What follows belongs to an exercise in optimizing a design on an open flow for small area, a short achievable clock period and few clock cycles per item; a production flow would make more cautious choices.
Only simulation tests tie the RTL to the original design; equivalence was not proved.
Not every run is shown, and edits may drop behaviour that the tests do not exercise.
No activity file was given, so power comes from the tool's default toggle rates.

[design/flow/config.mk]
export PLATFORM = sky130hd
export DESIGN_NAME = tdes_enc
export DESIGN_NICKNAME = tdes_enc
export VERILOG_FILES = /design/flow/design.v
export SDC_FILE = /design/flow/constraint.sdc
export NUM_CORES = 4
export LEC_CHECK = 0
export CAP_MARGIN = 20
export CELL_PAD_IN_SITES_DETAIL_PLACEMENT = 1
export CORE_AREA = 2 2 248 248
export CTS_BUF_LIST = sky130_fd_sc_hd__clkbuf_4
export DIE_AREA = 0 0 250 250
export PLACE_DENSITY = 0.5
export SLEW_MARGIN = 20
export SYNTH_HIERARCHICAL = 1
export SYNTH_MINIMUM_KEEP_SIZE = 0
[design/flow/flow/pins_args.txt]
-group_pins {ct[64] pt[0] ek1[0] k1[0] pt[64] ct[0] k2[0] ek2[0] k3[0] ek3[0]} -group_pins {ct[65] pt[1] ek1[1] k1[1] pt[65] ct[1] k2[1] ek2[1] k3[1] ek3[1]} -group_pins {ct[66] pt[2] ek1[2] k1[2] pt[66] ct[2] k2[2] ek2[2] k3[2] ek3[2]} -group_pins {ct[67] pt[3] ek1[3] k1[3] pt[67] ct[3] k2[3] ek2[3] k3[3] ek3[3]} -group_pins {ct[68] pt[4] ek1[4] k1[4] pt[68] ct[4] k2[4] ek2[4] k3[4] ek3[4]} -group_pins {ct[69] pt[5] ek1[5] k1[5] pt[69] ct[5] k2[5] ek2[5] k3[5] ek3[5]} -group_pins {ct[70] pt[6] ek1[6] k1[6] pt[70] ct[6] k2[6] ek2[6] k3[6] ek3[6]} -group_pins {ct[71] pt[7] ek1[7] k1[7] pt[71] ct[7] k2[7] ek2[7] k3[7] ek3[7]} -group_pins {ct[72] pt[8] ek1[8] k1[8] pt[72] ct[8] k2[8] ek2[8] k3[8] ek3[8]} -group_pins {ct[73] pt[9] ek1[9] k1[9] pt[73] ct[9] k2[9] ek2[9] k3[9] ek3[9]} -group_pins {ct[74] pt[10] ek1[10] k1[10] pt[74] ct[10] k2[10] ek2[10] k3[10] ek3[10]} -group_pins {ct[75] pt[11] ek1[11] k1[11] pt[75] ct[11] k2[11] ek2[11] k3[11] ek3[11]} -group_pins {ct[76] pt[12] ek1[12] k1[12] pt[76] ct[12] k2[12] ek2[12] k3[12] ek3[12]} -group_pins {ct[77] pt[13] ek1[13] k1[13] pt[77] ct[13] k2[13] ek2[13] k3[13] ek3[13]} -group_pins {ct[78] pt[14] ek1[14] k1[14] pt[78] ct[14] k2[14] ek2[14] k3[14] ek3[14]} -group_pins {ct[79] pt[15] ek1[15] k1[15] pt[79] ct[15] k2[15] ek2[15] k3[15] ek3[15]} -group_pins {ct[80] pt[16] ek1[16] k1[16] pt[80] ct[16] k2[16] ek2[16] k3[16] ek3[16]} -group_pins {ct[81] pt[17] ek1[17] k1[17] pt[81] ct[17] k2[17] ek2[17] k3[17] ek3[17]} -group_pins {ct[82] pt[18] ek1[18] k1[18] pt[82] ct[18] k2[18] ek2[18] k3[18] ek3[18]} -group_pins {ct[83] pt[19] ek1[19] k1[19] pt[83] ct[19] k2[19] ek2[19] k3[19] ek3[19]} -group_pins {ct[84] pt[20] ek1[20] k1[20] pt[84] ct[20] k2[20] ek2[20] k3[20] ek3[20]} -group_pins {ct[85] pt[21] ek1[21] k1[21] pt[85] ct[21] k2[21] ek2[21] k3[21] ek3[21]} -group_pins {ct[86] pt[22] ek1[22] k1[22] pt[86] ct[22] k2[22] ek2[22] k3[22] ek3[22]} -group_pins {ct[87] pt[23] ek1[23] k1[23] pt[87] ct[23] k2[23] ek2[23] k3[23] ek3[23]} -group_pins {ct[88] pt[24] ek1[24] k1[24] pt[88] ct[24] k2[24] ek2[24] k3[24] ek3[24]} -group_pins {ct[89] pt[25] ek1[25] k1[25] pt[89] ct[25] k2[25] ek2[25] k3[25] ek3[25]} -group_pins {ct[90] pt[26] ek1[26] k1[26] pt[90] ct[26] k2[26] ek2[26] k3[26] ek3[26]} -group_pins {ct[91] pt[27] ek1[27] k1[27] pt[91] ct[27] k2[27] ek2[27] k3[27] ek3[27]} -group_pins {ct[92] pt[28] ek1[28] k1[28] pt[92] ct[28] k2[28] ek2[28] k3[28] ek3[28]} -group_pins {ct[93] pt[29] ek1[29] k1[29] pt[93] ct[29] k2[29] ek2[29] k3[29] ek3[29]} -group_pins {ct[94] pt[30] ek1[30] k1[30] pt[94] ct[30] k2[30] ek2[30] k3[30] ek3[30]} -group_pins {ct[95] pt[31] ek1[31] k1[31] pt[95] ct[31] k2[31] ek2[31] k3[31] ek3[31]} -group_pins {ct[96] pt[32] ek1[32] k1[32] pt[96] ct[32] k2[32] ek2[32] k3[32] ek3[32]} -group_pins {ct[97] pt[33] ek1[33] k1[33] pt[97] ct[33] k2[33] ek2[33] k3[33] ek3[33]} -group_pins {ct[98] pt[34] ek1[34] k1[34] pt[98] ct[34] k2[34] ek2[34] k3[34] ek3[34]} -group_pins {ct[99] pt[35] ek1[35] k1[35] pt[99] ct[35] k2[35] ek2[35] k3[35] ek3[35]} -group_pins {ct[100] pt[36] ek1[36] k1[36] pt[100] ct[36] k2[36] ek2[36] k3[36] ek3[36]} -group_pins {ct[101] pt[37] ek1[37] k1[37] pt[101] ct[37] k2[37] ek2[37] k3[37] ek3[37]} -group_pins {ct[102] pt[38] ek1[38] k1[38] pt[102] ct[38] k2[38] ek2[38] k3[38] ek3[38]} -group_pins {ct[103] pt[39] ek1[39] k1[39] pt[103] ct[39] k2[39] ek2[39] k3[39] ek3[39]} -group_pins {ct[104] pt[40] ek1[40] k1[40] pt[104] ct[40] k2[40] ek2[40] k3[40] ek3[40]} -group_pins {ct[105] pt[41] ek1[41] k1[41] pt[105] ct[41] k2[41] ek2[41] k3[41] ek3[41]} -group_pins {ct[106] pt[42] ek1[42] k1[42] pt[106] ct[42] k2[42] ek2[42] k3[42] ek3[42]} -group_pins {ct[107] pt[43] ek1[43] k1[43] pt[107] ct[43] k2[43] ek2[43] k3[43] ek3[43]} -group_pins {ct[108] pt[44] ek1[44] k1[44] pt[108] ct[44] k2[44] ek2[44] k3[44] ek3[44]} -group_pins {ct[109] pt[45] ek1[45] k1[45] pt[109] ct[45] k2[45] ek2[45] k3[45] ek3[45]} -group_pins {ct[110] pt[46] ek1[46] k1[46] pt[110] ct[46] k2[46] ek2[46] k3[46] ek3[46]} -group_pins {ct[111] pt[47] ek1[47] k1[47] pt[111] ct[47] k2[47] ek2[47] k3[47] ek3[47]} -group_pins {ct[112] pt[48] ek1[48] k1[48] pt[112] ct[48] k2[48] ek2[48] k3[48] ek3[48]} -group_pins {ct[113] pt[49] ek1[49] k1[49] pt[113] ct[49] k2[49] ek2[49] k3[49] ek3[49]} -group_pins {ct[114] pt[50] ek1[50] k1[50] pt[114] ct[50] k2[50] ek2[50] k3[50] ek3[50]} -group_pins {ct[115] pt[51] ek1[51] k1[51] pt[115] ct[51] k2[51] ek2[51] k3[51] ek3[51]} -group_pins {ct[116] pt[52] ek1[52] k1[52] pt[116] ct[52] k2[52] ek2[52] k3[52] ek3[52]} -group_pins {ct[117] pt[53] ek1[53] k1[53] pt[117] ct[53] k2[53] ek2[53] k3[53] ek3[53]} -group_pins {ct[118] pt[54] ek1[54] k1[54] pt[118] ct[54] k2[54] ek2[54] k3[54] ek3[54]} -group_pins {ct[119] pt[55] ek1[55] k1[55] pt[119] ct[55] k2[55] ek2[55] k3[55] ek3[55]} -group_pins {ct[120] pt[56] ek1[56] k1[56] pt[120] ct[56] k2[56] ek2[56] k3[56] ek3[56]} -group_pins {ct[121] pt[57] ek1[57] k1[57] pt[121] ct[57] k2[57] ek2[57] k3[57] ek3[57]} -group_pins {ct[122] pt[58] ek1[58] k1[58] pt[122] ct[58] k2[58] ek2[58] k3[58] ek3[58]} -group_pins {ct[123] pt[59] ek1[59] k1[59] pt[123] ct[59] k2[59] ek2[59] k3[59] ek3[59]} -group_pins {ct[124] pt[60] ek1[60] k1[60] pt[124] ct[60] k2[60] ek2[60] k3[60] ek3[60]} -group_pins {ct[125] pt[61] ek1[61] k1[61] pt[125] ct[61] k2[61] ek2[61] k3[61] ek3[61]} -group_pins {ct[126] pt[62] ek1[62] k1[62] pt[126] ct[62] k2[62] ek2[62] k3[62] ek3[62]} -group_pins {ct[127] pt[63] ek1[63] k1[63] pt[127] ct[63] k2[63] ek2[63] k3[63] ek3[63]}
[design/flow/flow/run.sh]
#!/bin/bash
# The standard layout, with two changes to how it is made:
# - the port buffers that buffer_ports inserts are sky130_fd_sc_hd__buf_1
#   instead of the slow delay buffer it picks by default;
# - place_pins keeps the ports of each bit lane together (pins_args.txt,
#   written by gen/pins.py), so each lane's XOR tree sits next to its pins.
set -euo pipefail
PINS="$(cat flow/pins_args.txt)"
bash standard.sh "BUFFER_PORTS_ARGS=-buffer_cell sky130_fd_sc_hd__buf_1" "PLACE_PINS_ARGS=$PINS" finish > standard.log 2>&1
[design/flow/design.v]
module tdes_enc(
    input [63:0] k1,k2,k3,
    input [127:0] pt,
    output [127:0] ct,
    input rst,clk,
    output [63:0] ek1,ek2,ek3,
    output reg done
    );
always @(posedge clk)
  done <= !rst;
wire x0_0;
tdes_xnor2 gx0_0(.a(pt[0]), .b(k3[0]), .y(x0_0));
wire x0_1;
tdes_xnor2 gx0_1(.a(pt[64]), .b(k1[0]), .y(x0_1));
wire x0_2;
tdes_xnor2 gx0_2(.a(k2[0]), .b(x0_0), .y(x0_2));
wire x0_3;
tdes_xnor2 gx0_3(.a(x0_1), .b(x0_2), .y(x0_3));
wire x0_4;
tdes_xnor2 gx0_4(.a(pt[16]), .b(k3[16]), .y(x0_4));
wire x0_5;
tdes_xnor2 gx0_5(.a(pt[80]), .b(k1[16]), .y(x0_5));
wire x0_6;
tdes_xnor2 gx0_6(.a(k2[16]), .b(x0_4), .y(x0_6));
wire x0_7;
tdes_xnor2 gx0_7(.a(x0_5), .b(x0_6), .y(x0_7));
wire x0_8;
tdes_xnor2 gx0_8(.a(pt[32]), .b(k2[32]), .y(x0_8));
wire x0_9;
tdes_xnor2 gx0_9(.a(k3[32]), .b(pt[96]), .y(x0_9));
wire x0_10;
tdes_xnor2 gx0_10(.a(k1[32]), .b(x0_8), .y(x0_10));
wire x0_11;
tdes_xnor2 gx0_11(.a(x0_9), .b(x0_10), .y(x0_11));
wire x0_12;
tdes_xnor2 gx0_12(.a(pt[48]), .b(k2[48]), .y(x0_12));
wire x0_13;
tdes_xnor2 gx0_13(.a(k3[48]), .b(pt[112]), .y(x0_13));
wire x0_14;
tdes_xnor2 gx0_14(.a(k1[48]), .b(x0_12), .y(x0_14));
wire x0_15;
tdes_xnor2 gx0_15(.a(x0_13), .b(x0_14), .y(x0_15));
assign ct[0] = x0_3;
assign ct[16] = x0_7;
assign ct[32] = x0_11;
assign ct[48] = x0_15;
assign ct[64] = pt[0];
assign ct[80] = pt[16];
assign ct[96] = pt[32];
assign ct[112] = pt[48];
assign ek1[0] = k1[0];
assign ek1[16] = k1[16];
assign ek1[32] = k1[32];
assign ek1[48] = k1[48];
assign ek2[0] = k2[0];
assign ek2[16] = k2[16];
assign ek2[32] = k2[32];
assign ek2[48] = k2[48];
assign ek3[0] = k3[0];
assign ek3[16] = k3[16];
assign ek3[32] = k3[32];
assign ek3[48] = k3[48];
wire x1_16;
tdes_xnor2 gx1_16(.a(pt[65]), .b(pt[1]), .y(x1_16));
wire x1_17;
tdes_xnor2 gx1_17(.a(k1[1]), .b(k2[1]), .y(x1_17));
wire x1_18;
tdes_xnor2 gx1_18(.a(k3[1]), .b(x1_16), .y(x1_18));
wire x1_19;
tdes_xnor2 gx1_19(.a(x1_17), .b(x1_18), .y(x1_19));
wire x1_20;
tdes_xnor2 gx1_20(.a(pt[81]), .b(pt[17]), .y(x1_20));
wire x1_21;
tdes_xnor2 gx1_21(.a(k1[17]), .b(k2[17]), .y(x1_21));
wire x1_22;
tdes_xnor2 gx1_22(.a(k3[17]), .b(x1_20), .y(x1_22));
wire x1_23;
tdes_xnor2 gx1_23(.a(x1_21), .b(x1_22), .y(x1_23));
wire x1_24;
tdes_xnor2 gx1_24(.a(pt[33]), .b(k1[33]), .y(x1_24));
wire x1_25;
tdes_xnor2 gx1_25(.a(k2[33]), .b(pt[97]), .y(x1_25));
wire x1_26;
tdes_xnor2 gx1_26(.a(k3[33]), .b(x1_24), .y(x1_26));
wire x1_27;
tdes_xnor2 gx1_27(.a(x1_25), .b(x1_26), .y(x1_27));
wire x1_28;
tdes_xnor2 gx1_28(.a(pt[49]), .b(k1[49]), .y(x1_28));
wire x1_29;
tdes_xnor2 gx1_29(.a(k2[49]), .b(pt[113]), .y(x1_29));
wire x1_30;
tdes_xnor2 gx1_30(.a(k3[49]), .b(x1_28), .y(x1_30));
wire x1_31;
tdes_xnor2 gx1_31(.a(x1_29), .b(x1_30), .y(x1_31));
assign ct[1] = x1_19;
assign ct[17] = x1_23;
assign ct[33] = x1_27;
assign ct[49] = x1_31;
assign ct[65] = pt[1];
assign ct[81] = pt[17];
assign ct[97] = pt[33];
assign ct[113] = pt[49];
assign ek1[1] = k1[1];
assign ek1[17] = k1[17];
assign ek1[33] = k1[33];
assign ek1[49] = k1[49];
assign ek2[1] = k2[1];
assign ek2[17] = k2[17];
assign ek2[33] = k2[33];
assign ek2[49] = k2[49];
assign ek3[1] = k3[1];
assign ek3[17] = k3[17];
assign ek3[33] = k3[33];
assign ek3[49] = k3[49];
wire x2_32;
tdes_xnor2 gx2_32(.a(k2[2]), .b(pt[2]), .y(x2_32));
wire x2_33;
tdes_xnor2 gx2_33(.a(k3[2]), .b(pt[66]), .y(x2_33));
wire x2_34;
tdes_xnor2 gx2_34(.a(k1[2]), .b(x2_32), .y(x2_34));
wire x2_35;
tdes_xnor2 gx2_35(.a(x2_33), .b(x2_34), .y(x2_35));
wire x2_36;
tdes_xnor2 gx2_36(.a(k2[18]), .b(pt[18]), .y(x2_36));
wire x2_37;
tdes_xnor2 gx2_37(.a(k3[18]), .b(pt[82]), .y(x2_37));
wire x2_38;
tdes_xnor2 gx2_38(.a(k1[18]), .b(x2_36), .y(x2_38));
wire x2_39;
tdes_xnor2 gx2_39(.a(x2_37), .b(x2_38), .y(x2_39));
wire x2_40;
tdes_xnor2 gx2_40(.a(k1[34]), .b(pt[34]), .y(x2_40));
wire x2_41;
tdes_xnor2 gx2_41(.a(k2[34]), .b(k3[34]), .y(x2_41));
wire x2_42;
tdes_xnor2 gx2_42(.a(pt[98]), .b(x2_40), .y(x2_42));
wire x2_43;
tdes_xnor2 gx2_43(.a(x2_41), .b(x2_42), .y(x2_43));
wire x2_44;
tdes_xnor2 gx2_44(.a(k1[50]), .b(pt[50]), .y(x2_44));
wire x2_45;
tdes_xnor2 gx2_45(.a(k2[50]), .b(k3[50]), .y(x2_45));
wire x2_46;
tdes_xnor2 gx2_46(.a(pt[114]), .b(x2_44), .y(x2_46));
wire x2_47;
tdes_xnor2 gx2_47(.a(x2_45), .b(x2_46), .y(x2_47));
assign ct[2] = x2_35;
assign ct[18] = x2_39;
assign ct[34] = x2_43;
assign ct[50] = x2_47;
assign ct[66] = pt[2];
assign ct[82] = pt[18];
assign ct[98] = pt[34];
assign ct[114] = pt[50];
assign ek1[2] = k1[2];
assign ek1[18] = k1[18];
assign ek1[34] = k1[34];
assign ek1[50] = k1[50];
assign ek2[2] = k2[2];
assign ek2[18] = k2[18];
assign ek2[34] = k2[34];
assign ek2[50] = k2[50];
assign ek3[2] = k3[2];
assign ek3[18] = k3[18];
assign ek3[34] = k3[34];
assign ek3[50] = k3[50];
wire x3_48;
tdes_xnor2 gx3_48(.a(k3[3]), .b(pt[67]), .y(x3_48));
wire x3_49;
tdes_xnor2 gx3_49(.a(pt[3]), .b(k1[3]), .y(x3_49));
wire x3_50;
tdes_xnor2 gx3_50(.a(k2[3]), .b(x3_48), .y(x3_50));
wire x3_51;
tdes_xnor2 gx3_51(.a(x3_49), .b(x3_50), .y(x3_51));
wire x3_52;
tdes_xnor2 gx3_52(.a(k3[19]), .b(pt[83]), .y(x3_52));
wire x3_53;
tdes_xnor2 gx3_53(.a(pt[19]), .b(k1[19]), .y(x3_53));
wire x3_54;
tdes_xnor2 gx3_54(.a(k2[19]), .b(x3_52), .y(x3_54));
wire x3_55;
tdes_xnor2 gx3_55(.a(x3_53), .b(x3_54), .y(x3_55));
wire x3_56;
tdes_xnor2 gx3_56(.a(pt[99]), .b(k3[35]), .y(x3_56));
wire x3_57;
tdes_xnor2 gx3_57(.a(pt[35]), .b(k1[35]), .y(x3_57));
wire x3_58;
tdes_xnor2 gx3_58(.a(k2[35]), .b(x3_56), .y(x3_58));
wire x3_59;
tdes_xnor2 gx3_59(.a(x3_57), .b(x3_58), .y(x3_59));
wire x3_60;
tdes_xnor2 gx3_60(.a(pt[115]), .b(k3[51]), .y(x3_60));
wire x3_61;
tdes_xnor2 gx3_61(.a(pt[51]), .b(k1[51]), .y(x3_61));
wire x3_62;
tdes_xnor2 gx3_62(.a(k2[51]), .b(x3_60), .y(x3_62));
wire x3_63;
tdes_xnor2 gx3_63(.a(x3_61), .b(x3_62), .y(x3_63));
assign ct[3] = x3_51;
assign ct[19] = x3_55;
assign ct[35] = x3_59;
assign ct[51] = x3_63;
assign ct[67] = pt[3];
assign ct[83] = pt[19];
assign ct[99] = pt[35];
assign ct[115] = pt[51];
assign ek1[3] = k1[3];
assign ek1[19] = k1[19];
assign ek1[35] = k1[35];
assign ek1[51] = k1[51];
assign ek2[3] = k2[3];
assign ek2[19] = k2[19];
assign ek2[35] = k2[35];
assign ek2[51] = k2[51];
assign ek3[3] = k3[3];
assign ek3[19] = k3[19];
assign ek3[35] = k3[35];
assign ek3[51] = k3[51];
wire x4_64;
tdes_xnor2 gx4_64(.a(k1[4]), .b(k2[4]), .y(x4_64));
wire x4_65;
tdes_xnor2 gx4_65(.a(pt[4]), .b(k3[4]), .y(x4_65));
wire x4_66;
tdes_xnor2 gx4_66(.a(pt[68]), .b(x4_64), .y(x4_66));
wire x4_67;
tdes_xnor2 gx4_67(.a(x4_65), .b(x4_66), .y(x4_67));
wire x4_68;
tdes_xnor2 gx4_68(.a(k1[20]), .b(k2[20]), .y(x4_68));
wire x4_69;
tdes_xnor2 gx4_69(.a(pt[20]), .b(k3[20]), .y(x4_69));
wire x4_70;
tdes_xnor2 gx4_70(.a(pt[84]), .b(x4_68), .y(x4_70));
wire x4_71;
tdes_xnor2 gx4_71(.a(x4_69), .b(x4_70), .y(x4_71));
wire x4_72;
tdes_xnor2 gx4_72(.a(pt[100]), .b(k1[36]), .y(x4_72));
wire x4_73;
tdes_xnor2 gx4_73(.a(pt[36]), .b(k2[36]), .y(x4_73));
wire x4_74;
tdes_xnor2 gx4_74(.a(k3[36]), .b(x4_72), .y(x4_74));
wire x4_75;
tdes_xnor2 gx4_75(.a(x4_73), .b(x4_74), .y(x4_75));
wire x4_76;
tdes_xnor2 gx4_76(.a(pt[116]), .b(k1[52]), .y(x4_76));
wire x4_77;
tdes_xnor2 gx4_77(.a(pt[52]), .b(k2[52]), .y(x4_77));
wire x4_78;
tdes_xnor2 gx4_78(.a(k3[52]), .b(x4_76), .y(x4_78));
wire x4_79;
tdes_xnor2 gx4_79(.a(x4_77), .b(x4_78), .y(x4_79));
assign ct[4] = x4_67;
assign ct[20] = x4_71;
assign ct[36] = x4_75;
assign ct[52] = x4_79;
assign ct[68] = pt[4];
assign ct[84] = pt[20];
assign ct[100] = pt[36];
assign ct[116] = pt[52];
assign ek1[4] = k1[4];
assign ek1[20] = k1[20];
assign ek1[36] = k1[36];
assign ek1[52] = k1[52];
assign ek2[4] = k2[4];
assign ek2[20] = k2[20];
assign ek2[36] = k2[36];
assign ek2[52] = k2[52];
assign ek3[4] = k3[4];
assign ek3[20] = k3[20];
assign ek3[36] = k3[36];
assign ek3[52] = k3[52];
wire x5_80;
tdes_xnor2 gx5_80(.a(k2[5]), .b(k3[5]), .y(x5_80));
wire x5_81;
tdes_xnor2 gx5_81(.a(pt[69]), .b(pt[5]), .y(x5_81));
wire x5_82;
tdes_xnor2 gx5_82(.a(k1[5]), .b(x5_80), .y(x5_82));
wire x5_83;
tdes_xnor2 gx5_83(.a(x5_81), .b(x5_82), .y(x5_83));
wire x5_84;
tdes_xnor2 gx5_84(.a(k2[21]), .b(k3[21]), .y(x5_84));
wire x5_85;
tdes_xnor2 gx5_85(.a(pt[85]), .b(pt[21]), .y(x5_85));
wire x5_86;
tdes_xnor2 gx5_86(.a(k1[21]), .b(x5_84), .y(x5_86));
wire x5_87;
tdes_xnor2 gx5_87(.a(x5_85), .b(x5_86), .y(x5_87));
wire x5_88;
tdes_xnor2 gx5_88(.a(k2[37]), .b(pt[101]), .y(x5_88));
wire x5_89;
tdes_xnor2 gx5_89(.a(k3[37]), .b(pt[37]), .y(x5_89));
wire x5_90;
tdes_xnor2 gx5_90(.a(k1[37]), .b(x5_88), .y(x5_90));
wire x5_91;
tdes_xnor2 gx5_91(.a(x5_89), .b(x5_90), .y(x5_91));
wire x5_92;
tdes_xnor2 gx5_92(.a(k2[53]), .b(pt[117]), .y(x5_92));
wire x5_93;
tdes_xnor2 gx5_93(.a(k3[53]), .b(pt[53]), .y(x5_93));
wire x5_94;
tdes_xnor2 gx5_94(.a(k1[53]), .b(x5_92), .y(x5_94));
wire x5_95;
tdes_xnor2 gx5_95(.a(x5_93), .b(x5_94), .y(x5_95));
assign ct[5] = x5_83;
assign ct[21] = x5_87;
assign ct[37] = x5_91;
assign ct[53] = x5_95;
assign ct[69] = pt[5];
assign ct[85] = pt[21];
assign ct[101] = pt[37];
assign ct[117] = pt[53];
assign ek1[5] = k1[5];
assign ek1[21] = k1[21];
assign ek1[37] = k1[37];
assign ek1[53] = k1[53];
assign ek2[5] = k2[5];
assign ek2[21] = k2[21];
assign ek2[37] = k2[37];
assign ek2[53] = k2[53];
assign ek3[5] = k3[5];
assign ek3[21] = k3[21];
assign ek3[37] = k3[37];
assign ek3[53] = k3[53];
wire x6_96;
tdes_xnor2 gx6_96(.a(pt[70]), .b(k1[6]), .y(x6_96));
wire x6_97;
tdes_xnor2 gx6_97(.a(k2[6]), .b(pt[6]), .y(x6_97));
wire x6_98;
tdes_xnor2 gx6_98(.a(k3[6]), .b(x6_96), .y(x6_98));
wire x6_99;
tdes_xnor2 gx6_99(.a(x6_97), .b(x6_98), .y(x6_99));
wire x6_100;
tdes_xnor2 gx6_100(.a(pt[86]), .b(k1[22]), .y(x6_100));
wire x6_101;
tdes_xnor2 gx6_101(.a(k2[22]), .b(pt[22]), .y(x6_101));
wire x6_102;
tdes_xnor2 gx6_102(.a(k3[22]), .b(x6_100), .y(x6_102));
wire x6_103;
tdes_xnor2 gx6_103(.a(x6_101), .b(x6_102), .y(x6_103));
wire x6_104;
tdes_xnor2 gx6_104(.a(k3[38]), .b(pt[102]), .y(x6_104));
wire x6_105;
tdes_xnor2 gx6_105(.a(k1[38]), .b(pt[38]), .y(x6_105));
wire x6_106;
tdes_xnor2 gx6_106(.a(k2[38]), .b(x6_104), .y(x6_106));
wire x6_107;
tdes_xnor2 gx6_107(.a(x6_105), .b(x6_106), .y(x6_107));
wire x6_108;
tdes_xnor2 gx6_108(.a(k3[54]), .b(pt[118]), .y(x6_108));
wire x6_109;
tdes_xnor2 gx6_109(.a(k1[54]), .b(pt[54]), .y(x6_109));
wire x6_110;
tdes_xnor2 gx6_110(.a(k2[54]), .b(x6_108), .y(x6_110));
wire x6_111;
tdes_xnor2 gx6_111(.a(x6_109), .b(x6_110), .y(x6_111));
assign ct[6] = x6_99;
assign ct[22] = x6_103;
assign ct[38] = x6_107;
assign ct[54] = x6_111;
assign ct[70] = pt[6];
assign ct[86] = pt[22];
assign ct[102] = pt[38];
assign ct[118] = pt[54];
assign ek1[6] = k1[6];
assign ek1[22] = k1[22];
assign ek1[38] = k1[38];
assign ek1[54] = k1[54];
assign ek2[6] = k2[6];
assign ek2[22] = k2[22];
assign ek2[38] = k2[38];
assign ek2[54] = k2[54];
assign ek3[6] = k3[6];
assign ek3[22] = k3[22];
assign ek3[38] = k3[38];
assign ek3[54] = k3[54];
wire x7_112;
tdes_xnor2 gx7_112(.a(pt[7]), .b(pt[71]), .y(x7_112));
wire x7_113;
tdes_xnor2 gx7_113(.a(k1[7]), .b(k2[7]), .y(x7_113));
wire x7_114;
tdes_xnor2 gx7_114(.a(k3[7]), .b(x7_112), .y(x7_114));
wire x7_115;
tdes_xnor2 gx7_115(.a(x7_113), .b(x7_114), .y(x7_115));
wire x7_116;
tdes_xnor2 gx7_116(.a(pt[87]), .b(pt[23]), .y(x7_116));
wire x7_117;
tdes_xnor2 gx7_117(.a(k1[23]), .b(k2[23]), .y(x7_117));
wire x7_118;
tdes_xnor2 gx7_118(.a(k3[23]), .b(x7_116), .y(x7_118));
wire x7_119;
tdes_xnor2 gx7_119(.a(x7_117), .b(x7_118), .y(x7_119));
wire x7_120;
tdes_xnor2 gx7_120(.a(pt[103]), .b(pt[39]), .y(x7_120));
wire x7_121;
tdes_xnor2 gx7_121(.a(k1[39]), .b(k2[39]), .y(x7_121));
wire x7_122;
tdes_xnor2 gx7_122(.a(k3[39]), .b(x7_120), .y(x7_122));
wire x7_123;
tdes_xnor2 gx7_123(.a(x7_121), .b(x7_122), .y(x7_123));
wire x7_124;
tdes_xnor2 gx7_124(.a(pt[55]), .b(pt[119]), .y(x7_124));
wire x7_125;
tdes_xnor2 gx7_125(.a(k1[55]), .b(k2[55]), .y(x7_125));
wire x7_126;
tdes_xnor2 gx7_126(.a(k3[55]), .b(x7_124), .y(x7_126));
wire x7_127;
tdes_xnor2 gx7_127(.a(x7_125), .b(x7_126), .y(x7_127));
assign ct[7] = x7_115;
assign ct[23] = x7_119;
assign ct[39] = x7_123;
assign ct[55] = x7_127;
assign ct[71] = pt[7];
assign ct[87] = pt[23];
assign ct[103] = pt[39];
assign ct[119] = pt[55];
assign ek1[7] = k1[7];
assign ek1[23] = k1[23];
assign ek1[39] = k1[39];
assign ek1[55] = k1[55];
assign ek2[7] = k2[7];
assign ek2[23] = k2[23];
assign ek2[39] = k2[39];
assign ek2[55] = k2[55];
assign ek3[7] = k3[7];
assign ek3[23] = k3[23];
assign ek3[39] = k3[39];
assign ek3[55] = k3[55];
wire x8_128;
tdes_xnor2 gx8_128(.a(k3[8]), .b(pt[8]), .y(x8_128));
wire x8_129;
tdes_xnor2 gx8_129(.a(pt[72]), .b(k1[8]), .y(x8_129));
wire x8_130;
tdes_xnor2 gx8_130(.a(k2[8]), .b(x8_128), .y(x8_130));
wire x8_131;
tdes_xnor2 gx8_131(.a(x8_129), .b(x8_130), .y(x8_131));
wire x8_132;
tdes_xnor2 gx8_132(.a(k3[24]), .b(pt[24]), .y(x8_132));
wire x8_133;
tdes_xnor2 gx8_133(.a(pt[88]), .b(k1[24]), .y(x8_133));
wire x8_134;
tdes_xnor2 gx8_134(.a(k2[24]), .b(x8_132), .y(x8_134));
wire x8_135;
tdes_xnor2 gx8_135(.a(x8_133), .b(x8_134), .y(x8_135));
wire x8_136;
tdes_xnor2 gx8_136(.a(k2[40]), .b(k3[40]), .y(x8_136));
wire x8_137;
tdes_xnor2 gx8_137(.a(pt[40]), .b(pt[104]), .y(x8_137));
wire x8_138;
tdes_xnor2 gx8_138(.a(k1[40]), .b(x8_136), .y(x8_138));
wire x8_139;
tdes_xnor2 gx8_139(.a(x8_137), .b(x8_138), .y(x8_139));
wire x8_140;
tdes_xnor2 gx8_140(.a(k3[56]), .b(k2[56]), .y(x8_140));
wire x8_141;
tdes_xnor2 gx8_141(.a(pt[56]), .b(pt[120]), .y(x8_141));
wire x8_142;
tdes_xnor2 gx8_142(.a(k1[56]), .b(x8_140), .y(x8_142));
wire x8_143;
tdes_xnor2 gx8_143(.a(x8_141), .b(x8_142), .y(x8_143));
assign ct[8] = x8_131;
assign ct[24] = x8_135;
assign ct[40] = x8_139;
assign ct[56] = x8_143;
assign ct[72] = pt[8];
assign ct[88] = pt[24];
assign ct[104] = pt[40];
assign ct[120] = pt[56];
assign ek1[8] = k1[8];
assign ek1[24] = k1[24];
assign ek1[40] = k1[40];
assign ek1[56] = k1[56];
assign ek2[8] = k2[8];
assign ek2[24] = k2[24];
assign ek2[40] = k2[40];
assign ek2[56] = k2[56];
assign ek3[8] = k3[8];
assign ek3[24] = k3[24];
assign ek3[40] = k3[40];
assign ek3[56] = k3[56];
wire x9_144;
tdes_xnor2 gx9_144(.a(k1[9]), .b(k2[9]), .y(x9_144));
wire x9_145;
tdes_xnor2 gx9_145(.a(k3[9]), .b(pt[73]), .y(x9_145));
wire x9_146;
tdes_xnor2 gx9_146(.a(pt[9]), .b(x9_144), .y(x9_146));
wire x9_147;
tdes_xnor2 gx9_147(.a(x9_145), .b(x9_146), .y(x9_147));
wire x9_148;
tdes_xnor2 gx9_148(.a(pt[89]), .b(k2[25]), .y(x9_148));
wire x9_149;
tdes_xnor2 gx9_149(.a(k3[25]), .b(k1[25]), .y(x9_149));
wire x9_150;
tdes_xnor2 gx9_150(.a(pt[25]), .b(x9_148), .y(x9_150));
wire x9_151;
tdes_xnor2 gx9_151(.a(x9_149), .b(x9_150), .y(x9_151));
wire x9_152;
tdes_xnor2 gx9_152(.a(pt[105]), .b(k1[41]), .y(x9_152));
wire x9_153;
tdes_xnor2 gx9_153(.a(k2[41]), .b(k3[41]), .y(x9_153));
wire x9_154;
tdes_xnor2 gx9_154(.a(pt[41]), .b(x9_152), .y(x9_154));
wire x9_155;
tdes_xnor2 gx9_155(.a(x9_153), .b(x9_154), .y(x9_155));
wire x9_156;
tdes_xnor2 gx9_156(.a(k1[57]), .b(k2[57]), .y(x9_156));
wire x9_157;
tdes_xnor2 gx9_157(.a(k3[57]), .b(pt[121]), .y(x9_157));
wire x9_158;
tdes_xnor2 gx9_158(.a(pt[57]), .b(x9_156), .y(x9_158));
wire x9_159;
tdes_xnor2 gx9_159(.a(x9_157), .b(x9_158), .y(x9_159));
assign ct[9] = x9_147;
assign ct[25] = x9_151;
assign ct[41] = x9_155;
assign ct[57] = x9_159;
assign ct[73] = pt[9];
assign ct[89] = pt[25];
assign ct[105] = pt[41];
assign ct[121] = pt[57];
assign ek1[9] = k1[9];
assign ek1[25] = k1[25];
assign ek1[41] = k1[41];
assign ek1[57] = k1[57];
assign ek2[9] = k2[9];
assign ek2[25] = k2[25];
assign ek2[41] = k2[41];
assign ek2[57] = k2[57];
assign ek3[9] = k3[9];
assign ek3[25] = k3[25];
assign ek3[41] = k3[41];
assign ek3[57] = k3[57];
wire x10_160;
tdes_xnor2 gx10_160(.a(pt[10]), .b(pt[74]), .y(x10_160));
wire x10_161;
tdes_xnor2 gx10_161(.a(k1[10]), .b(k2[10]), .y(x10_161));
wire x10_162;
tdes_xnor2 gx10_162(.a(k3[10]), .b(x10_160), .y(x10_162));
wire x10_163;
tdes_xnor2 gx10_163(.a(x10_161), .b(x10_162), .y(x10_163));
wire x10_164;
tdes_xnor2 gx10_164(.a(pt[90]), .b(k1[26]), .y(x10_164));
wire x10_165;
tdes_xnor2 gx10_165(.a(k2[26]), .b(pt[26]), .y(x10_165));
wire x10_166;
tdes_xnor2 gx10_166(.a(k3[26]), .b(x10_164), .y(x10_166));
wire x10_167;
tdes_xnor2 gx10_167(.a(x10_165), .b(x10_166), .y(x10_167));
wire x10_168;
tdes_xnor2 gx10_168(.a(k2[42]), .b(pt[42]), .y(x10_168));
wire x10_169;
tdes_xnor2 gx10_169(.a(pt[106]), .b(k1[42]), .y(x10_169));
wire x10_170;
tdes_xnor2 gx10_170(.a(k3[42]), .b(x10_168), .y(x10_170));
wire x10_171;
tdes_xnor2 gx10_171(.a(x10_169), .b(x10_170), .y(x10_171));
wire x10_172;
tdes_xnor2 gx10_172(.a(k2[58]), .b(pt[122]), .y(x10_172));
wire x10_173;
tdes_xnor2 gx10_173(.a(k1[58]), .b(pt[58]), .y(x10_173));
wire x10_174;
tdes_xnor2 gx10_174(.a(k3[58]), .b(x10_172), .y(x10_174));
wire x10_175;
tdes_xnor2 gx10_175(.a(x10_173), .b(x10_174), .y(x10_175));
assign ct[10] = x10_163;
assign ct[26] = x10_167;
assign ct[42] = x10_171;
assign ct[58] = x10_175;
assign ct[74] = pt[10];
assign ct[90] = pt[26];
assign ct[106] = pt[42];
assign ct[122] = pt[58];
assign ek1[10] = k1[10];
assign ek1[26] = k1[26];
assign ek1[42] = k1[42];
assign ek1[58] = k1[58];
assign ek2[10] = k2[10];
assign ek2[26] = k2[26];
assign ek2[42] = k2[42];
assign ek2[58] = k2[58];
assign ek3[10] = k3[10];
assign ek3[26] = k3[26];
assign ek3[42] = k3[42];
assign ek3[58] = k3[58];
wire x11_176;
tdes_xnor2 gx11_176(.a(pt[11]), .b(pt[75]), .y(x11_176));
wire x11_177;
tdes_xnor2 gx11_177(.a(k3[11]), .b(k1[11]), .y(x11_177));
wire x11_178;
tdes_xnor2 gx11_178(.a(k2[11]), .b(x11_176), .y(x11_178));
wire x11_179;
tdes_xnor2 gx11_179(.a(x11_177), .b(x11_178), .y(x11_179));
wire x11_180;
tdes_xnor2 gx11_180(.a(k3[27]), .b(pt[91]), .y(x11_180));
wire x11_181;
tdes_xnor2 gx11_181(.a(pt[27]), .b(k1[27]), .y(x11_181));
wire x11_182;
tdes_xnor2 gx11_182(.a(k2[27]), .b(x11_180), .y(x11_182));
wire x11_183;
tdes_xnor2 gx11_183(.a(x11_181), .b(x11_182), .y(x11_183));
wire x11_184;
tdes_xnor2 gx11_184(.a(k3[43]), .b(pt[43]), .y(x11_184));
wire x11_185;
tdes_xnor2 gx11_185(.a(pt[107]), .b(k1[43]), .y(x11_185));
wire x11_186;
tdes_xnor2 gx11_186(.a(k2[43]), .b(x11_184), .y(x11_186));
wire x11_187;
tdes_xnor2 gx11_187(.a(x11_185), .b(x11_186), .y(x11_187));
wire x11_188;
tdes_xnor2 gx11_188(.a(k3[59]), .b(pt[123]), .y(x11_188));
wire x11_189;
tdes_xnor2 gx11_189(.a(pt[59]), .b(k1[59]), .y(x11_189));
wire x11_190;
tdes_xnor2 gx11_190(.a(k2[59]), .b(x11_188), .y(x11_190));
wire x11_191;
tdes_xnor2 gx11_191(.a(x11_189), .b(x11_190), .y(x11_191));
assign ct[11] = x11_179;
assign ct[27] = x11_183;
assign ct[43] = x11_187;
assign ct[59] = x11_191;
assign ct[75] = pt[11];
assign ct[91] = pt[27];
assign ct[107] = pt[43];
assign ct[123] = pt[59];
assign ek1[11] = k1[11];
assign ek1[27] = k1[27];
assign ek1[43] = k1[43];
assign ek1[59] = k1[59];
assign ek2[11] = k2[11];
assign ek2[27] = k2[27];
assign ek2[43] = k2[43];
assign ek2[59] = k2[59];
assign ek3[11] = k3[11];
assign ek3[27] = k3[27];
assign ek3[43] = k3[43];
assign ek3[59] = k3[59];
wire x12_192;
tdes_xnor2 gx12_192(.a(k2[12]), .b(k3[12]), .y(x12_192));
wire x12_193;
tdes_xnor2 gx12_193(.a(k1[12]), .b(pt[12]), .y(x12_193));
wire x12_194;
tdes_xnor2 gx12_194(.a(pt[76]), .b(x12_192), .y(x12_194));
wire x12_195;
tdes_xnor2 gx12_195(.a(x12_193), .b(x12_194), .y(x12_195));
wire x12_196;
tdes_xnor2 gx12_196(.a(k1[28]), .b(k2[28]), .y(x12_196));
wire x12_197;
tdes_xnor2 gx12_197(.a(k3[28]), .b(pt[28]), .y(x12_197));
wire x12_198;
tdes_xnor2 gx12_198(.a(pt[92]), .b(x12_196), .y(x12_198));
wire x12_199;
tdes_xnor2 gx12_199(.a(x12_197), .b(x12_198), .y(x12_199));
wire x12_200;
tdes_xnor2 gx12_200(.a(k1[44]), .b(k2[44]), .y(x12_200));
wire x12_201;
tdes_xnor2 gx12_201(.a(k3[44]), .b(pt[108]), .y(x12_201));
wire x12_202;
tdes_xnor2 gx12_202(.a(pt[44]), .b(x12_200), .y(x12_202));
wire x12_203;
tdes_xnor2 gx12_203(.a(x12_201), .b(x12_202), .y(x12_203));
wire x12_204;
tdes_xnor2 gx12_204(.a(pt[124]), .b(k1[60]), .y(x12_204));
wire x12_205;
tdes_xnor2 gx12_205(.a(k2[60]), .b(k3[60]), .y(x12_205));
wire x12_206;
tdes_xnor2 gx12_206(.a(pt[60]), .b(x12_204), .y(x12_206));
wire x12_207;
tdes_xnor2 gx12_207(.a(x12_205), .b(x12_206), .y(x12_207));
assign ct[12] = x12_195;
assign ct[28] = x12_199;
assign ct[44] = x12_203;
assign ct[60] = x12_207;
assign ct[76] = pt[12];
assign ct[92] = pt[28];
assign ct[108] = pt[44];
assign ct[124] = pt[60];
assign ek1[12] = k1[12];
assign ek1[28] = k1[28];
assign ek1[44] = k1[44];
assign ek1[60] = k1[60];
assign ek2[12] = k2[12];
assign ek2[28] = k2[28];
assign ek2[44] = k2[44];
assign ek2[60] = k2[60];
assign ek3[12] = k3[12];
assign ek3[28] = k3[28];
assign ek3[44] = k3[44];
assign ek3[60] = k3[60];
wire x13_208;
tdes_xnor2 gx13_208(.a(pt[13]), .b(pt[77]), .y(x13_208));
wire x13_209;
tdes_xnor2 gx13_209(.a(k1[13]), .b(k3[13]), .y(x13_209));
wire x13_210;
tdes_xnor2 gx13_210(.a(k2[13]), .b(x13_208), .y(x13_210));
wire x13_211;
tdes_xnor2 gx13_211(.a(x13_209), .b(x13_210), .y(x13_211));
wire x13_212;
tdes_xnor2 gx13_212(.a(pt[93]), .b(k1[29]), .y(x13_212));
wire x13_213;
tdes_xnor2 gx13_213(.a(k2[29]), .b(k3[29]), .y(x13_213));
wire x13_214;
tdes_xnor2 gx13_214(.a(pt[29]), .b(x13_212), .y(x13_214));
wire x13_215;
tdes_xnor2 gx13_215(.a(x13_213), .b(x13_214), .y(x13_215));
wire x13_216;
tdes_xnor2 gx13_216(.a(pt[45]), .b(pt[109]), .y(x13_216));
wire x13_217;
tdes_xnor2 gx13_217(.a(k1[45]), .b(k3[45]), .y(x13_217));
wire x13_218;
tdes_xnor2 gx13_218(.a(k2[45]), .b(x13_216), .y(x13_218));
wire x13_219;
tdes_xnor2 gx13_219(.a(x13_217), .b(x13_218), .y(x13_219));
wire x13_220;
tdes_xnor2 gx13_220(.a(pt[125]), .b(k1[61]), .y(x13_220));
wire x13_221;
tdes_xnor2 gx13_221(.a(k2[61]), .b(k3[61]), .y(x13_221));
wire x13_222;
tdes_xnor2 gx13_222(.a(pt[61]), .b(x13_220), .y(x13_222));
wire x13_223;
tdes_xnor2 gx13_223(.a(x13_221), .b(x13_222), .y(x13_223));
assign ct[13] = x13_211;
assign ct[29] = x13_215;
assign ct[45] = x13_219;
assign ct[61] = x13_223;
assign ct[77] = pt[13];
assign ct[93] = pt[29];
assign ct[109] = pt[45];
assign ct[125] = pt[61];
assign ek1[13] = k1[13];
assign ek1[29] = k1[29];
assign ek1[45] = k1[45];
assign ek1[61] = k1[61];
assign ek2[13] = k2[13];
assign ek2[29] = k2[29];
assign ek2[45] = k2[45];
assign ek2[61] = k2[61];
assign ek3[13] = k3[13];
assign ek3[29] = k3[29];
assign ek3[45] = k3[45];
assign ek3[61] = k3[61];
wire x14_224;
tdes_xnor2 gx14_224(.a(k1[46]), .b(k3[46]), .y(x14_224));
wire x14_225;
tdes_xnor2 gx14_225(.a(k1[62]), .b(k3[62]), .y(x14_225));
wire x14_226;
tdes_xnor2 gx14_226(.a(k1[30]), .b(k2[62]), .y(x14_226));
wire x14_227;
tdes_xnor2 gx14_227(.a(k2[46]), .b(x14_224), .y(x14_227));
wire x14_228;
tdes_xnor2 gx14_228(.a(k3[30]), .b(x14_226), .y(x14_228));
wire x14_229;
tdes_xnor2 gx14_229(.a(k2[30]), .b(x14_225), .y(x14_229));
wire x14_230;
tdes_xor2 gx14_230(.a(x14_228), .b(x14_229), .y(x14_230));
wire x14_231;
tdes_xnor2 gx14_231(.a(k3[14]), .b(k2[14]), .y(x14_231));
wire x14_232;
tdes_xnor2 gx14_232(.a(k1[14]), .b(x14_231), .y(x14_232));
wire x14_233;
tdes_xnor2 gx14_233(.a(x14_227), .b(x14_228), .y(x14_233));
wire x14_234;
tdes_xnor2 gx14_234(.a(x14_232), .b(x14_233), .y(x14_234));
wire x14_235;
tdes_xnor2 gx14_235(.a(x14_224), .b(x14_230), .y(x14_235));
wire x14_236;
tdes_xnor2 gx14_236(.a(x14_225), .b(x14_227), .y(x14_236));
wire x14_237;
tdes_xnor2 gx14_237(.a(k2[62]), .b(x14_225), .y(x14_237));
wire x14_238;
tdes_xor2 gx14_238(.a(k1[30]), .b(k1[14]), .y(x14_238));
wire x14_239;
tdes_xor2 gx14_239(.a(k1[46]), .b(k1[30]), .y(x14_239));
wire x14_240;
tdes_xor2 gx14_240(.a(k1[62]), .b(k1[46]), .y(x14_240));
wire x14_241;
tdes_xor2 gx14_241(.a(k2[30]), .b(k2[14]), .y(x14_241));
wire x14_242;
tdes_xor2 gx14_242(.a(k2[30]), .b(k2[46]), .y(x14_242));
wire x14_243;
tdes_xor2 gx14_243(.a(k2[46]), .b(k2[62]), .y(x14_243));
wire x14_244;
tdes_xor2 gx14_244(.a(k3[14]), .b(k3[30]), .y(x14_244));
wire x14_245;
tdes_xor2 gx14_245(.a(k3[46]), .b(k3[30]), .y(x14_245));
wire x14_246;
tdes_xor2 gx14_246(.a(k3[62]), .b(k3[46]), .y(x14_246));
reg kr14_0;
always @(posedge clk) kr14_0 <= x14_234;
reg kr14_1;
always @(posedge clk) kr14_1 <= x14_235;
reg kr14_2;
always @(posedge clk) kr14_2 <= x14_230;
reg kr14_3;
always @(posedge clk) kr14_3 <= x14_236;
reg kr14_4;
always @(posedge clk) kr14_4 <= x14_227;
reg kr14_5;
always @(posedge clk) kr14_5 <= x14_237;
assign ek1[14] = x14_238;
assign ek1[30] = x14_239;
assign ek1[46] = x14_240;
assign ek1[62] = k1[62];
assign ek2[14] = x14_241;
assign ek2[30] = x14_242;
assign ek2[46] = x14_243;
assign ek2[62] = k2[62];
assign ek3[14] = x14_244;
assign ek3[30] = x14_245;
assign ek3[46] = x14_246;
assign ek3[62] = k3[62];
wire y14_247;
tdes_xnor2 gy14_247(.a(pt[14]), .b(pt[78]), .y(y14_247));
wire y14_247_o;
tdes_xnor2 gy14_247_o(.a(y14_247), .b(kr14_0), .y(y14_247_o));
assign ct[14] = y14_247_o;
wire y14_248;
tdes_xnor2 gy14_248(.a(pt[30]), .b(pt[94]), .y(y14_248));
wire y14_248_o;
tdes_xnor2 gy14_248_o(.a(y14_248), .b(kr14_1), .y(y14_248_o));
assign ct[30] = y14_248_o;
wire y14_249;
tdes_xnor2 gy14_249(.a(pt[46]), .b(pt[110]), .y(y14_249));
wire y14_249_o;
tdes_xnor2 gy14_249_o(.a(y14_249), .b(kr14_3), .y(y14_249_o));
assign ct[46] = y14_249_o;
wire y14_250;
tdes_xnor2 gy14_250(.a(pt[62]), .b(pt[126]), .y(y14_250));
wire y14_250_o;
tdes_xnor2 gy14_250_o(.a(y14_250), .b(kr14_5), .y(y14_250_o));
assign ct[62] = y14_250_o;
wire y14_251;
tdes_xor2 gy14_251(.a(pt[14]), .b(kr14_2), .y(y14_251));
assign ct[78] = y14_251;
wire y14_252;
tdes_xor2 gy14_252(.a(pt[30]), .b(kr14_4), .y(y14_252));
assign ct[94] = y14_252;
wire y14_253;
tdes_xor2 gy14_253(.a(pt[46]), .b(kr14_5), .y(y14_253));
assign ct[110] = y14_253;
assign ct[126] = pt[62];
wire x15_254;
tdes_xnor2 gx15_254(.a(k1[47]), .b(k3[47]), .y(x15_254));
wire x15_255;
tdes_xnor2 gx15_255(.a(k1[63]), .b(k3[63]), .y(x15_255));
wire x15_256;
tdes_xnor2 gx15_256(.a(k1[31]), .b(k2[63]), .y(x15_256));
wire x15_257;
tdes_xnor2 gx15_257(.a(k2[47]), .b(x15_254), .y(x15_257));
wire x15_258;
tdes_xnor2 gx15_258(.a(k3[31]), .b(x15_256), .y(x15_258));
wire x15_259;
tdes_xnor2 gx15_259(.a(k2[31]), .b(x15_255), .y(x15_259));
wire x15_260;
tdes_xor2 gx15_260(.a(x15_258), .b(x15_259), .y(x15_260));
wire x15_261;
tdes_xnor2 gx15_261(.a(k1[15]), .b(k2[15]), .y(x15_261));
wire x15_262;
tdes_xnor2 gx15_262(.a(k3[15]), .b(x15_261), .y(x15_262));
wire x15_263;
tdes_xnor2 gx15_263(.a(x15_257), .b(x15_258), .y(x15_263));
wire x15_264;
tdes_xnor2 gx15_264(.a(x15_262), .b(x15_263), .y(x15_264));
wire x15_265;
tdes_xnor2 gx15_265(.a(x15_254), .b(x15_260), .y(x15_265));
wire x15_266;
tdes_xnor2 gx15_266(.a(x15_255), .b(x15_257), .y(x15_266));
wire x15_267;
tdes_xnor2 gx15_267(.a(k2[63]), .b(x15_255), .y(x15_267));
wire x15_268;
tdes_xor2 gx15_268(.a(k1[31]), .b(k1[15]), .y(x15_268));
wire x15_269;
tdes_xor2 gx15_269(.a(k1[47]), .b(k1[31]), .y(x15_269));
wire x15_270;
tdes_xor2 gx15_270(.a(k1[63]), .b(k1[47]), .y(x15_270));
wire x15_271;
tdes_xor2 gx15_271(.a(k2[31]), .b(k2[15]), .y(x15_271));
wire x15_272;
tdes_xor2 gx15_272(.a(k2[47]), .b(k2[31]), .y(x15_272));
wire x15_273;
tdes_xor2 gx15_273(.a(k2[63]), .b(k2[47]), .y(x15_273));
wire x15_274;
tdes_xor2 gx15_274(.a(k3[31]), .b(k3[15]), .y(x15_274));
wire x15_275;
tdes_xor2 gx15_275(.a(k3[47]), .b(k3[31]), .y(x15_275));
wire x15_276;
tdes_xor2 gx15_276(.a(k3[63]), .b(k3[47]), .y(x15_276));
reg kr15_6;
always @(posedge clk) kr15_6 <= x15_264;
reg kr15_7;
always @(posedge clk) kr15_7 <= x15_265;
reg kr15_8;
always @(posedge clk) kr15_8 <= x15_260;
reg kr15_9;
always @(posedge clk) kr15_9 <= x15_266;
reg kr15_10;
always @(posedge clk) kr15_10 <= x15_257;
reg kr15_11;
always @(posedge clk) kr15_11 <= x15_267;
assign ek1[15] = x15_268;
assign ek1[31] = x15_269;
assign ek1[47] = x15_270;
assign ek1[63] = k1[63];
assign ek2[15] = x15_271;
assign ek2[31] = x15_272;
assign ek2[47] = x15_273;
assign ek2[63] = k2[63];
assign ek3[15] = x15_274;
assign ek3[31] = x15_275;
assign ek3[47] = x15_276;
assign ek3[63] = k3[63];
wire y15_277;
tdes_xnor2 gy15_277(.a(pt[15]), .b(pt[79]), .y(y15_277));
wire y15_277_o;
tdes_xnor2 gy15_277_o(.a(y15_277), .b(kr15_6), .y(y15_277_o));
assign ct[15] = y15_277_o;
wire y15_278;
tdes_xnor2 gy15_278(.a(pt[31]), .b(pt[95]), .y(y15_278));
wire y15_278_o;
tdes_xnor2 gy15_278_o(.a(y15_278), .b(kr15_7), .y(y15_278_o));
assign ct[31] = y15_278_o;
wire y15_279;
tdes_xnor2 gy15_279(.a(pt[47]), .b(pt[111]), .y(y15_279));
wire y15_279_o;
tdes_xnor2 gy15_279_o(.a(y15_279), .b(kr15_9), .y(y15_279_o));
assign ct[47] = y15_279_o;
wire y15_280;
tdes_xnor2 gy15_280(.a(pt[63]), .b(pt[127]), .y(y15_280));
wire y15_280_o;
tdes_xnor2 gy15_280_o(.a(y15_280), .b(kr15_11), .y(y15_280_o));
assign ct[63] = y15_280_o;
wire y15_281;
tdes_xor2 gy15_281(.a(pt[15]), .b(kr15_8), .y(y15_281));
assign ct[79] = y15_281;
wire y15_282;
tdes_xor2 gy15_282(.a(pt[31]), .b(kr15_10), .y(y15_282));
assign ct[95] = y15_282;
wire y15_283;
tdes_xor2 gy15_283(.a(pt[47]), .b(kr15_11), .y(y15_283));
assign ct[111] = y15_283;
assign ct[127] = pt[63];
endmodule
module tdes_xor2(input a, input b, output y);
assign y = a ^ b;
endmodule
module tdes_xnor2(input a, input b, output y);
assign y = ~(a ^ b);
endmodule
[design/flow/standard.sh]
#!/bin/bash
# synth_recipe.tcl (not shown) runs the flow's synth.tcl, then flattens the netlist and writes it again
# the make line also repeats each setting of config.mk as NAME=value (left out here)
make -C /OpenROAD-flow-scripts/flow DESIGN_CONFIG=/design/flow/config.mk WORK_HOME=/design/flow/orfs CLKGATE_MAP_FILE= SYNTH_SCRIPT=/design/flow/synth_recipe.tcl "${@:-finish}"
[design/flow/constraint.sdc]
create_clock -name core_clock -period 10.0 [get_ports {clk}]
set_input_delay 2.0000 -clock core_clock [delete_from_list [all_inputs] [get_ports {clk}]]
set_output_delay 2.0000 -clock core_clock [all_outputs]
set_load 0.01 [all_outputs]
Run 1, power grid:
Pins as bars on the die edge.
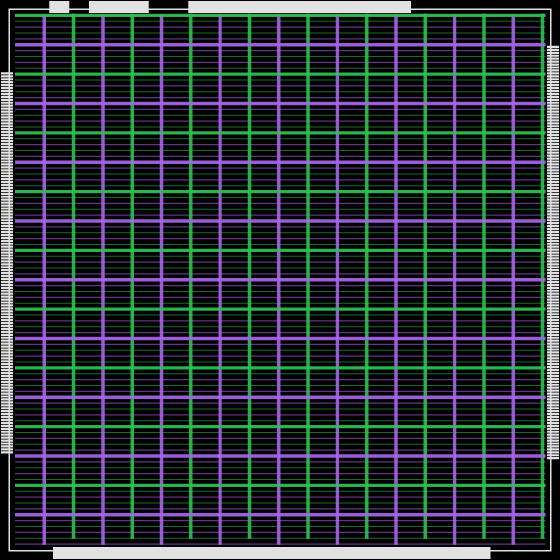
- VDD: green
- VSS: purple
- signal pins: 643
- met1 rails: 91
- met4 straps: 18
- met5 straps: 18
die width: 250 um
Peak VDD IR: 27.9 uV
core area: 60,100 um2
die height: 250 um

Run 1, placed cells, one colour a class:
Fill, decap, tap and diode cells in grey.
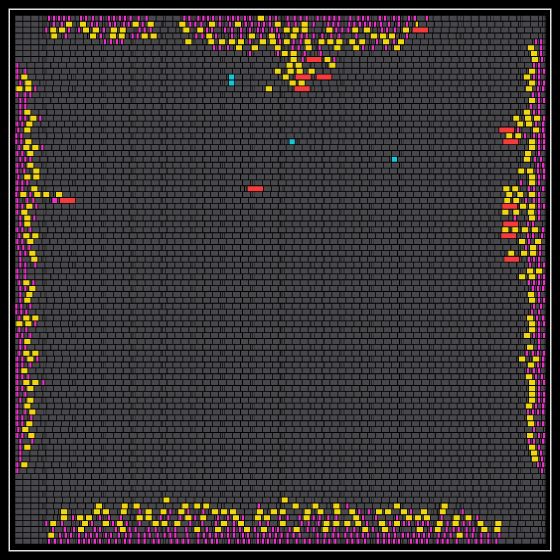
- other buffers and delay cells: magenta (cells 643; share of their area 46%)
- flops: red (cells 13; share of their area 4.9%)
- combinational and other logic: yellow (cells 293; share of their area 49%)
- clock drivers and dummy loads: cyan (cells 4; share of their area 0.57%)

==> impl_metrics.yaml, run 1 <==
layout:
  largest_class: "multi-input combinational cells"
  seq_share_pct: 4.16
  clk_share_pct: 0.480
  area_growth_pct: 19.6
  final_common_cell: "buf_1"
  finish.utilization_pct: 10.4
  multi_input_area_um2: 2560
  num-multi-input-gates: 292
yosys:
  yosys.cell_count.top_type: "buf_4"
  ys_warn_count: 7
  async_flop_share_pct: 0
  synth_compound_area_share_pct: 0
  synthXorXnorAreaFrac_pct: 49.0
  synth_edf_count: 0
  synthDistinctLibCells: 5
routing:
  wl_met2_mm: 7.00
  wl_met1_mm: 3.78
  highest_layer: "met4"
  drc: 0
  avgViaCountPerCell: 2.61
floorplanning:
  start_util_pct: 8.69
  n_tap_cell: 782
placement:
  routabilityCongestion: 0.651
worst_setup_path:
  critPathTopFamily: "buffers and inverters"
  critPathBufInv: 2
  required_ns: 8.00
  arrival_ns: 2.78
  cp_slowest_cell: "buf_1"
  crit_end: "ek3[31]"
  start_kind: "input pin"
  critPathMaxFanout: 3
pwr:
  p_int_mw: 0.280
  maxPowerGroup: "combinational cells"
  p_leak_nw: 1.56
  switching_share_pct: 48.9
min_path:
  hp-start: "rst"
  hold_path.class: "input pin to flop"
clock_network:
  cts_buffers: 3
  ctsHoldBuffers: 0
  cts.sinks: 13
  post_cts_buffers: 0
timing:
  min_period_over_period_pct: 47.8
  min_period_ns: 4.78
global_route:
  grt_use_total_pct: 3.41
  gr-usage-met3_pct: 1.04
status:
  status: "timing/DRC/antenna clean"
Testbench counts for the RTL of run 1, summed over its fixed seeds: cycles 512, items 256.
Run 1, clock network drawn from the DEF:
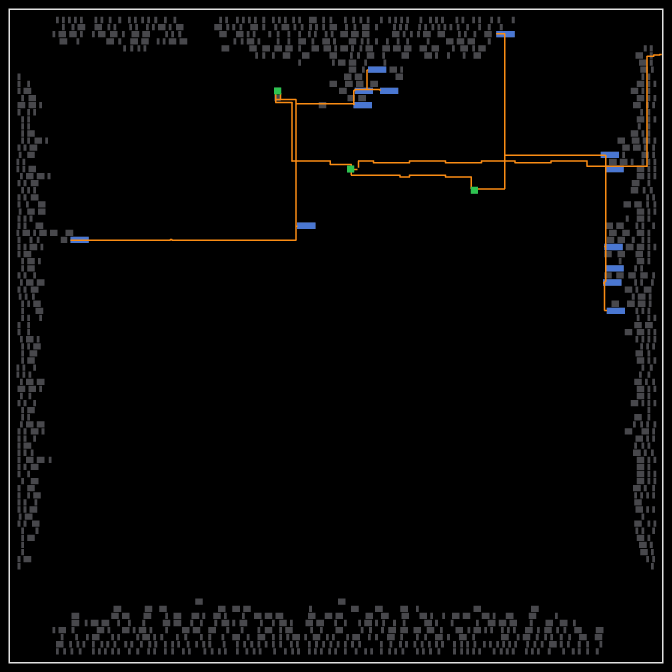
- flip-flops: blue (count 13)
- clock drivers: green (count 3)
- clock wires: orange (length 658 um)
- routed clock nets: 4
clock network power share: 8.4%
clk pwr: 0.0461 mW

--- run 2 (diff from run 1) ---
--- a/design/flow/config.mk
+++ b/design/flow/config.mk
@@ -8,7 +8,6 @@
 export CAP_MARGIN = 20
 export CELL_PAD_IN_SITES_DETAIL_PLACEMENT = 1
 export CORE_AREA = 2 2 248 248
-export CTS_BUF_LIST = sky130_fd_sc_hd__clkbuf_4
 export DIE_AREA = 0 0 250 250
 export PLACE_DENSITY = 0.5
 export SLEW_MARGIN = 20
Run 2, IR drop map:
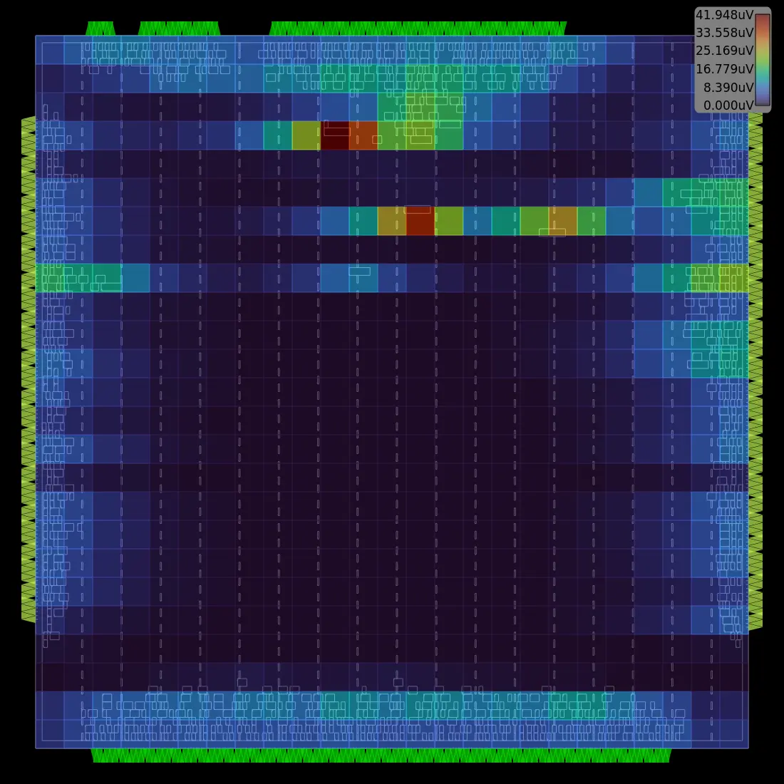
Int Power: 0.317 mW
power density over cell area: 93.5 nW/um2
Pwr Total: 0.589 mW

==> run 2 against run 1 <==
  * Cell area increased by 0.74%
  * Largest cell class unchanged
  * Hold slack improved by 0.072 ns
  * First-iteration DRC count decreased by 20%
  * Sequential power about the same
  * Die area unchanged
  * Sequential cell count unchanged
  * Utilization increased by 0.077 points
  * Global-route usage about the same
  * Synthesized cell count unchanged
  * Final cell count about the same
  * Sequential share of layout area about the same
==> impl_metrics.yaml, run 2 <==
status:
  status: "timing/DRC/antenna clean"
layout:
  clk_share_pct: 1.25
  num-multi-input-gates: 292
  seq_share_pct: 4.13
  final_common_cell: "buf_1"
  area_growth_pct: 20.5
  multi_input_area_um2: 2560
  finish.utilization_pct: 10.5
  largest_class: "multi-input combinational cells"
routing:
  highest_layer: "met4"
  wl_met1_mm: 3.77
  avgViaCountPerCell: 2.61
  drc: 0
  wl_met2_mm: 7.00
floorplanning:
  core_area_um2: 60100
  die_w_um: 250
  die_y_um: 250
worst_setup_path:
  arrival_ns: 2.81
  required_ns: 8.00
  critPathMaxFanout: 4
  critPathBufInv: 2
  cp_slowest_cell: "buf_1"
  critPathTopFamily: "buffers and inverters"
  start_kind: "input pin"
global_route:
  grt_use_total_pct: 3.41
timing:
  hold_viol: 0
  min_period_over_period_pct: 48.1
yosys:
  synth_edf_count: 0
  synthXorXnorAreaFrac_pct: 49.0
  synthDistinctLibCells: 5
  synth_compound_area_share_pct: 0
  yosys.cell_count.top_type: "buf_4"
pwr:
  clkPwrFrac_pct: 14.5
  p_leak_nw: 1.58
  powerClk_mw: 0.0856
  switching_share_pct: 46.2
  maxPowerGroup: "combinational cells"
  vdd_drop_max_uv: 39.3
clock_network:
  ctsHoldBuffers: 0
min_path:
  hp-start: "rst"
  hold_path.class: "input pin to flop"
placement:
  routabilityCongestion: 0.651
Run 2, the clock tree on the layout:
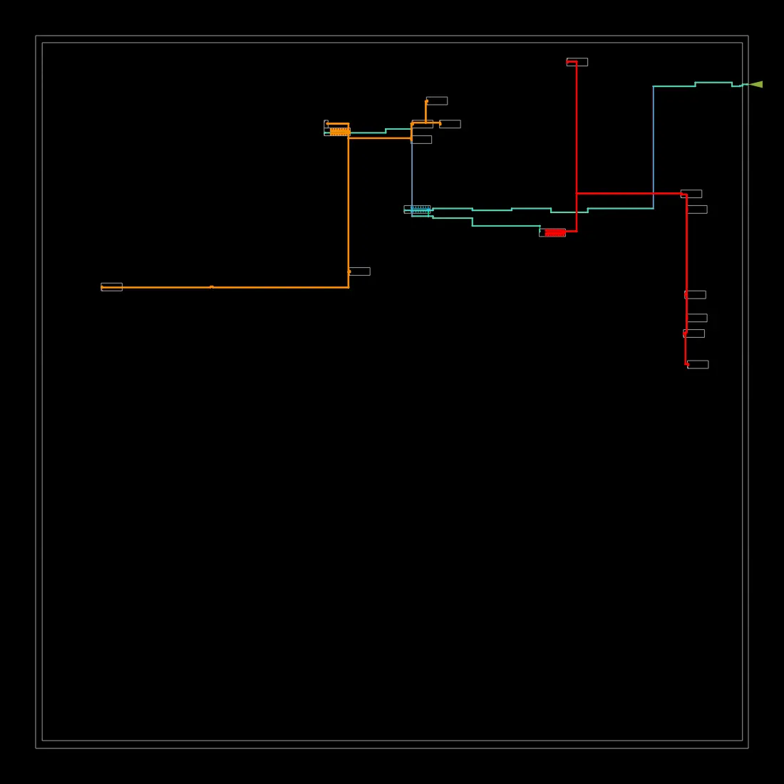
total clock sinks: 13
total CTS buffers: 3

--- run 3 (diff from run 2) ---
--- a/design/flow/config.mk
+++ b/design/flow/config.mk
@@ -8,6 +8,7 @@
 export CAP_MARGIN = 20
 export CELL_PAD_IN_SITES_DETAIL_PLACEMENT = 1
 export CORE_AREA = 2 2 248 248
+export CTS_BUF_LIST = sky130_fd_sc_hd__clkbuf_8
 export DIE_AREA = 0 0 250 250
 export PLACE_DENSITY = 0.5
 export SLEW_MARGIN = 20
Run 3, placed cells, one colour a class:
Fill, decap, tap and diode cells in grey.
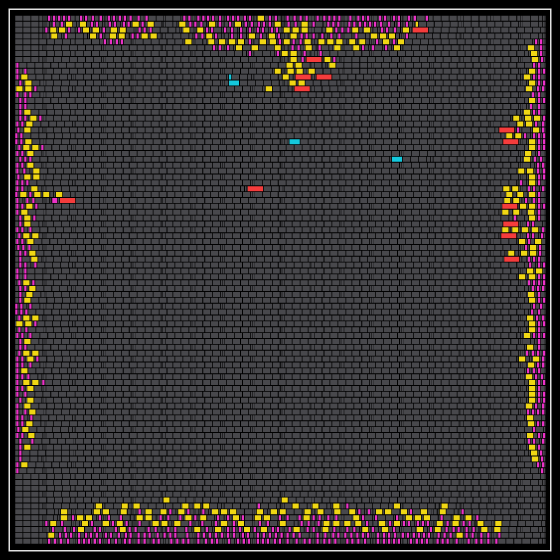
- other buffers and delay cells: magenta (cells 643; share of their area 46%)
- flops: red (cells 13; share of their area 4.9%)
- combinational and other logic: yellow (cells 293; share of their area 48%)
- clock drivers and dummy loads: cyan (cells 4; share of their area 0.85%)

Run 3, the clock tree on the layout:
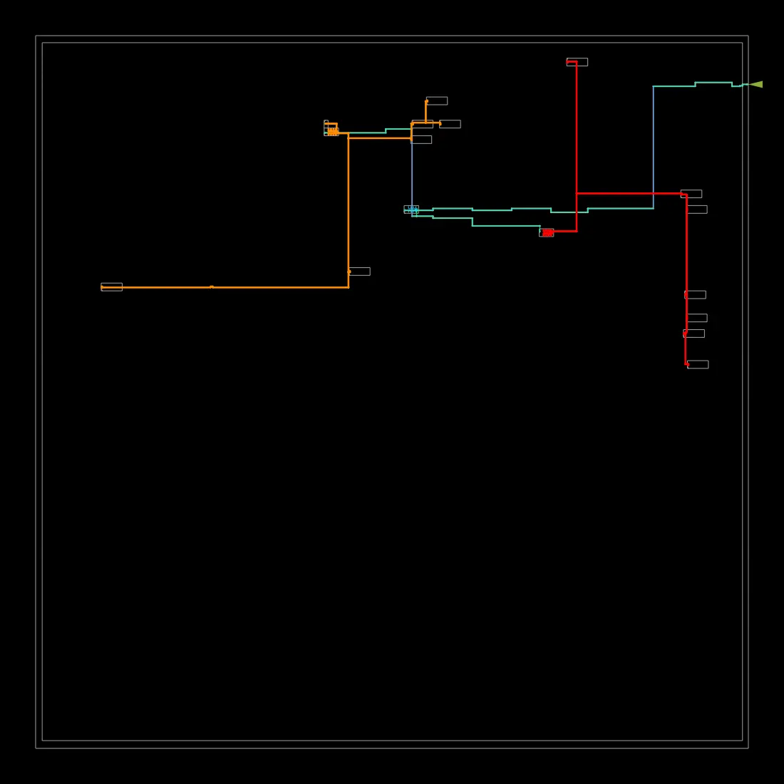
Clock Tree Root: clkbuf_8
H-tree depth: 1
num sequential: 13

==> run 3 against run 2 <==
  * Still clean on timing, DRC and antenna
  * Worst setup slack unchanged
  * Combinational power hardly changed
  * Global-route usage unchanged
  * Sequential cell count unchanged
  * Clock power decreased by 34%
  * Non-clock buffer count did not move
  * First-iteration DRC count unchanged
  * Utilization shrank 0.056 points
  * Fmax unchanged
  * Hold slack worse by 0.015 ns
  * Die area did not move
  * Critical endpoint unchanged
  * Largest cell class unchanged
  * Largest power group unchanged
  * Highest routed layer unchanged
==> impl_metrics.yaml, run 3 <==
layout:
  area_growth_pct: 19.9
  largest_class: "multi-input combinational cells"
  final_common_cell: "buf_1"
  multi_input_area_um2: 2560
  clk_share_pct: 0.719
  num-multi-input-gates: 292
status:
  status: "timing/DRC/antenna clean"
min_path:
  hold_path.class: "input pin to flop"
floorplanning:
  die_w_um: 250
  start_util_pct: 8.69
routing:
  highest_layer: "met4"
  avgViaCountPerCell: 2.61
  wl_met2_mm: 7.00
  wl_met1_mm: 3.77
pwr:
  switching_share_pct: 48.2
  power_mw: 0.559
  p_int_mw: 0.290
  maxPowerGroup: "combinational cells"
  powerClk_mw: 0.0566
clock_network:
  cts.sinks: 13
  cts_buffers: 3
  post_cts_buffers: 0
yosys:
  synth_compound_area_share_pct: 0
  synthDistinctLibCells: 5
  synthXorXnorAreaFrac_pct: 49.0
  synth_edf_count: 0
  yosys.cell_count.top_type: "buf_4"
timing:
  min_period_ns: 4.81
  min_period_over_period_pct: 48.1
global_route:
  grt_use_total_pct: 3.41
worst_setup_path:
  cp_slowest_cell: "buf_1"
  critPathBufInv: 2
  required_ns: 8.00
  critPathTopFamily: "buffers and inverters"
  crit_end: "ek2[47]"
--- run 4 (diff from run 3) ---
==> design/flow/flow/pins_args.txt (replaced) <==
-group_pins {ct[64] pt[0] ek1[0] k1[0] pt[64] ct[0] k2[0] ek2[0] k3[0] ek3[0]} -group_pins {ct[80] pt[16] ek1[16] k1[16] pt[80] ct[16] k2[16] ek2[16] k3[16] ek3[16]} -group_pins {ct[96] pt[32] ek1[32] k1[32] pt[96] ct[32] k2[32] ek2[32] k3[32] ek3[32]} -group_pins {ct[112] pt[48] ek1[48] k1[48] pt[112] ct[48] k2[48] ek2[48] k3[48] ek3[48]} -group_pins {ct[65] pt[1] ek1[1] k1[1] pt[65] ct[1] k2[1] ek2[1] k3[1] ek3[1]} -group_pins {ct[81] pt[17] ek1[17] k1[17] pt[81] ct[17] k2[17] ek2[17] k3[17] ek3[17]} -group_pins {ct[97] pt[33] ek1[33] k1[33] pt[97] ct[33] k2[33] ek2[33] k3[33] ek3[33]} -group_pins {ct[113] pt[49] ek1[49] k1[49] pt[113] ct[49] k2[49] ek2[49] k3[49] ek3[49]} -group_pins {ct[66] pt[2] ek1[2] k1[2] pt[66] ct[2] k2[2] ek2[2] k3[2] ek3[2]} -group_pins {ct[82] pt[18] ek1[18] k1[18] pt[82] ct[18] k2[18] ek2[18] k3[18] ek3[18]} -group_pins {ct[98] pt[34] ek1[34] k1[34] pt[98] ct[34] k2[34] ek2[34] k3[34] ek3[34]} -group_pins {ct[114] pt[50] ek1[50] k1[50] pt[114] ct[50] k2[50] ek2[50] k3[50] ek3[50]} -group_pins {ct[67] pt[3] ek1[3] k1[3] pt[67] ct[3] k2[3] ek2[3] k3[3] ek3[3]} -group_pins {ct[83] pt[19] ek1[19] k1[19] pt[83] ct[19] k2[19] ek2[19] k3[19] ek3[19]} -group_pins {ct[99] pt[35] ek1[35] k1[35] pt[99] ct[35] k2[35] ek2[35] k3[35] ek3[35]} -group_pins {ct[115] pt[51] ek1[51] k1[51] pt[115] ct[51] k2[51] ek2[51] k3[51] ek3[51]} -group_pins {ct[68] pt[4] ek1[4] k1[4] pt[68] ct[4] k2[4] ek2[4] k3[4] ek3[4]} -group_pins {ct[84] pt[20] ek1[20] k1[20] pt[84] ct[20] k2[20] ek2[20] k3[20] ek3[20]} -group_pins {ct[100] pt[36] ek1[36] k1[36] pt[100] ct[36] k2[36] ek2[36] k3[36] ek3[36]} -group_pins {ct[116] pt[52] ek1[52] k1[52] pt[116] ct[52] k2[52] ek2[52] k3[52] ek3[52]} -group_pins {ct[69] pt[5] ek1[5] k1[5] pt[69] ct[5] k2[5] ek2[5] k3[5] ek3[5]} -group_pins {ct[85] pt[21] ek1[21] k1[21] pt[85] ct[21] k2[21] ek2[21] k3[21] ek3[21]} -group_pins {ct[101] pt[37] ek1[37] k1[37] pt[101] ct[37] k2[37] ek2[37] k3[37] ek3[37]} -group_pins {ct[117] pt[53] ek1[53] k1[53] pt[117] ct[53] k2[53] ek2[53] k3[53] ek3[53]} -group_pins {ct[70] pt[6] ek1[6] k1[6] pt[70] ct[6] k2[6] ek2[6] k3[6] ek3[6]} -group_pins {ct[86] pt[22] ek1[22] k1[22] pt[86] ct[22] k2[22] ek2[22] k3[22] ek3[22]} -group_pins {ct[102] pt[38] ek1[38] k1[38] pt[102] ct[38] k2[38] ek2[38] k3[38] ek3[38]} -group_pins {ct[118] pt[54] ek1[54] k1[54] pt[118] ct[54] k2[54] ek2[54] k3[54] ek3[54]} -group_pins {ct[71] pt[7] ek1[7] k1[7] pt[71] ct[7] k2[7] ek2[7] k3[7] ek3[7]} -group_pins {ct[87] pt[23] ek1[23] k1[23] pt[87] ct[23] k2[23] ek2[23] k3[23] ek3[23]} -group_pins {ct[103] pt[39] ek1[39] k1[39] pt[103] ct[39] k2[39] ek2[39] k3[39] ek3[39]} -group_pins {ct[119] pt[55] ek1[55] k1[55] pt[119] ct[55] k2[55] ek2[55] k3[55] ek3[55]} -group_pins {ct[72] pt[8] ek1[8] k1[8] pt[72] ct[8] k2[8] ek2[8] k3[8] ek3[8]} -group_pins {ct[88] pt[24] ek1[24] k1[24] pt[88] ct[24] k2[24] ek2[24] k3[24] ek3[24]} -group_pins {ct[104] pt[40] ek1[40] k1[40] pt[104] ct[40] k2[40] ek2[40] k3[40] ek3[40]} -group_pins {ct[120] pt[56] ek1[56] k1[56] pt[120] ct[56] k2[56] ek2[56] k3[56] ek3[56]} -group_pins {ct[73] pt[9] ek1[9] k1[9] pt[73] ct[9] k2[9] ek2[9] k3[9] ek3[9]} -group_pins {ct[89] pt[25] ek1[25] k1[25] pt[89] ct[25] k2[25] ek2[25] k3[25] ek3[25]} -group_pins {ct[105] pt[41] ek1[41] k1[41] pt[105] ct[41] k2[41] ek2[41] k3[41] ek3[41]} -group_pins {ct[121] pt[57] ek1[57] k1[57] pt[121] ct[57] k2[57] ek2[57] k3[57] ek3[57]} -group_pins {ct[74] pt[10] ek1[10] k1[10] pt[74] ct[10] k2[10] ek2[10] k3[10] ek3[10]} -group_pins {ct[90] pt[26] ek1[26] k1[26] pt[90] ct[26] k2[26] ek2[26] k3[26] ek3[26]} -group_pins {ct[106] pt[42] ek1[42] k1[42] pt[106] ct[42] k2[42] ek2[42] k3[42] ek3[42]} -group_pins {ct[122] pt[58] ek1[58] k1[58] pt[122] ct[58] k2[58] ek2[58] k3[58] ek3[58]} -group_pins {ct[75] pt[11] ek1[11] k1[11] pt[75] ct[11] k2[11] ek2[11] k3[11] ek3[11]} -group_pins {ct[91] pt[27] ek1[27] k1[27] pt[91] ct[27] k2[27] ek2[27] k3[27] ek3[27]} -group_pins {ct[107] pt[43] ek1[43] k1[43] pt[107] ct[43] k2[43] ek2[43] k3[43] ek3[43]} -group_pins {ct[123] pt[59] ek1[59] k1[59] pt[123] ct[59] k2[59] ek2[59] k3[59] ek3[59]} -group_pins {ct[76] pt[12] ek1[12] k1[12] pt[76] ct[12] k2[12] ek2[12] k3[12] ek3[12]} -group_pins {ct[92] pt[28] ek1[28] k1[28] pt[92] ct[28] k2[28] ek2[28] k3[28] ek3[28]} -group_pins {ct[108] pt[44] ek1[44] k1[44] pt[108] ct[44] k2[44] ek2[44] k3[44] ek3[44]} -group_pins {ct[124] pt[60] ek1[60] k1[60] pt[124] ct[60] k2[60] ek2[60] k3[60] ek3[60]} -group_pins {ct[77] pt[13] ek1[13] k1[13] pt[77] ct[13] k2[13] ek2[13] k3[13] ek3[13]} -group_pins {ct[93] pt[29] ek1[29] k1[29] pt[93] ct[29] k2[29] ek2[29] k3[29] ek3[29]} -group_pins {ct[109] pt[45] ek1[45] k1[45] pt[109] ct[45] k2[45] ek2[45] k3[45] ek3[45]} -group_pins {ct[125] pt[61] ek1[61] k1[61] pt[125] ct[61] k2[61] ek2[61] k3[61] ek3[61]} -group_pins {k1[14] ek1[14] k1[30] ek1[30] k1[46] ek1[46] k1[62] ek1[62]} -group_pins {k2[14] ek2[14] k2[30] ek2[30] k2[46] ek2[46] k2[62] ek2[62]} -group_pins {k3[14] ek3[14] k3[30] ek3[30] k3[46] ek3[46] k3[62] ek3[62]} -group_pins {ct[78] pt[14] pt[78] ct[14] ct[94] pt[30] pt[94] ct[30]} -group_pins {ct[110] pt[46] pt[110] ct[46] ct[126] pt[62] pt[126] ct[62]} -group_pins {k1[15] ek1[15] k1[31] ek1[31] k1[47] ek1[47] k1[63] ek1[63]} -group_pins {k2[15] ek2[15] k2[31] ek2[31] k2[47] ek2[47] k2[63] ek2[63]} -group_pins {k3[15] ek3[15] k3[31] ek3[31] k3[47] ek3[47] k3[63] ek3[63]} -group_pins {ct[79] pt[15] pt[79] ct[15] ct[95] pt[31] pt[95] ct[31]} -group_pins {ct[111] pt[47] pt[111] ct[47] ct[127] pt[63] pt[127] ct[63]}
--- a/design/flow/config.mk
+++ b/design/flow/config.mk
@@ -8,7 +8,7 @@
 export CAP_MARGIN = 20
 export CELL_PAD_IN_SITES_DETAIL_PLACEMENT = 1
 export CORE_AREA = 2 2 248 248
-export CTS_BUF_LIST = sky130_fd_sc_hd__clkbuf_8
+export CTS_BUF_LIST = sky130_fd_sc_hd__clkbuf_4
 export DIE_AREA = 0 0 250 250
 export PLACE_DENSITY = 0.5
 export SLEW_MARGIN = 20
Run 4, placed cells, one colour a class:
Fill, decap, tap and diode cells in grey.
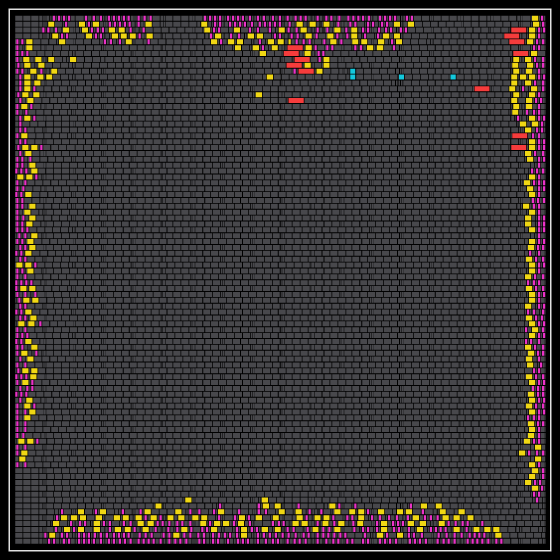
- clock drivers and dummy loads: cyan (cells 4; share of their area 0.57%)
- combinational and other logic: yellow (cells 293; share of their area 49%)
- flops: red (cells 13; share of their area 4.9%)
- other buffers and delay cells: magenta (cells 642; share of their area 46%)

==> run 4 against run 3 <==
  * Still clean on timing, DRC and antenna
  * Non-clock buffer count fell by 1
  * Utilization barely moved
  * Routed wire length shrank 1.2%
  * Clock power shrank 35%
  * Largest cell class unchanged
  * Critical path depth is 2 higher
  * Critical path type unchanged
==> impl_metrics.yaml, run 4 <==
yosys:
  synth_edf_count: 0
  synth_compound_area_share_pct: 0
  yosys.cell_count.top_type: "buf_4"
  async_flop_share_pct: 0
  ys_warn_count: 7
  synthDistinctLibCells: 5
  synthXorXnorAreaFrac_pct: 49.0
pwr:
  clkPwrFrac_pct: 6.8
  seqPwrFrac_pct: 14.4
  p_leak_nw: 1.55
  p_per_area_nw_per_um2: 87.1
  power_mw: 0.544
  vdd_drop_max_uv: 23.3
  p_int_mw: 0.280
  switching_share_pct: 48.5
  powerClk_mw: 0.0370
worst_setup_path:
  start_kind: "input pin"
  critPathBufInv: 2
  critPathMaxFanout: 2
  arrival_ns: 2.76
  crit_end: "ct[26]"
  cp_slowest_cell: "xnor2_1"
layout:
  final_common_cell: "buf_1"
  seq_share_pct: 4.17
  finish.utilization_pct: 10.4
  area_growth_pct: 19.5
  seq_cell_count: 13
  clk_share_pct: 0.481
  multi_input_area_um2: 2560
  design_area_um2: 6240
  largest_class: "multi-input combinational cells"
floorplanning:
  n_tap_cell: 782
  die_y_um: 250
  die_w_um: 250
  start_util_pct: 8.69
  core_area_um2: 60100
placement:
  io_buffers: 642
  routabilityCongestion: 0.663
  dp_hpwl_mm: 11.5
clock_network:
  cts.sinks: 13
  ctsHoldBuffers: 0
  htree_levels: 1
  cts_buffers: 3
  post_cts_buffers: 0
global_route:
  grt_use_total_pct: 3.29
  gr-usage-met3_pct: 0.699
timing:
  min_period_ns: 4.76
  hold_viol: 0
  min_period_over_period_pct: 47.6
routing:
  avgViaCountPerCell: 2.57
  wl_met1_mm: 3.85
  drc: 0
  wl_met2_mm: 6.81
  highest_layer: "met4"
status:
  status: "timing/DRC/antenna clean"
min_path:
  hp-start: "rst"
Run 4, the clock tree on the layout:
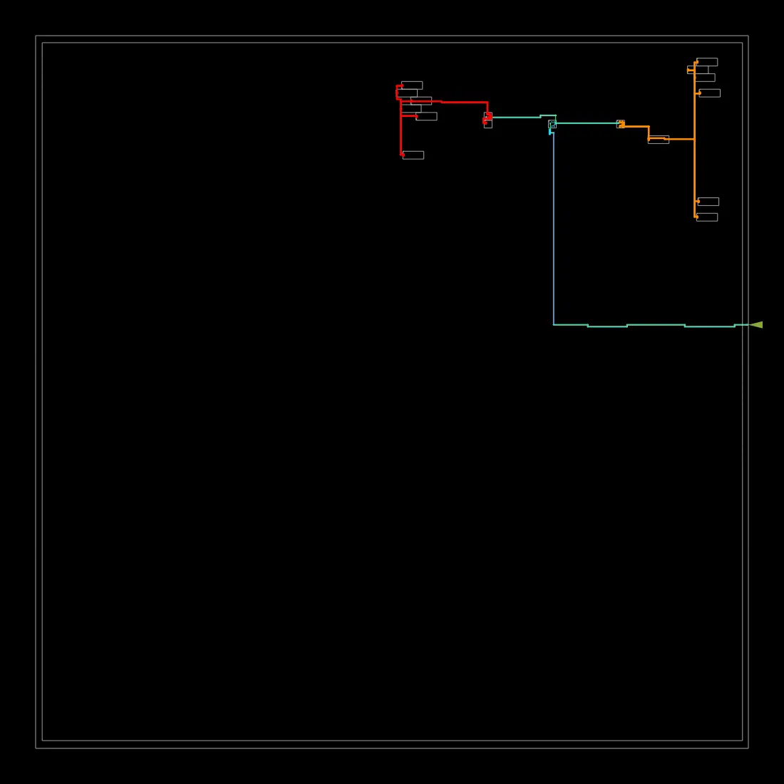
Clock Tree Root: clkbuf_4

--- run 5 (diff from run 4) ---
--- a/design/flow/config.mk
+++ b/design/flow/config.mk
@@ -6,7 +6,7 @@
 export NUM_CORES = 4
 export LEC_CHECK = 0
 export CAP_MARGIN = 20
-export CELL_PAD_IN_SITES_DETAIL_PLACEMENT = 1
+export CELL_PAD_IN_SITES_DETAIL_PLACEMENT = 0
 export CORE_AREA = 2 2 248 248
 export CTS_BUF_LIST = sky130_fd_sc_hd__clkbuf_4
 export DIE_AREA = 0 0 250 250
==> run 5 against run 4 <==
  * Utilization did not move
  * Hold slack improved by 0.0025 ns
  * Count of clock-buffer cells in the layout is the same
  * Critical path depth unchanged
  * Die area unchanged
  * Combinational power fell by 1%
  * Synthesized cell count did not move
  * Critical endpoint is now ct[21]
  * Area after synthesis unchanged
  * Still clean on timing, DRC and antenna
  * Largest power group unchanged
  * First-iteration DRC count down 19%
==> impl_metrics.yaml, run 5 <==
layout:
  area_growth_pct: 19.5
  design_area_um2: 6240
  multi_input_area_um2: 2560
  seq_share_pct: 4.17
  seq_cell_count: 13
  largest_class: "multi-input combinational cells"
  num-multi-input-gates: 292
  final_common_cell: "buf_1"
  finish.utilization_pct: 10.4
  clk_share_pct: 0.481
placement:
  io_buffers: 642
  dp_hpwl_mm: 9.63
yosys:
  synthDistinctLibCells: 5
  async_flop_share_pct: 0
  synthXorXnorAreaFrac_pct: 49.0
  ys_warn_count: 7
  yosys.cell_count.top_type: "buf_4"
floorplanning:
  n_tap_cell: 782
  die_w_um: 250
  die_y_um: 250
  core_area_um2: 60100
clock_network:
  root_buffer: "clkbuf_4"
  post_cts_buffers: 0
  cts.sinks: 13
  htree_levels: 1
global_route:
  gr-usage-met3_pct: 0.521
  grt_use_total_pct: 2.79
worst_setup_path:
  cp_slowest_cell: "xnor2_1"
  arrival_ns: 2.76
  crit_end: "ct[21]"
  start_kind: "input pin"
  critPathMaxFanout: 2
pwr:
  seqPwrFrac_pct: 14.5
  clkPwrFrac_pct: 6.8
  p_leak_nw: 1.55
  powerClk_mw: 0.0364
  switching_share_pct: 48.0
  vdd_drop_max_uv: 30.2
min_path:
  hp-start: "rst"
  hold_path.class: "input pin to flop"
routing:
  highest_layer: "met4"
  drc: 0
  wl_met2_mm: 5.36
  avgViaCountPerCell: 2.45
timing:
  hold_viol: 0
status:
  status: "timing/DRC/antenna clean"
Run 5, the clock tree on the layout:
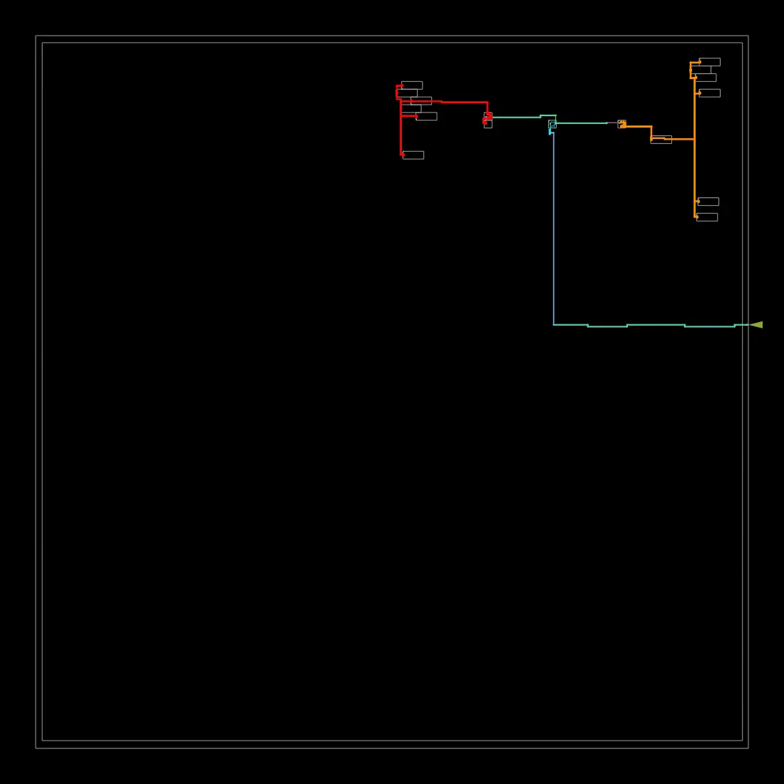

Run 5, IR drop map:
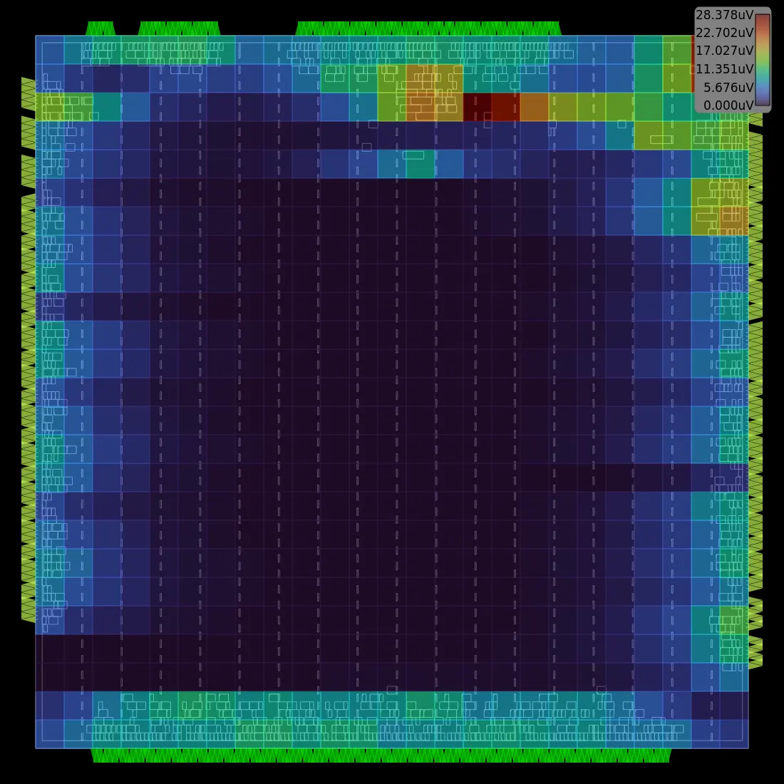
power density over cell area: 86.3 nW/um2
Pwr Total: 0.539 mW
Int Power: 0.280 mW

Run 5, clock network drawn from the DEF:
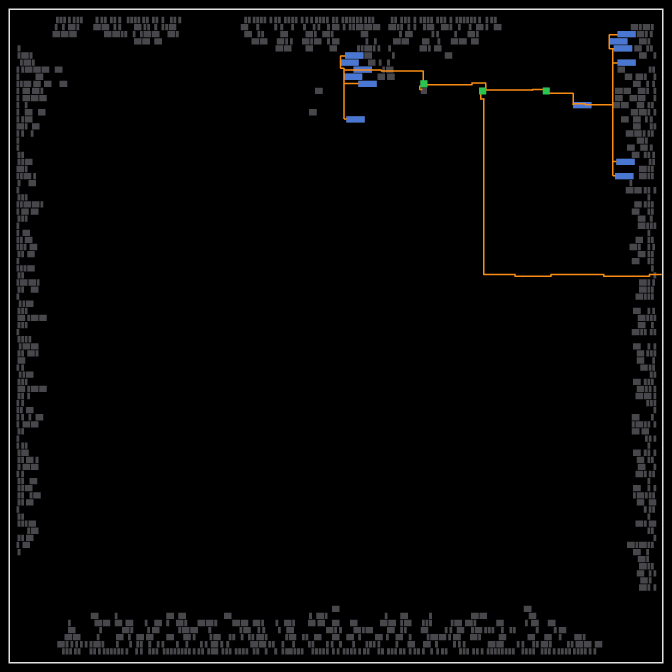

--- run 6 (diff from run 5) ---
--- a/design/flow/config.mk
+++ b/design/flow/config.mk
@@ -10,7 +10,7 @@
 export CORE_AREA = 2 2 248 248
 export CTS_BUF_LIST = sky130_fd_sc_hd__clkbuf_4
 export DIE_AREA = 0 0 250 250
-export PLACE_DENSITY = 0.5
+export PLACE_DENSITY = 0.8
 export SLEW_MARGIN = 20
 export SYNTH_HIERARCHICAL = 1
 export SYNTH_MINIMUM_KEEP_SIZE = 0
Run 6, clock network drawn from the DEF:
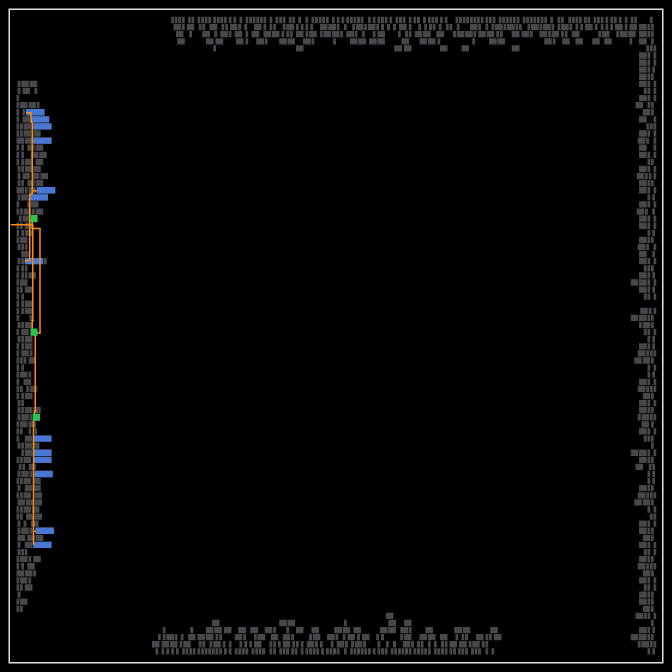
- clock drivers: green (count 3)
- clock wires: orange (length 247 um)
- flip-flops: blue (count 13)
- routed clock nets: 4
clk pwr: 0.0368 mW
clock network power share: 7.0%

==> run 6 against run 5 <==
  * Critical path depth did not move
  * Routed wire length down 19%
  * Sequential power decreased by 4.1%
  * Hold slack worse by 0.019 ns
  * Sequential share of layout area is essentially flat
  * Clock power is 1% higher
  * Die area stayed put
  * Utilization is essentially flat
  * Total power shrank 2.0%
  * Worst setup slack gained 0.0061 ns
  * Area after synthesis stayed put
  * Largest cell class unchanged
  * Largest power group unchanged
==> impl_metrics.yaml, run 6 <==
routing:
  avgViaCountPerCell: 2.54
  highest_layer: "met4"
  wl_met1_mm: 2.57
  wl_met2_mm: 4.53
floorplanning:
  n_tap_cell: 782
  die_w_um: 250
  die_y_um: 250
  core_area_um2: 60100
placement:
  io_buffers: 642
  routabilityCongestion: 0.675
  dp_hpwl_mm: 7.73
layout:
  multi_input_area_um2: 2560
  seq_cell_count: 13
  seq_share_pct: 4.17
  nets: 1275
  area_growth_pct: 19.4
  num-multi-input-gates: 292
  design_area_um2: 6240
  final_common_cell: "buf_1"
  largest_class: "multi-input combinational cells"
  clk_share_pct: 0.481
yosys:
  ys_warn_count: 7
  synthXorXnorAreaFrac_pct: 49.0
  synth_edf_count: 0
  yosys.cell_count.top_type: "buf_4"
  synthDistinctLibCells: 5
clock_network:
  ctsHoldBuffers: 0
  post_cts_buffers: 0
  cts_buffers: 3
  root_buffer: "clkbuf_4"
  cts.sinks: 13
  htree_levels: 1
timing:
  finalSetupTns_ns: 0
  min_period_over_period_pct: 47.5
  min_period_ns: 4.75
  hold_viol: 0
worst_setup_path:
  arrival_ns: 2.75
  critPathBufInv: 2
  cp_slowest_cell: "xnor2_1"
  critPathTopFamily: "XOR/XNOR gates"
  required_ns: 8.00
  critPathMaxFanout: 2
  start_kind: "input pin"
min_path:
  hold_end: "done$_DFF_P_"
  hold_path.class: "input pin to flop"
pwr:
  seqPwrFrac_pct: 14.2
  switching_share_pct: 46.9
  maxPowerGroup: "combinational cells"
  power_mw: 0.528
  p_leak_nw: 1.55
  vdd_drop_max_uv: 58.5
  p_int_mw: 0.280
  p_per_area_nw_per_um2: 84.6
status:
  status: "timing/DRC/antenna clean"
global_route:
  gr-usage-met3_pct: 0.0730
  grt_use_total_pct: 2.00
Run 6, the clock tree on the layout:
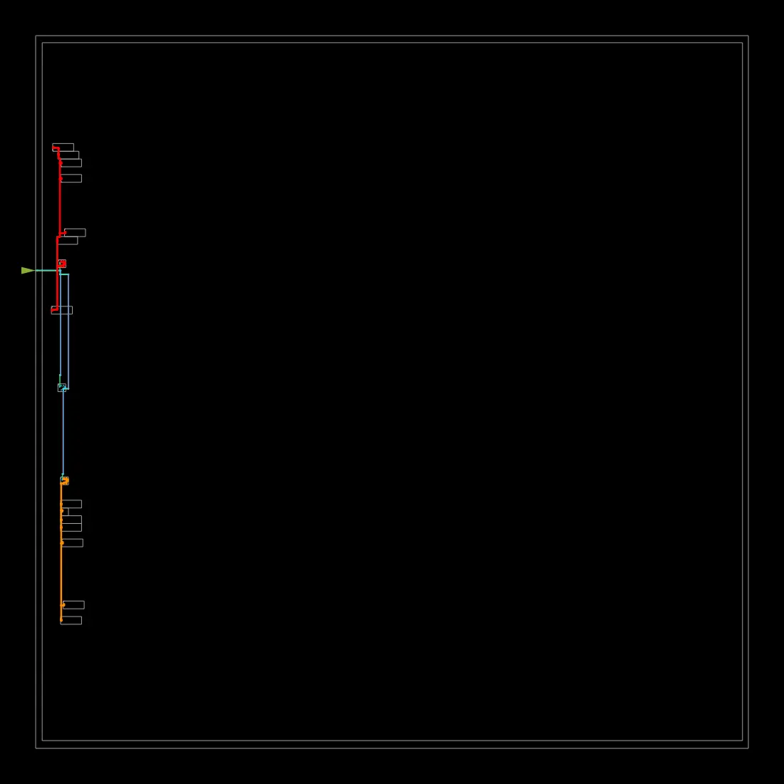

Run 6, placed cells, one colour a class:
Fill, decap, tap and diode cells in grey.
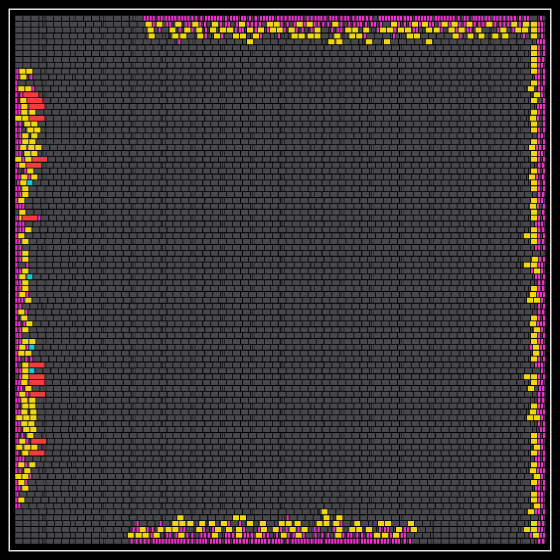

--- run 7 (diff from run 6) ---
--- a/design/flow/config.mk
+++ b/design/flow/config.mk
@@ -10,7 +10,7 @@
 export CORE_AREA = 2 2 248 248
 export CTS_BUF_LIST = sky130_fd_sc_hd__clkbuf_4
 export DIE_AREA = 0 0 250 250
-export PLACE_DENSITY = 0.8
+export PLACE_DENSITY = 0.65
 export SLEW_MARGIN = 20
 export SYNTH_HIERARCHICAL = 1
 export SYNTH_MINIMUM_KEEP_SIZE = 0
Run 7, placed cells, one colour a class:
Fill, decap, tap and diode cells in grey.
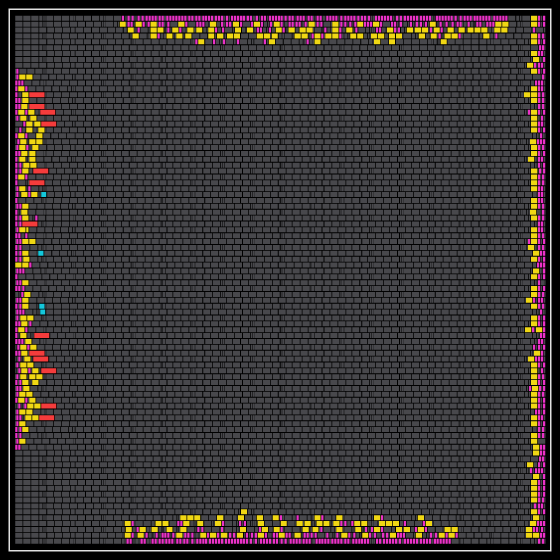
- flops: red (cells 13; share of their area 4.9%)
- combinational and other logic: yellow (cells 293; share of their area 49%)
- clock drivers and dummy loads: cyan (cells 4; share of their area 0.57%)
- other buffers and delay cells: magenta (cells 642; share of their area 46%)
fin util: 10.4%
Layout Cell Area excl Fill: 6240 um2
cell row count: 90

Run 7, wiring by layer:
Scale bar: 100 um.
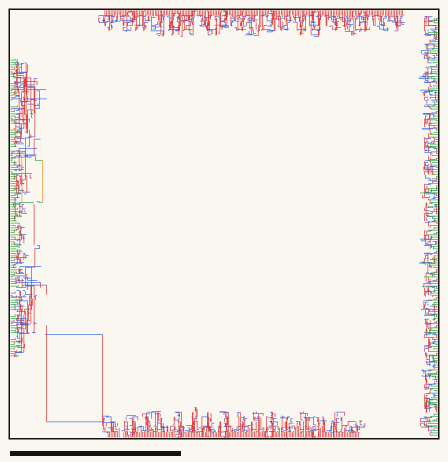
- metal 3: green (wire length 928 um)
- metal 2: red (wire length 4,500 um)
- metal 1: blue (wire length 2,630 um)
- metal 4: orange (wire length 54.4 um)
detailed-route via count: 4,355
Total Wirelength: 8.11 mm

==> run 7 against run 6 <==
  * Still clean on timing, DRC and antenna
  * Fmax hardly changed
  * First-iteration DRC count is 67% higher
  * Cell area stayed put
  * Count of clock-buffer cells in the layout stayed put
  * Critical path depth stayed put
  * Total power hardly changed
  * Critical endpoint is now ct[26]
  * Highest routed layer unchanged
==> impl_metrics.yaml, run 7 <==
clock_network:
  root_buffer: "clkbuf_4"
floorplanning:
  n_tap_cell: 782
  die_y_um: 250
worst_setup_path:
  required_ns: 8.00
  crit_end: "ct[26]"
  critPathMaxFanout: 2
  start_kind: "input pin"
  critPathBufInv: 2
timing:
  min_period_over_period_pct: 47.5
  finalSetupTns_ns: 0
pwr:
  powerClk_mw: 0.0366
  power_mw: 0.527
  maxPowerGroup: "combinational cells"
  clkPwrFrac_pct: 6.9
global_route:
  gr-usage-met3_pct: 0.0521
yosys:
  synthXorXnorAreaFrac_pct: 49.0
  synth_compound_area_share_pct: 0
  yosys.cell_count.top_type: "buf_4"
layout:
  multi_input_area_um2: 2560
  final_common_cell: "buf_1"
  area_growth_pct: 19.4
  seq_share_pct: 4.17
min_path:
  hp-start: "rst"
  hold_end: "done$_DFF_P_"
  hold_path.class: "input pin to flop"
status:
  status: "timing/DRC/antenna clean"
placement:
  dp_hpwl_mm: 7.65
routing:
  wl_met2_mm: 4.50
  highest_layer: "met4"
  avgViaCountPerCell: 2.51
  drc: 0

## separate check: timing with driven ports
No port has a modelled driver above. Below, the same layouts with a new extraction and two added sets of constraints.
Step 1, drivers: a clkbuf_16 drives clk and a buf_2 each remaining input, both assumed.
Step 2, shift: input delay + t, output delay - t, t = (earliest + latest rising clock arrival at the registers) / 2. This alone moves slack from input paths to output paths.
a / b / c = ideal / step 1 / step 2; a / b = the first two.
run	t (ns)	setup slack, ns	latest minus earliest clock arrival (ns)	worst register clock-pin slew, ns	cell pins on the clock port's net
run 1	0.370	5.224 / 5.197 / 5.197	0.010 / 0.010	0.12 / 0.12	1
run 2	0.305	5.193 / 5.169 / 5.169	0.004 / 0.004	0.06 / 0.06	1
run 3	0.314	5.193 / 5.169 / 5.169	0.007 / 0.006	0.08 / 0.08	1
run 4	0.317	5.237 / 5.212 / 5.212	0.006 / 0.006	0.09 / 0.09	1
run 5	0.316	5.241 / 5.221 / 5.221	0.004 / 0.003	0.08 / 0.08	1
run 6	0.311	5.247 / 5.226 / 5.226	0.004 / 0.003	0.08 / 0.08	1
run 7	0.303	5.246 / 5.223 / 5.223	0.005 / 0.005	0.08 / 0.08	1
After both steps every run listed still meets setup and hold. The setup slack of run 1, which loses most, moves by -0.027 ns with the drivers and by -0.027 ns with both steps.
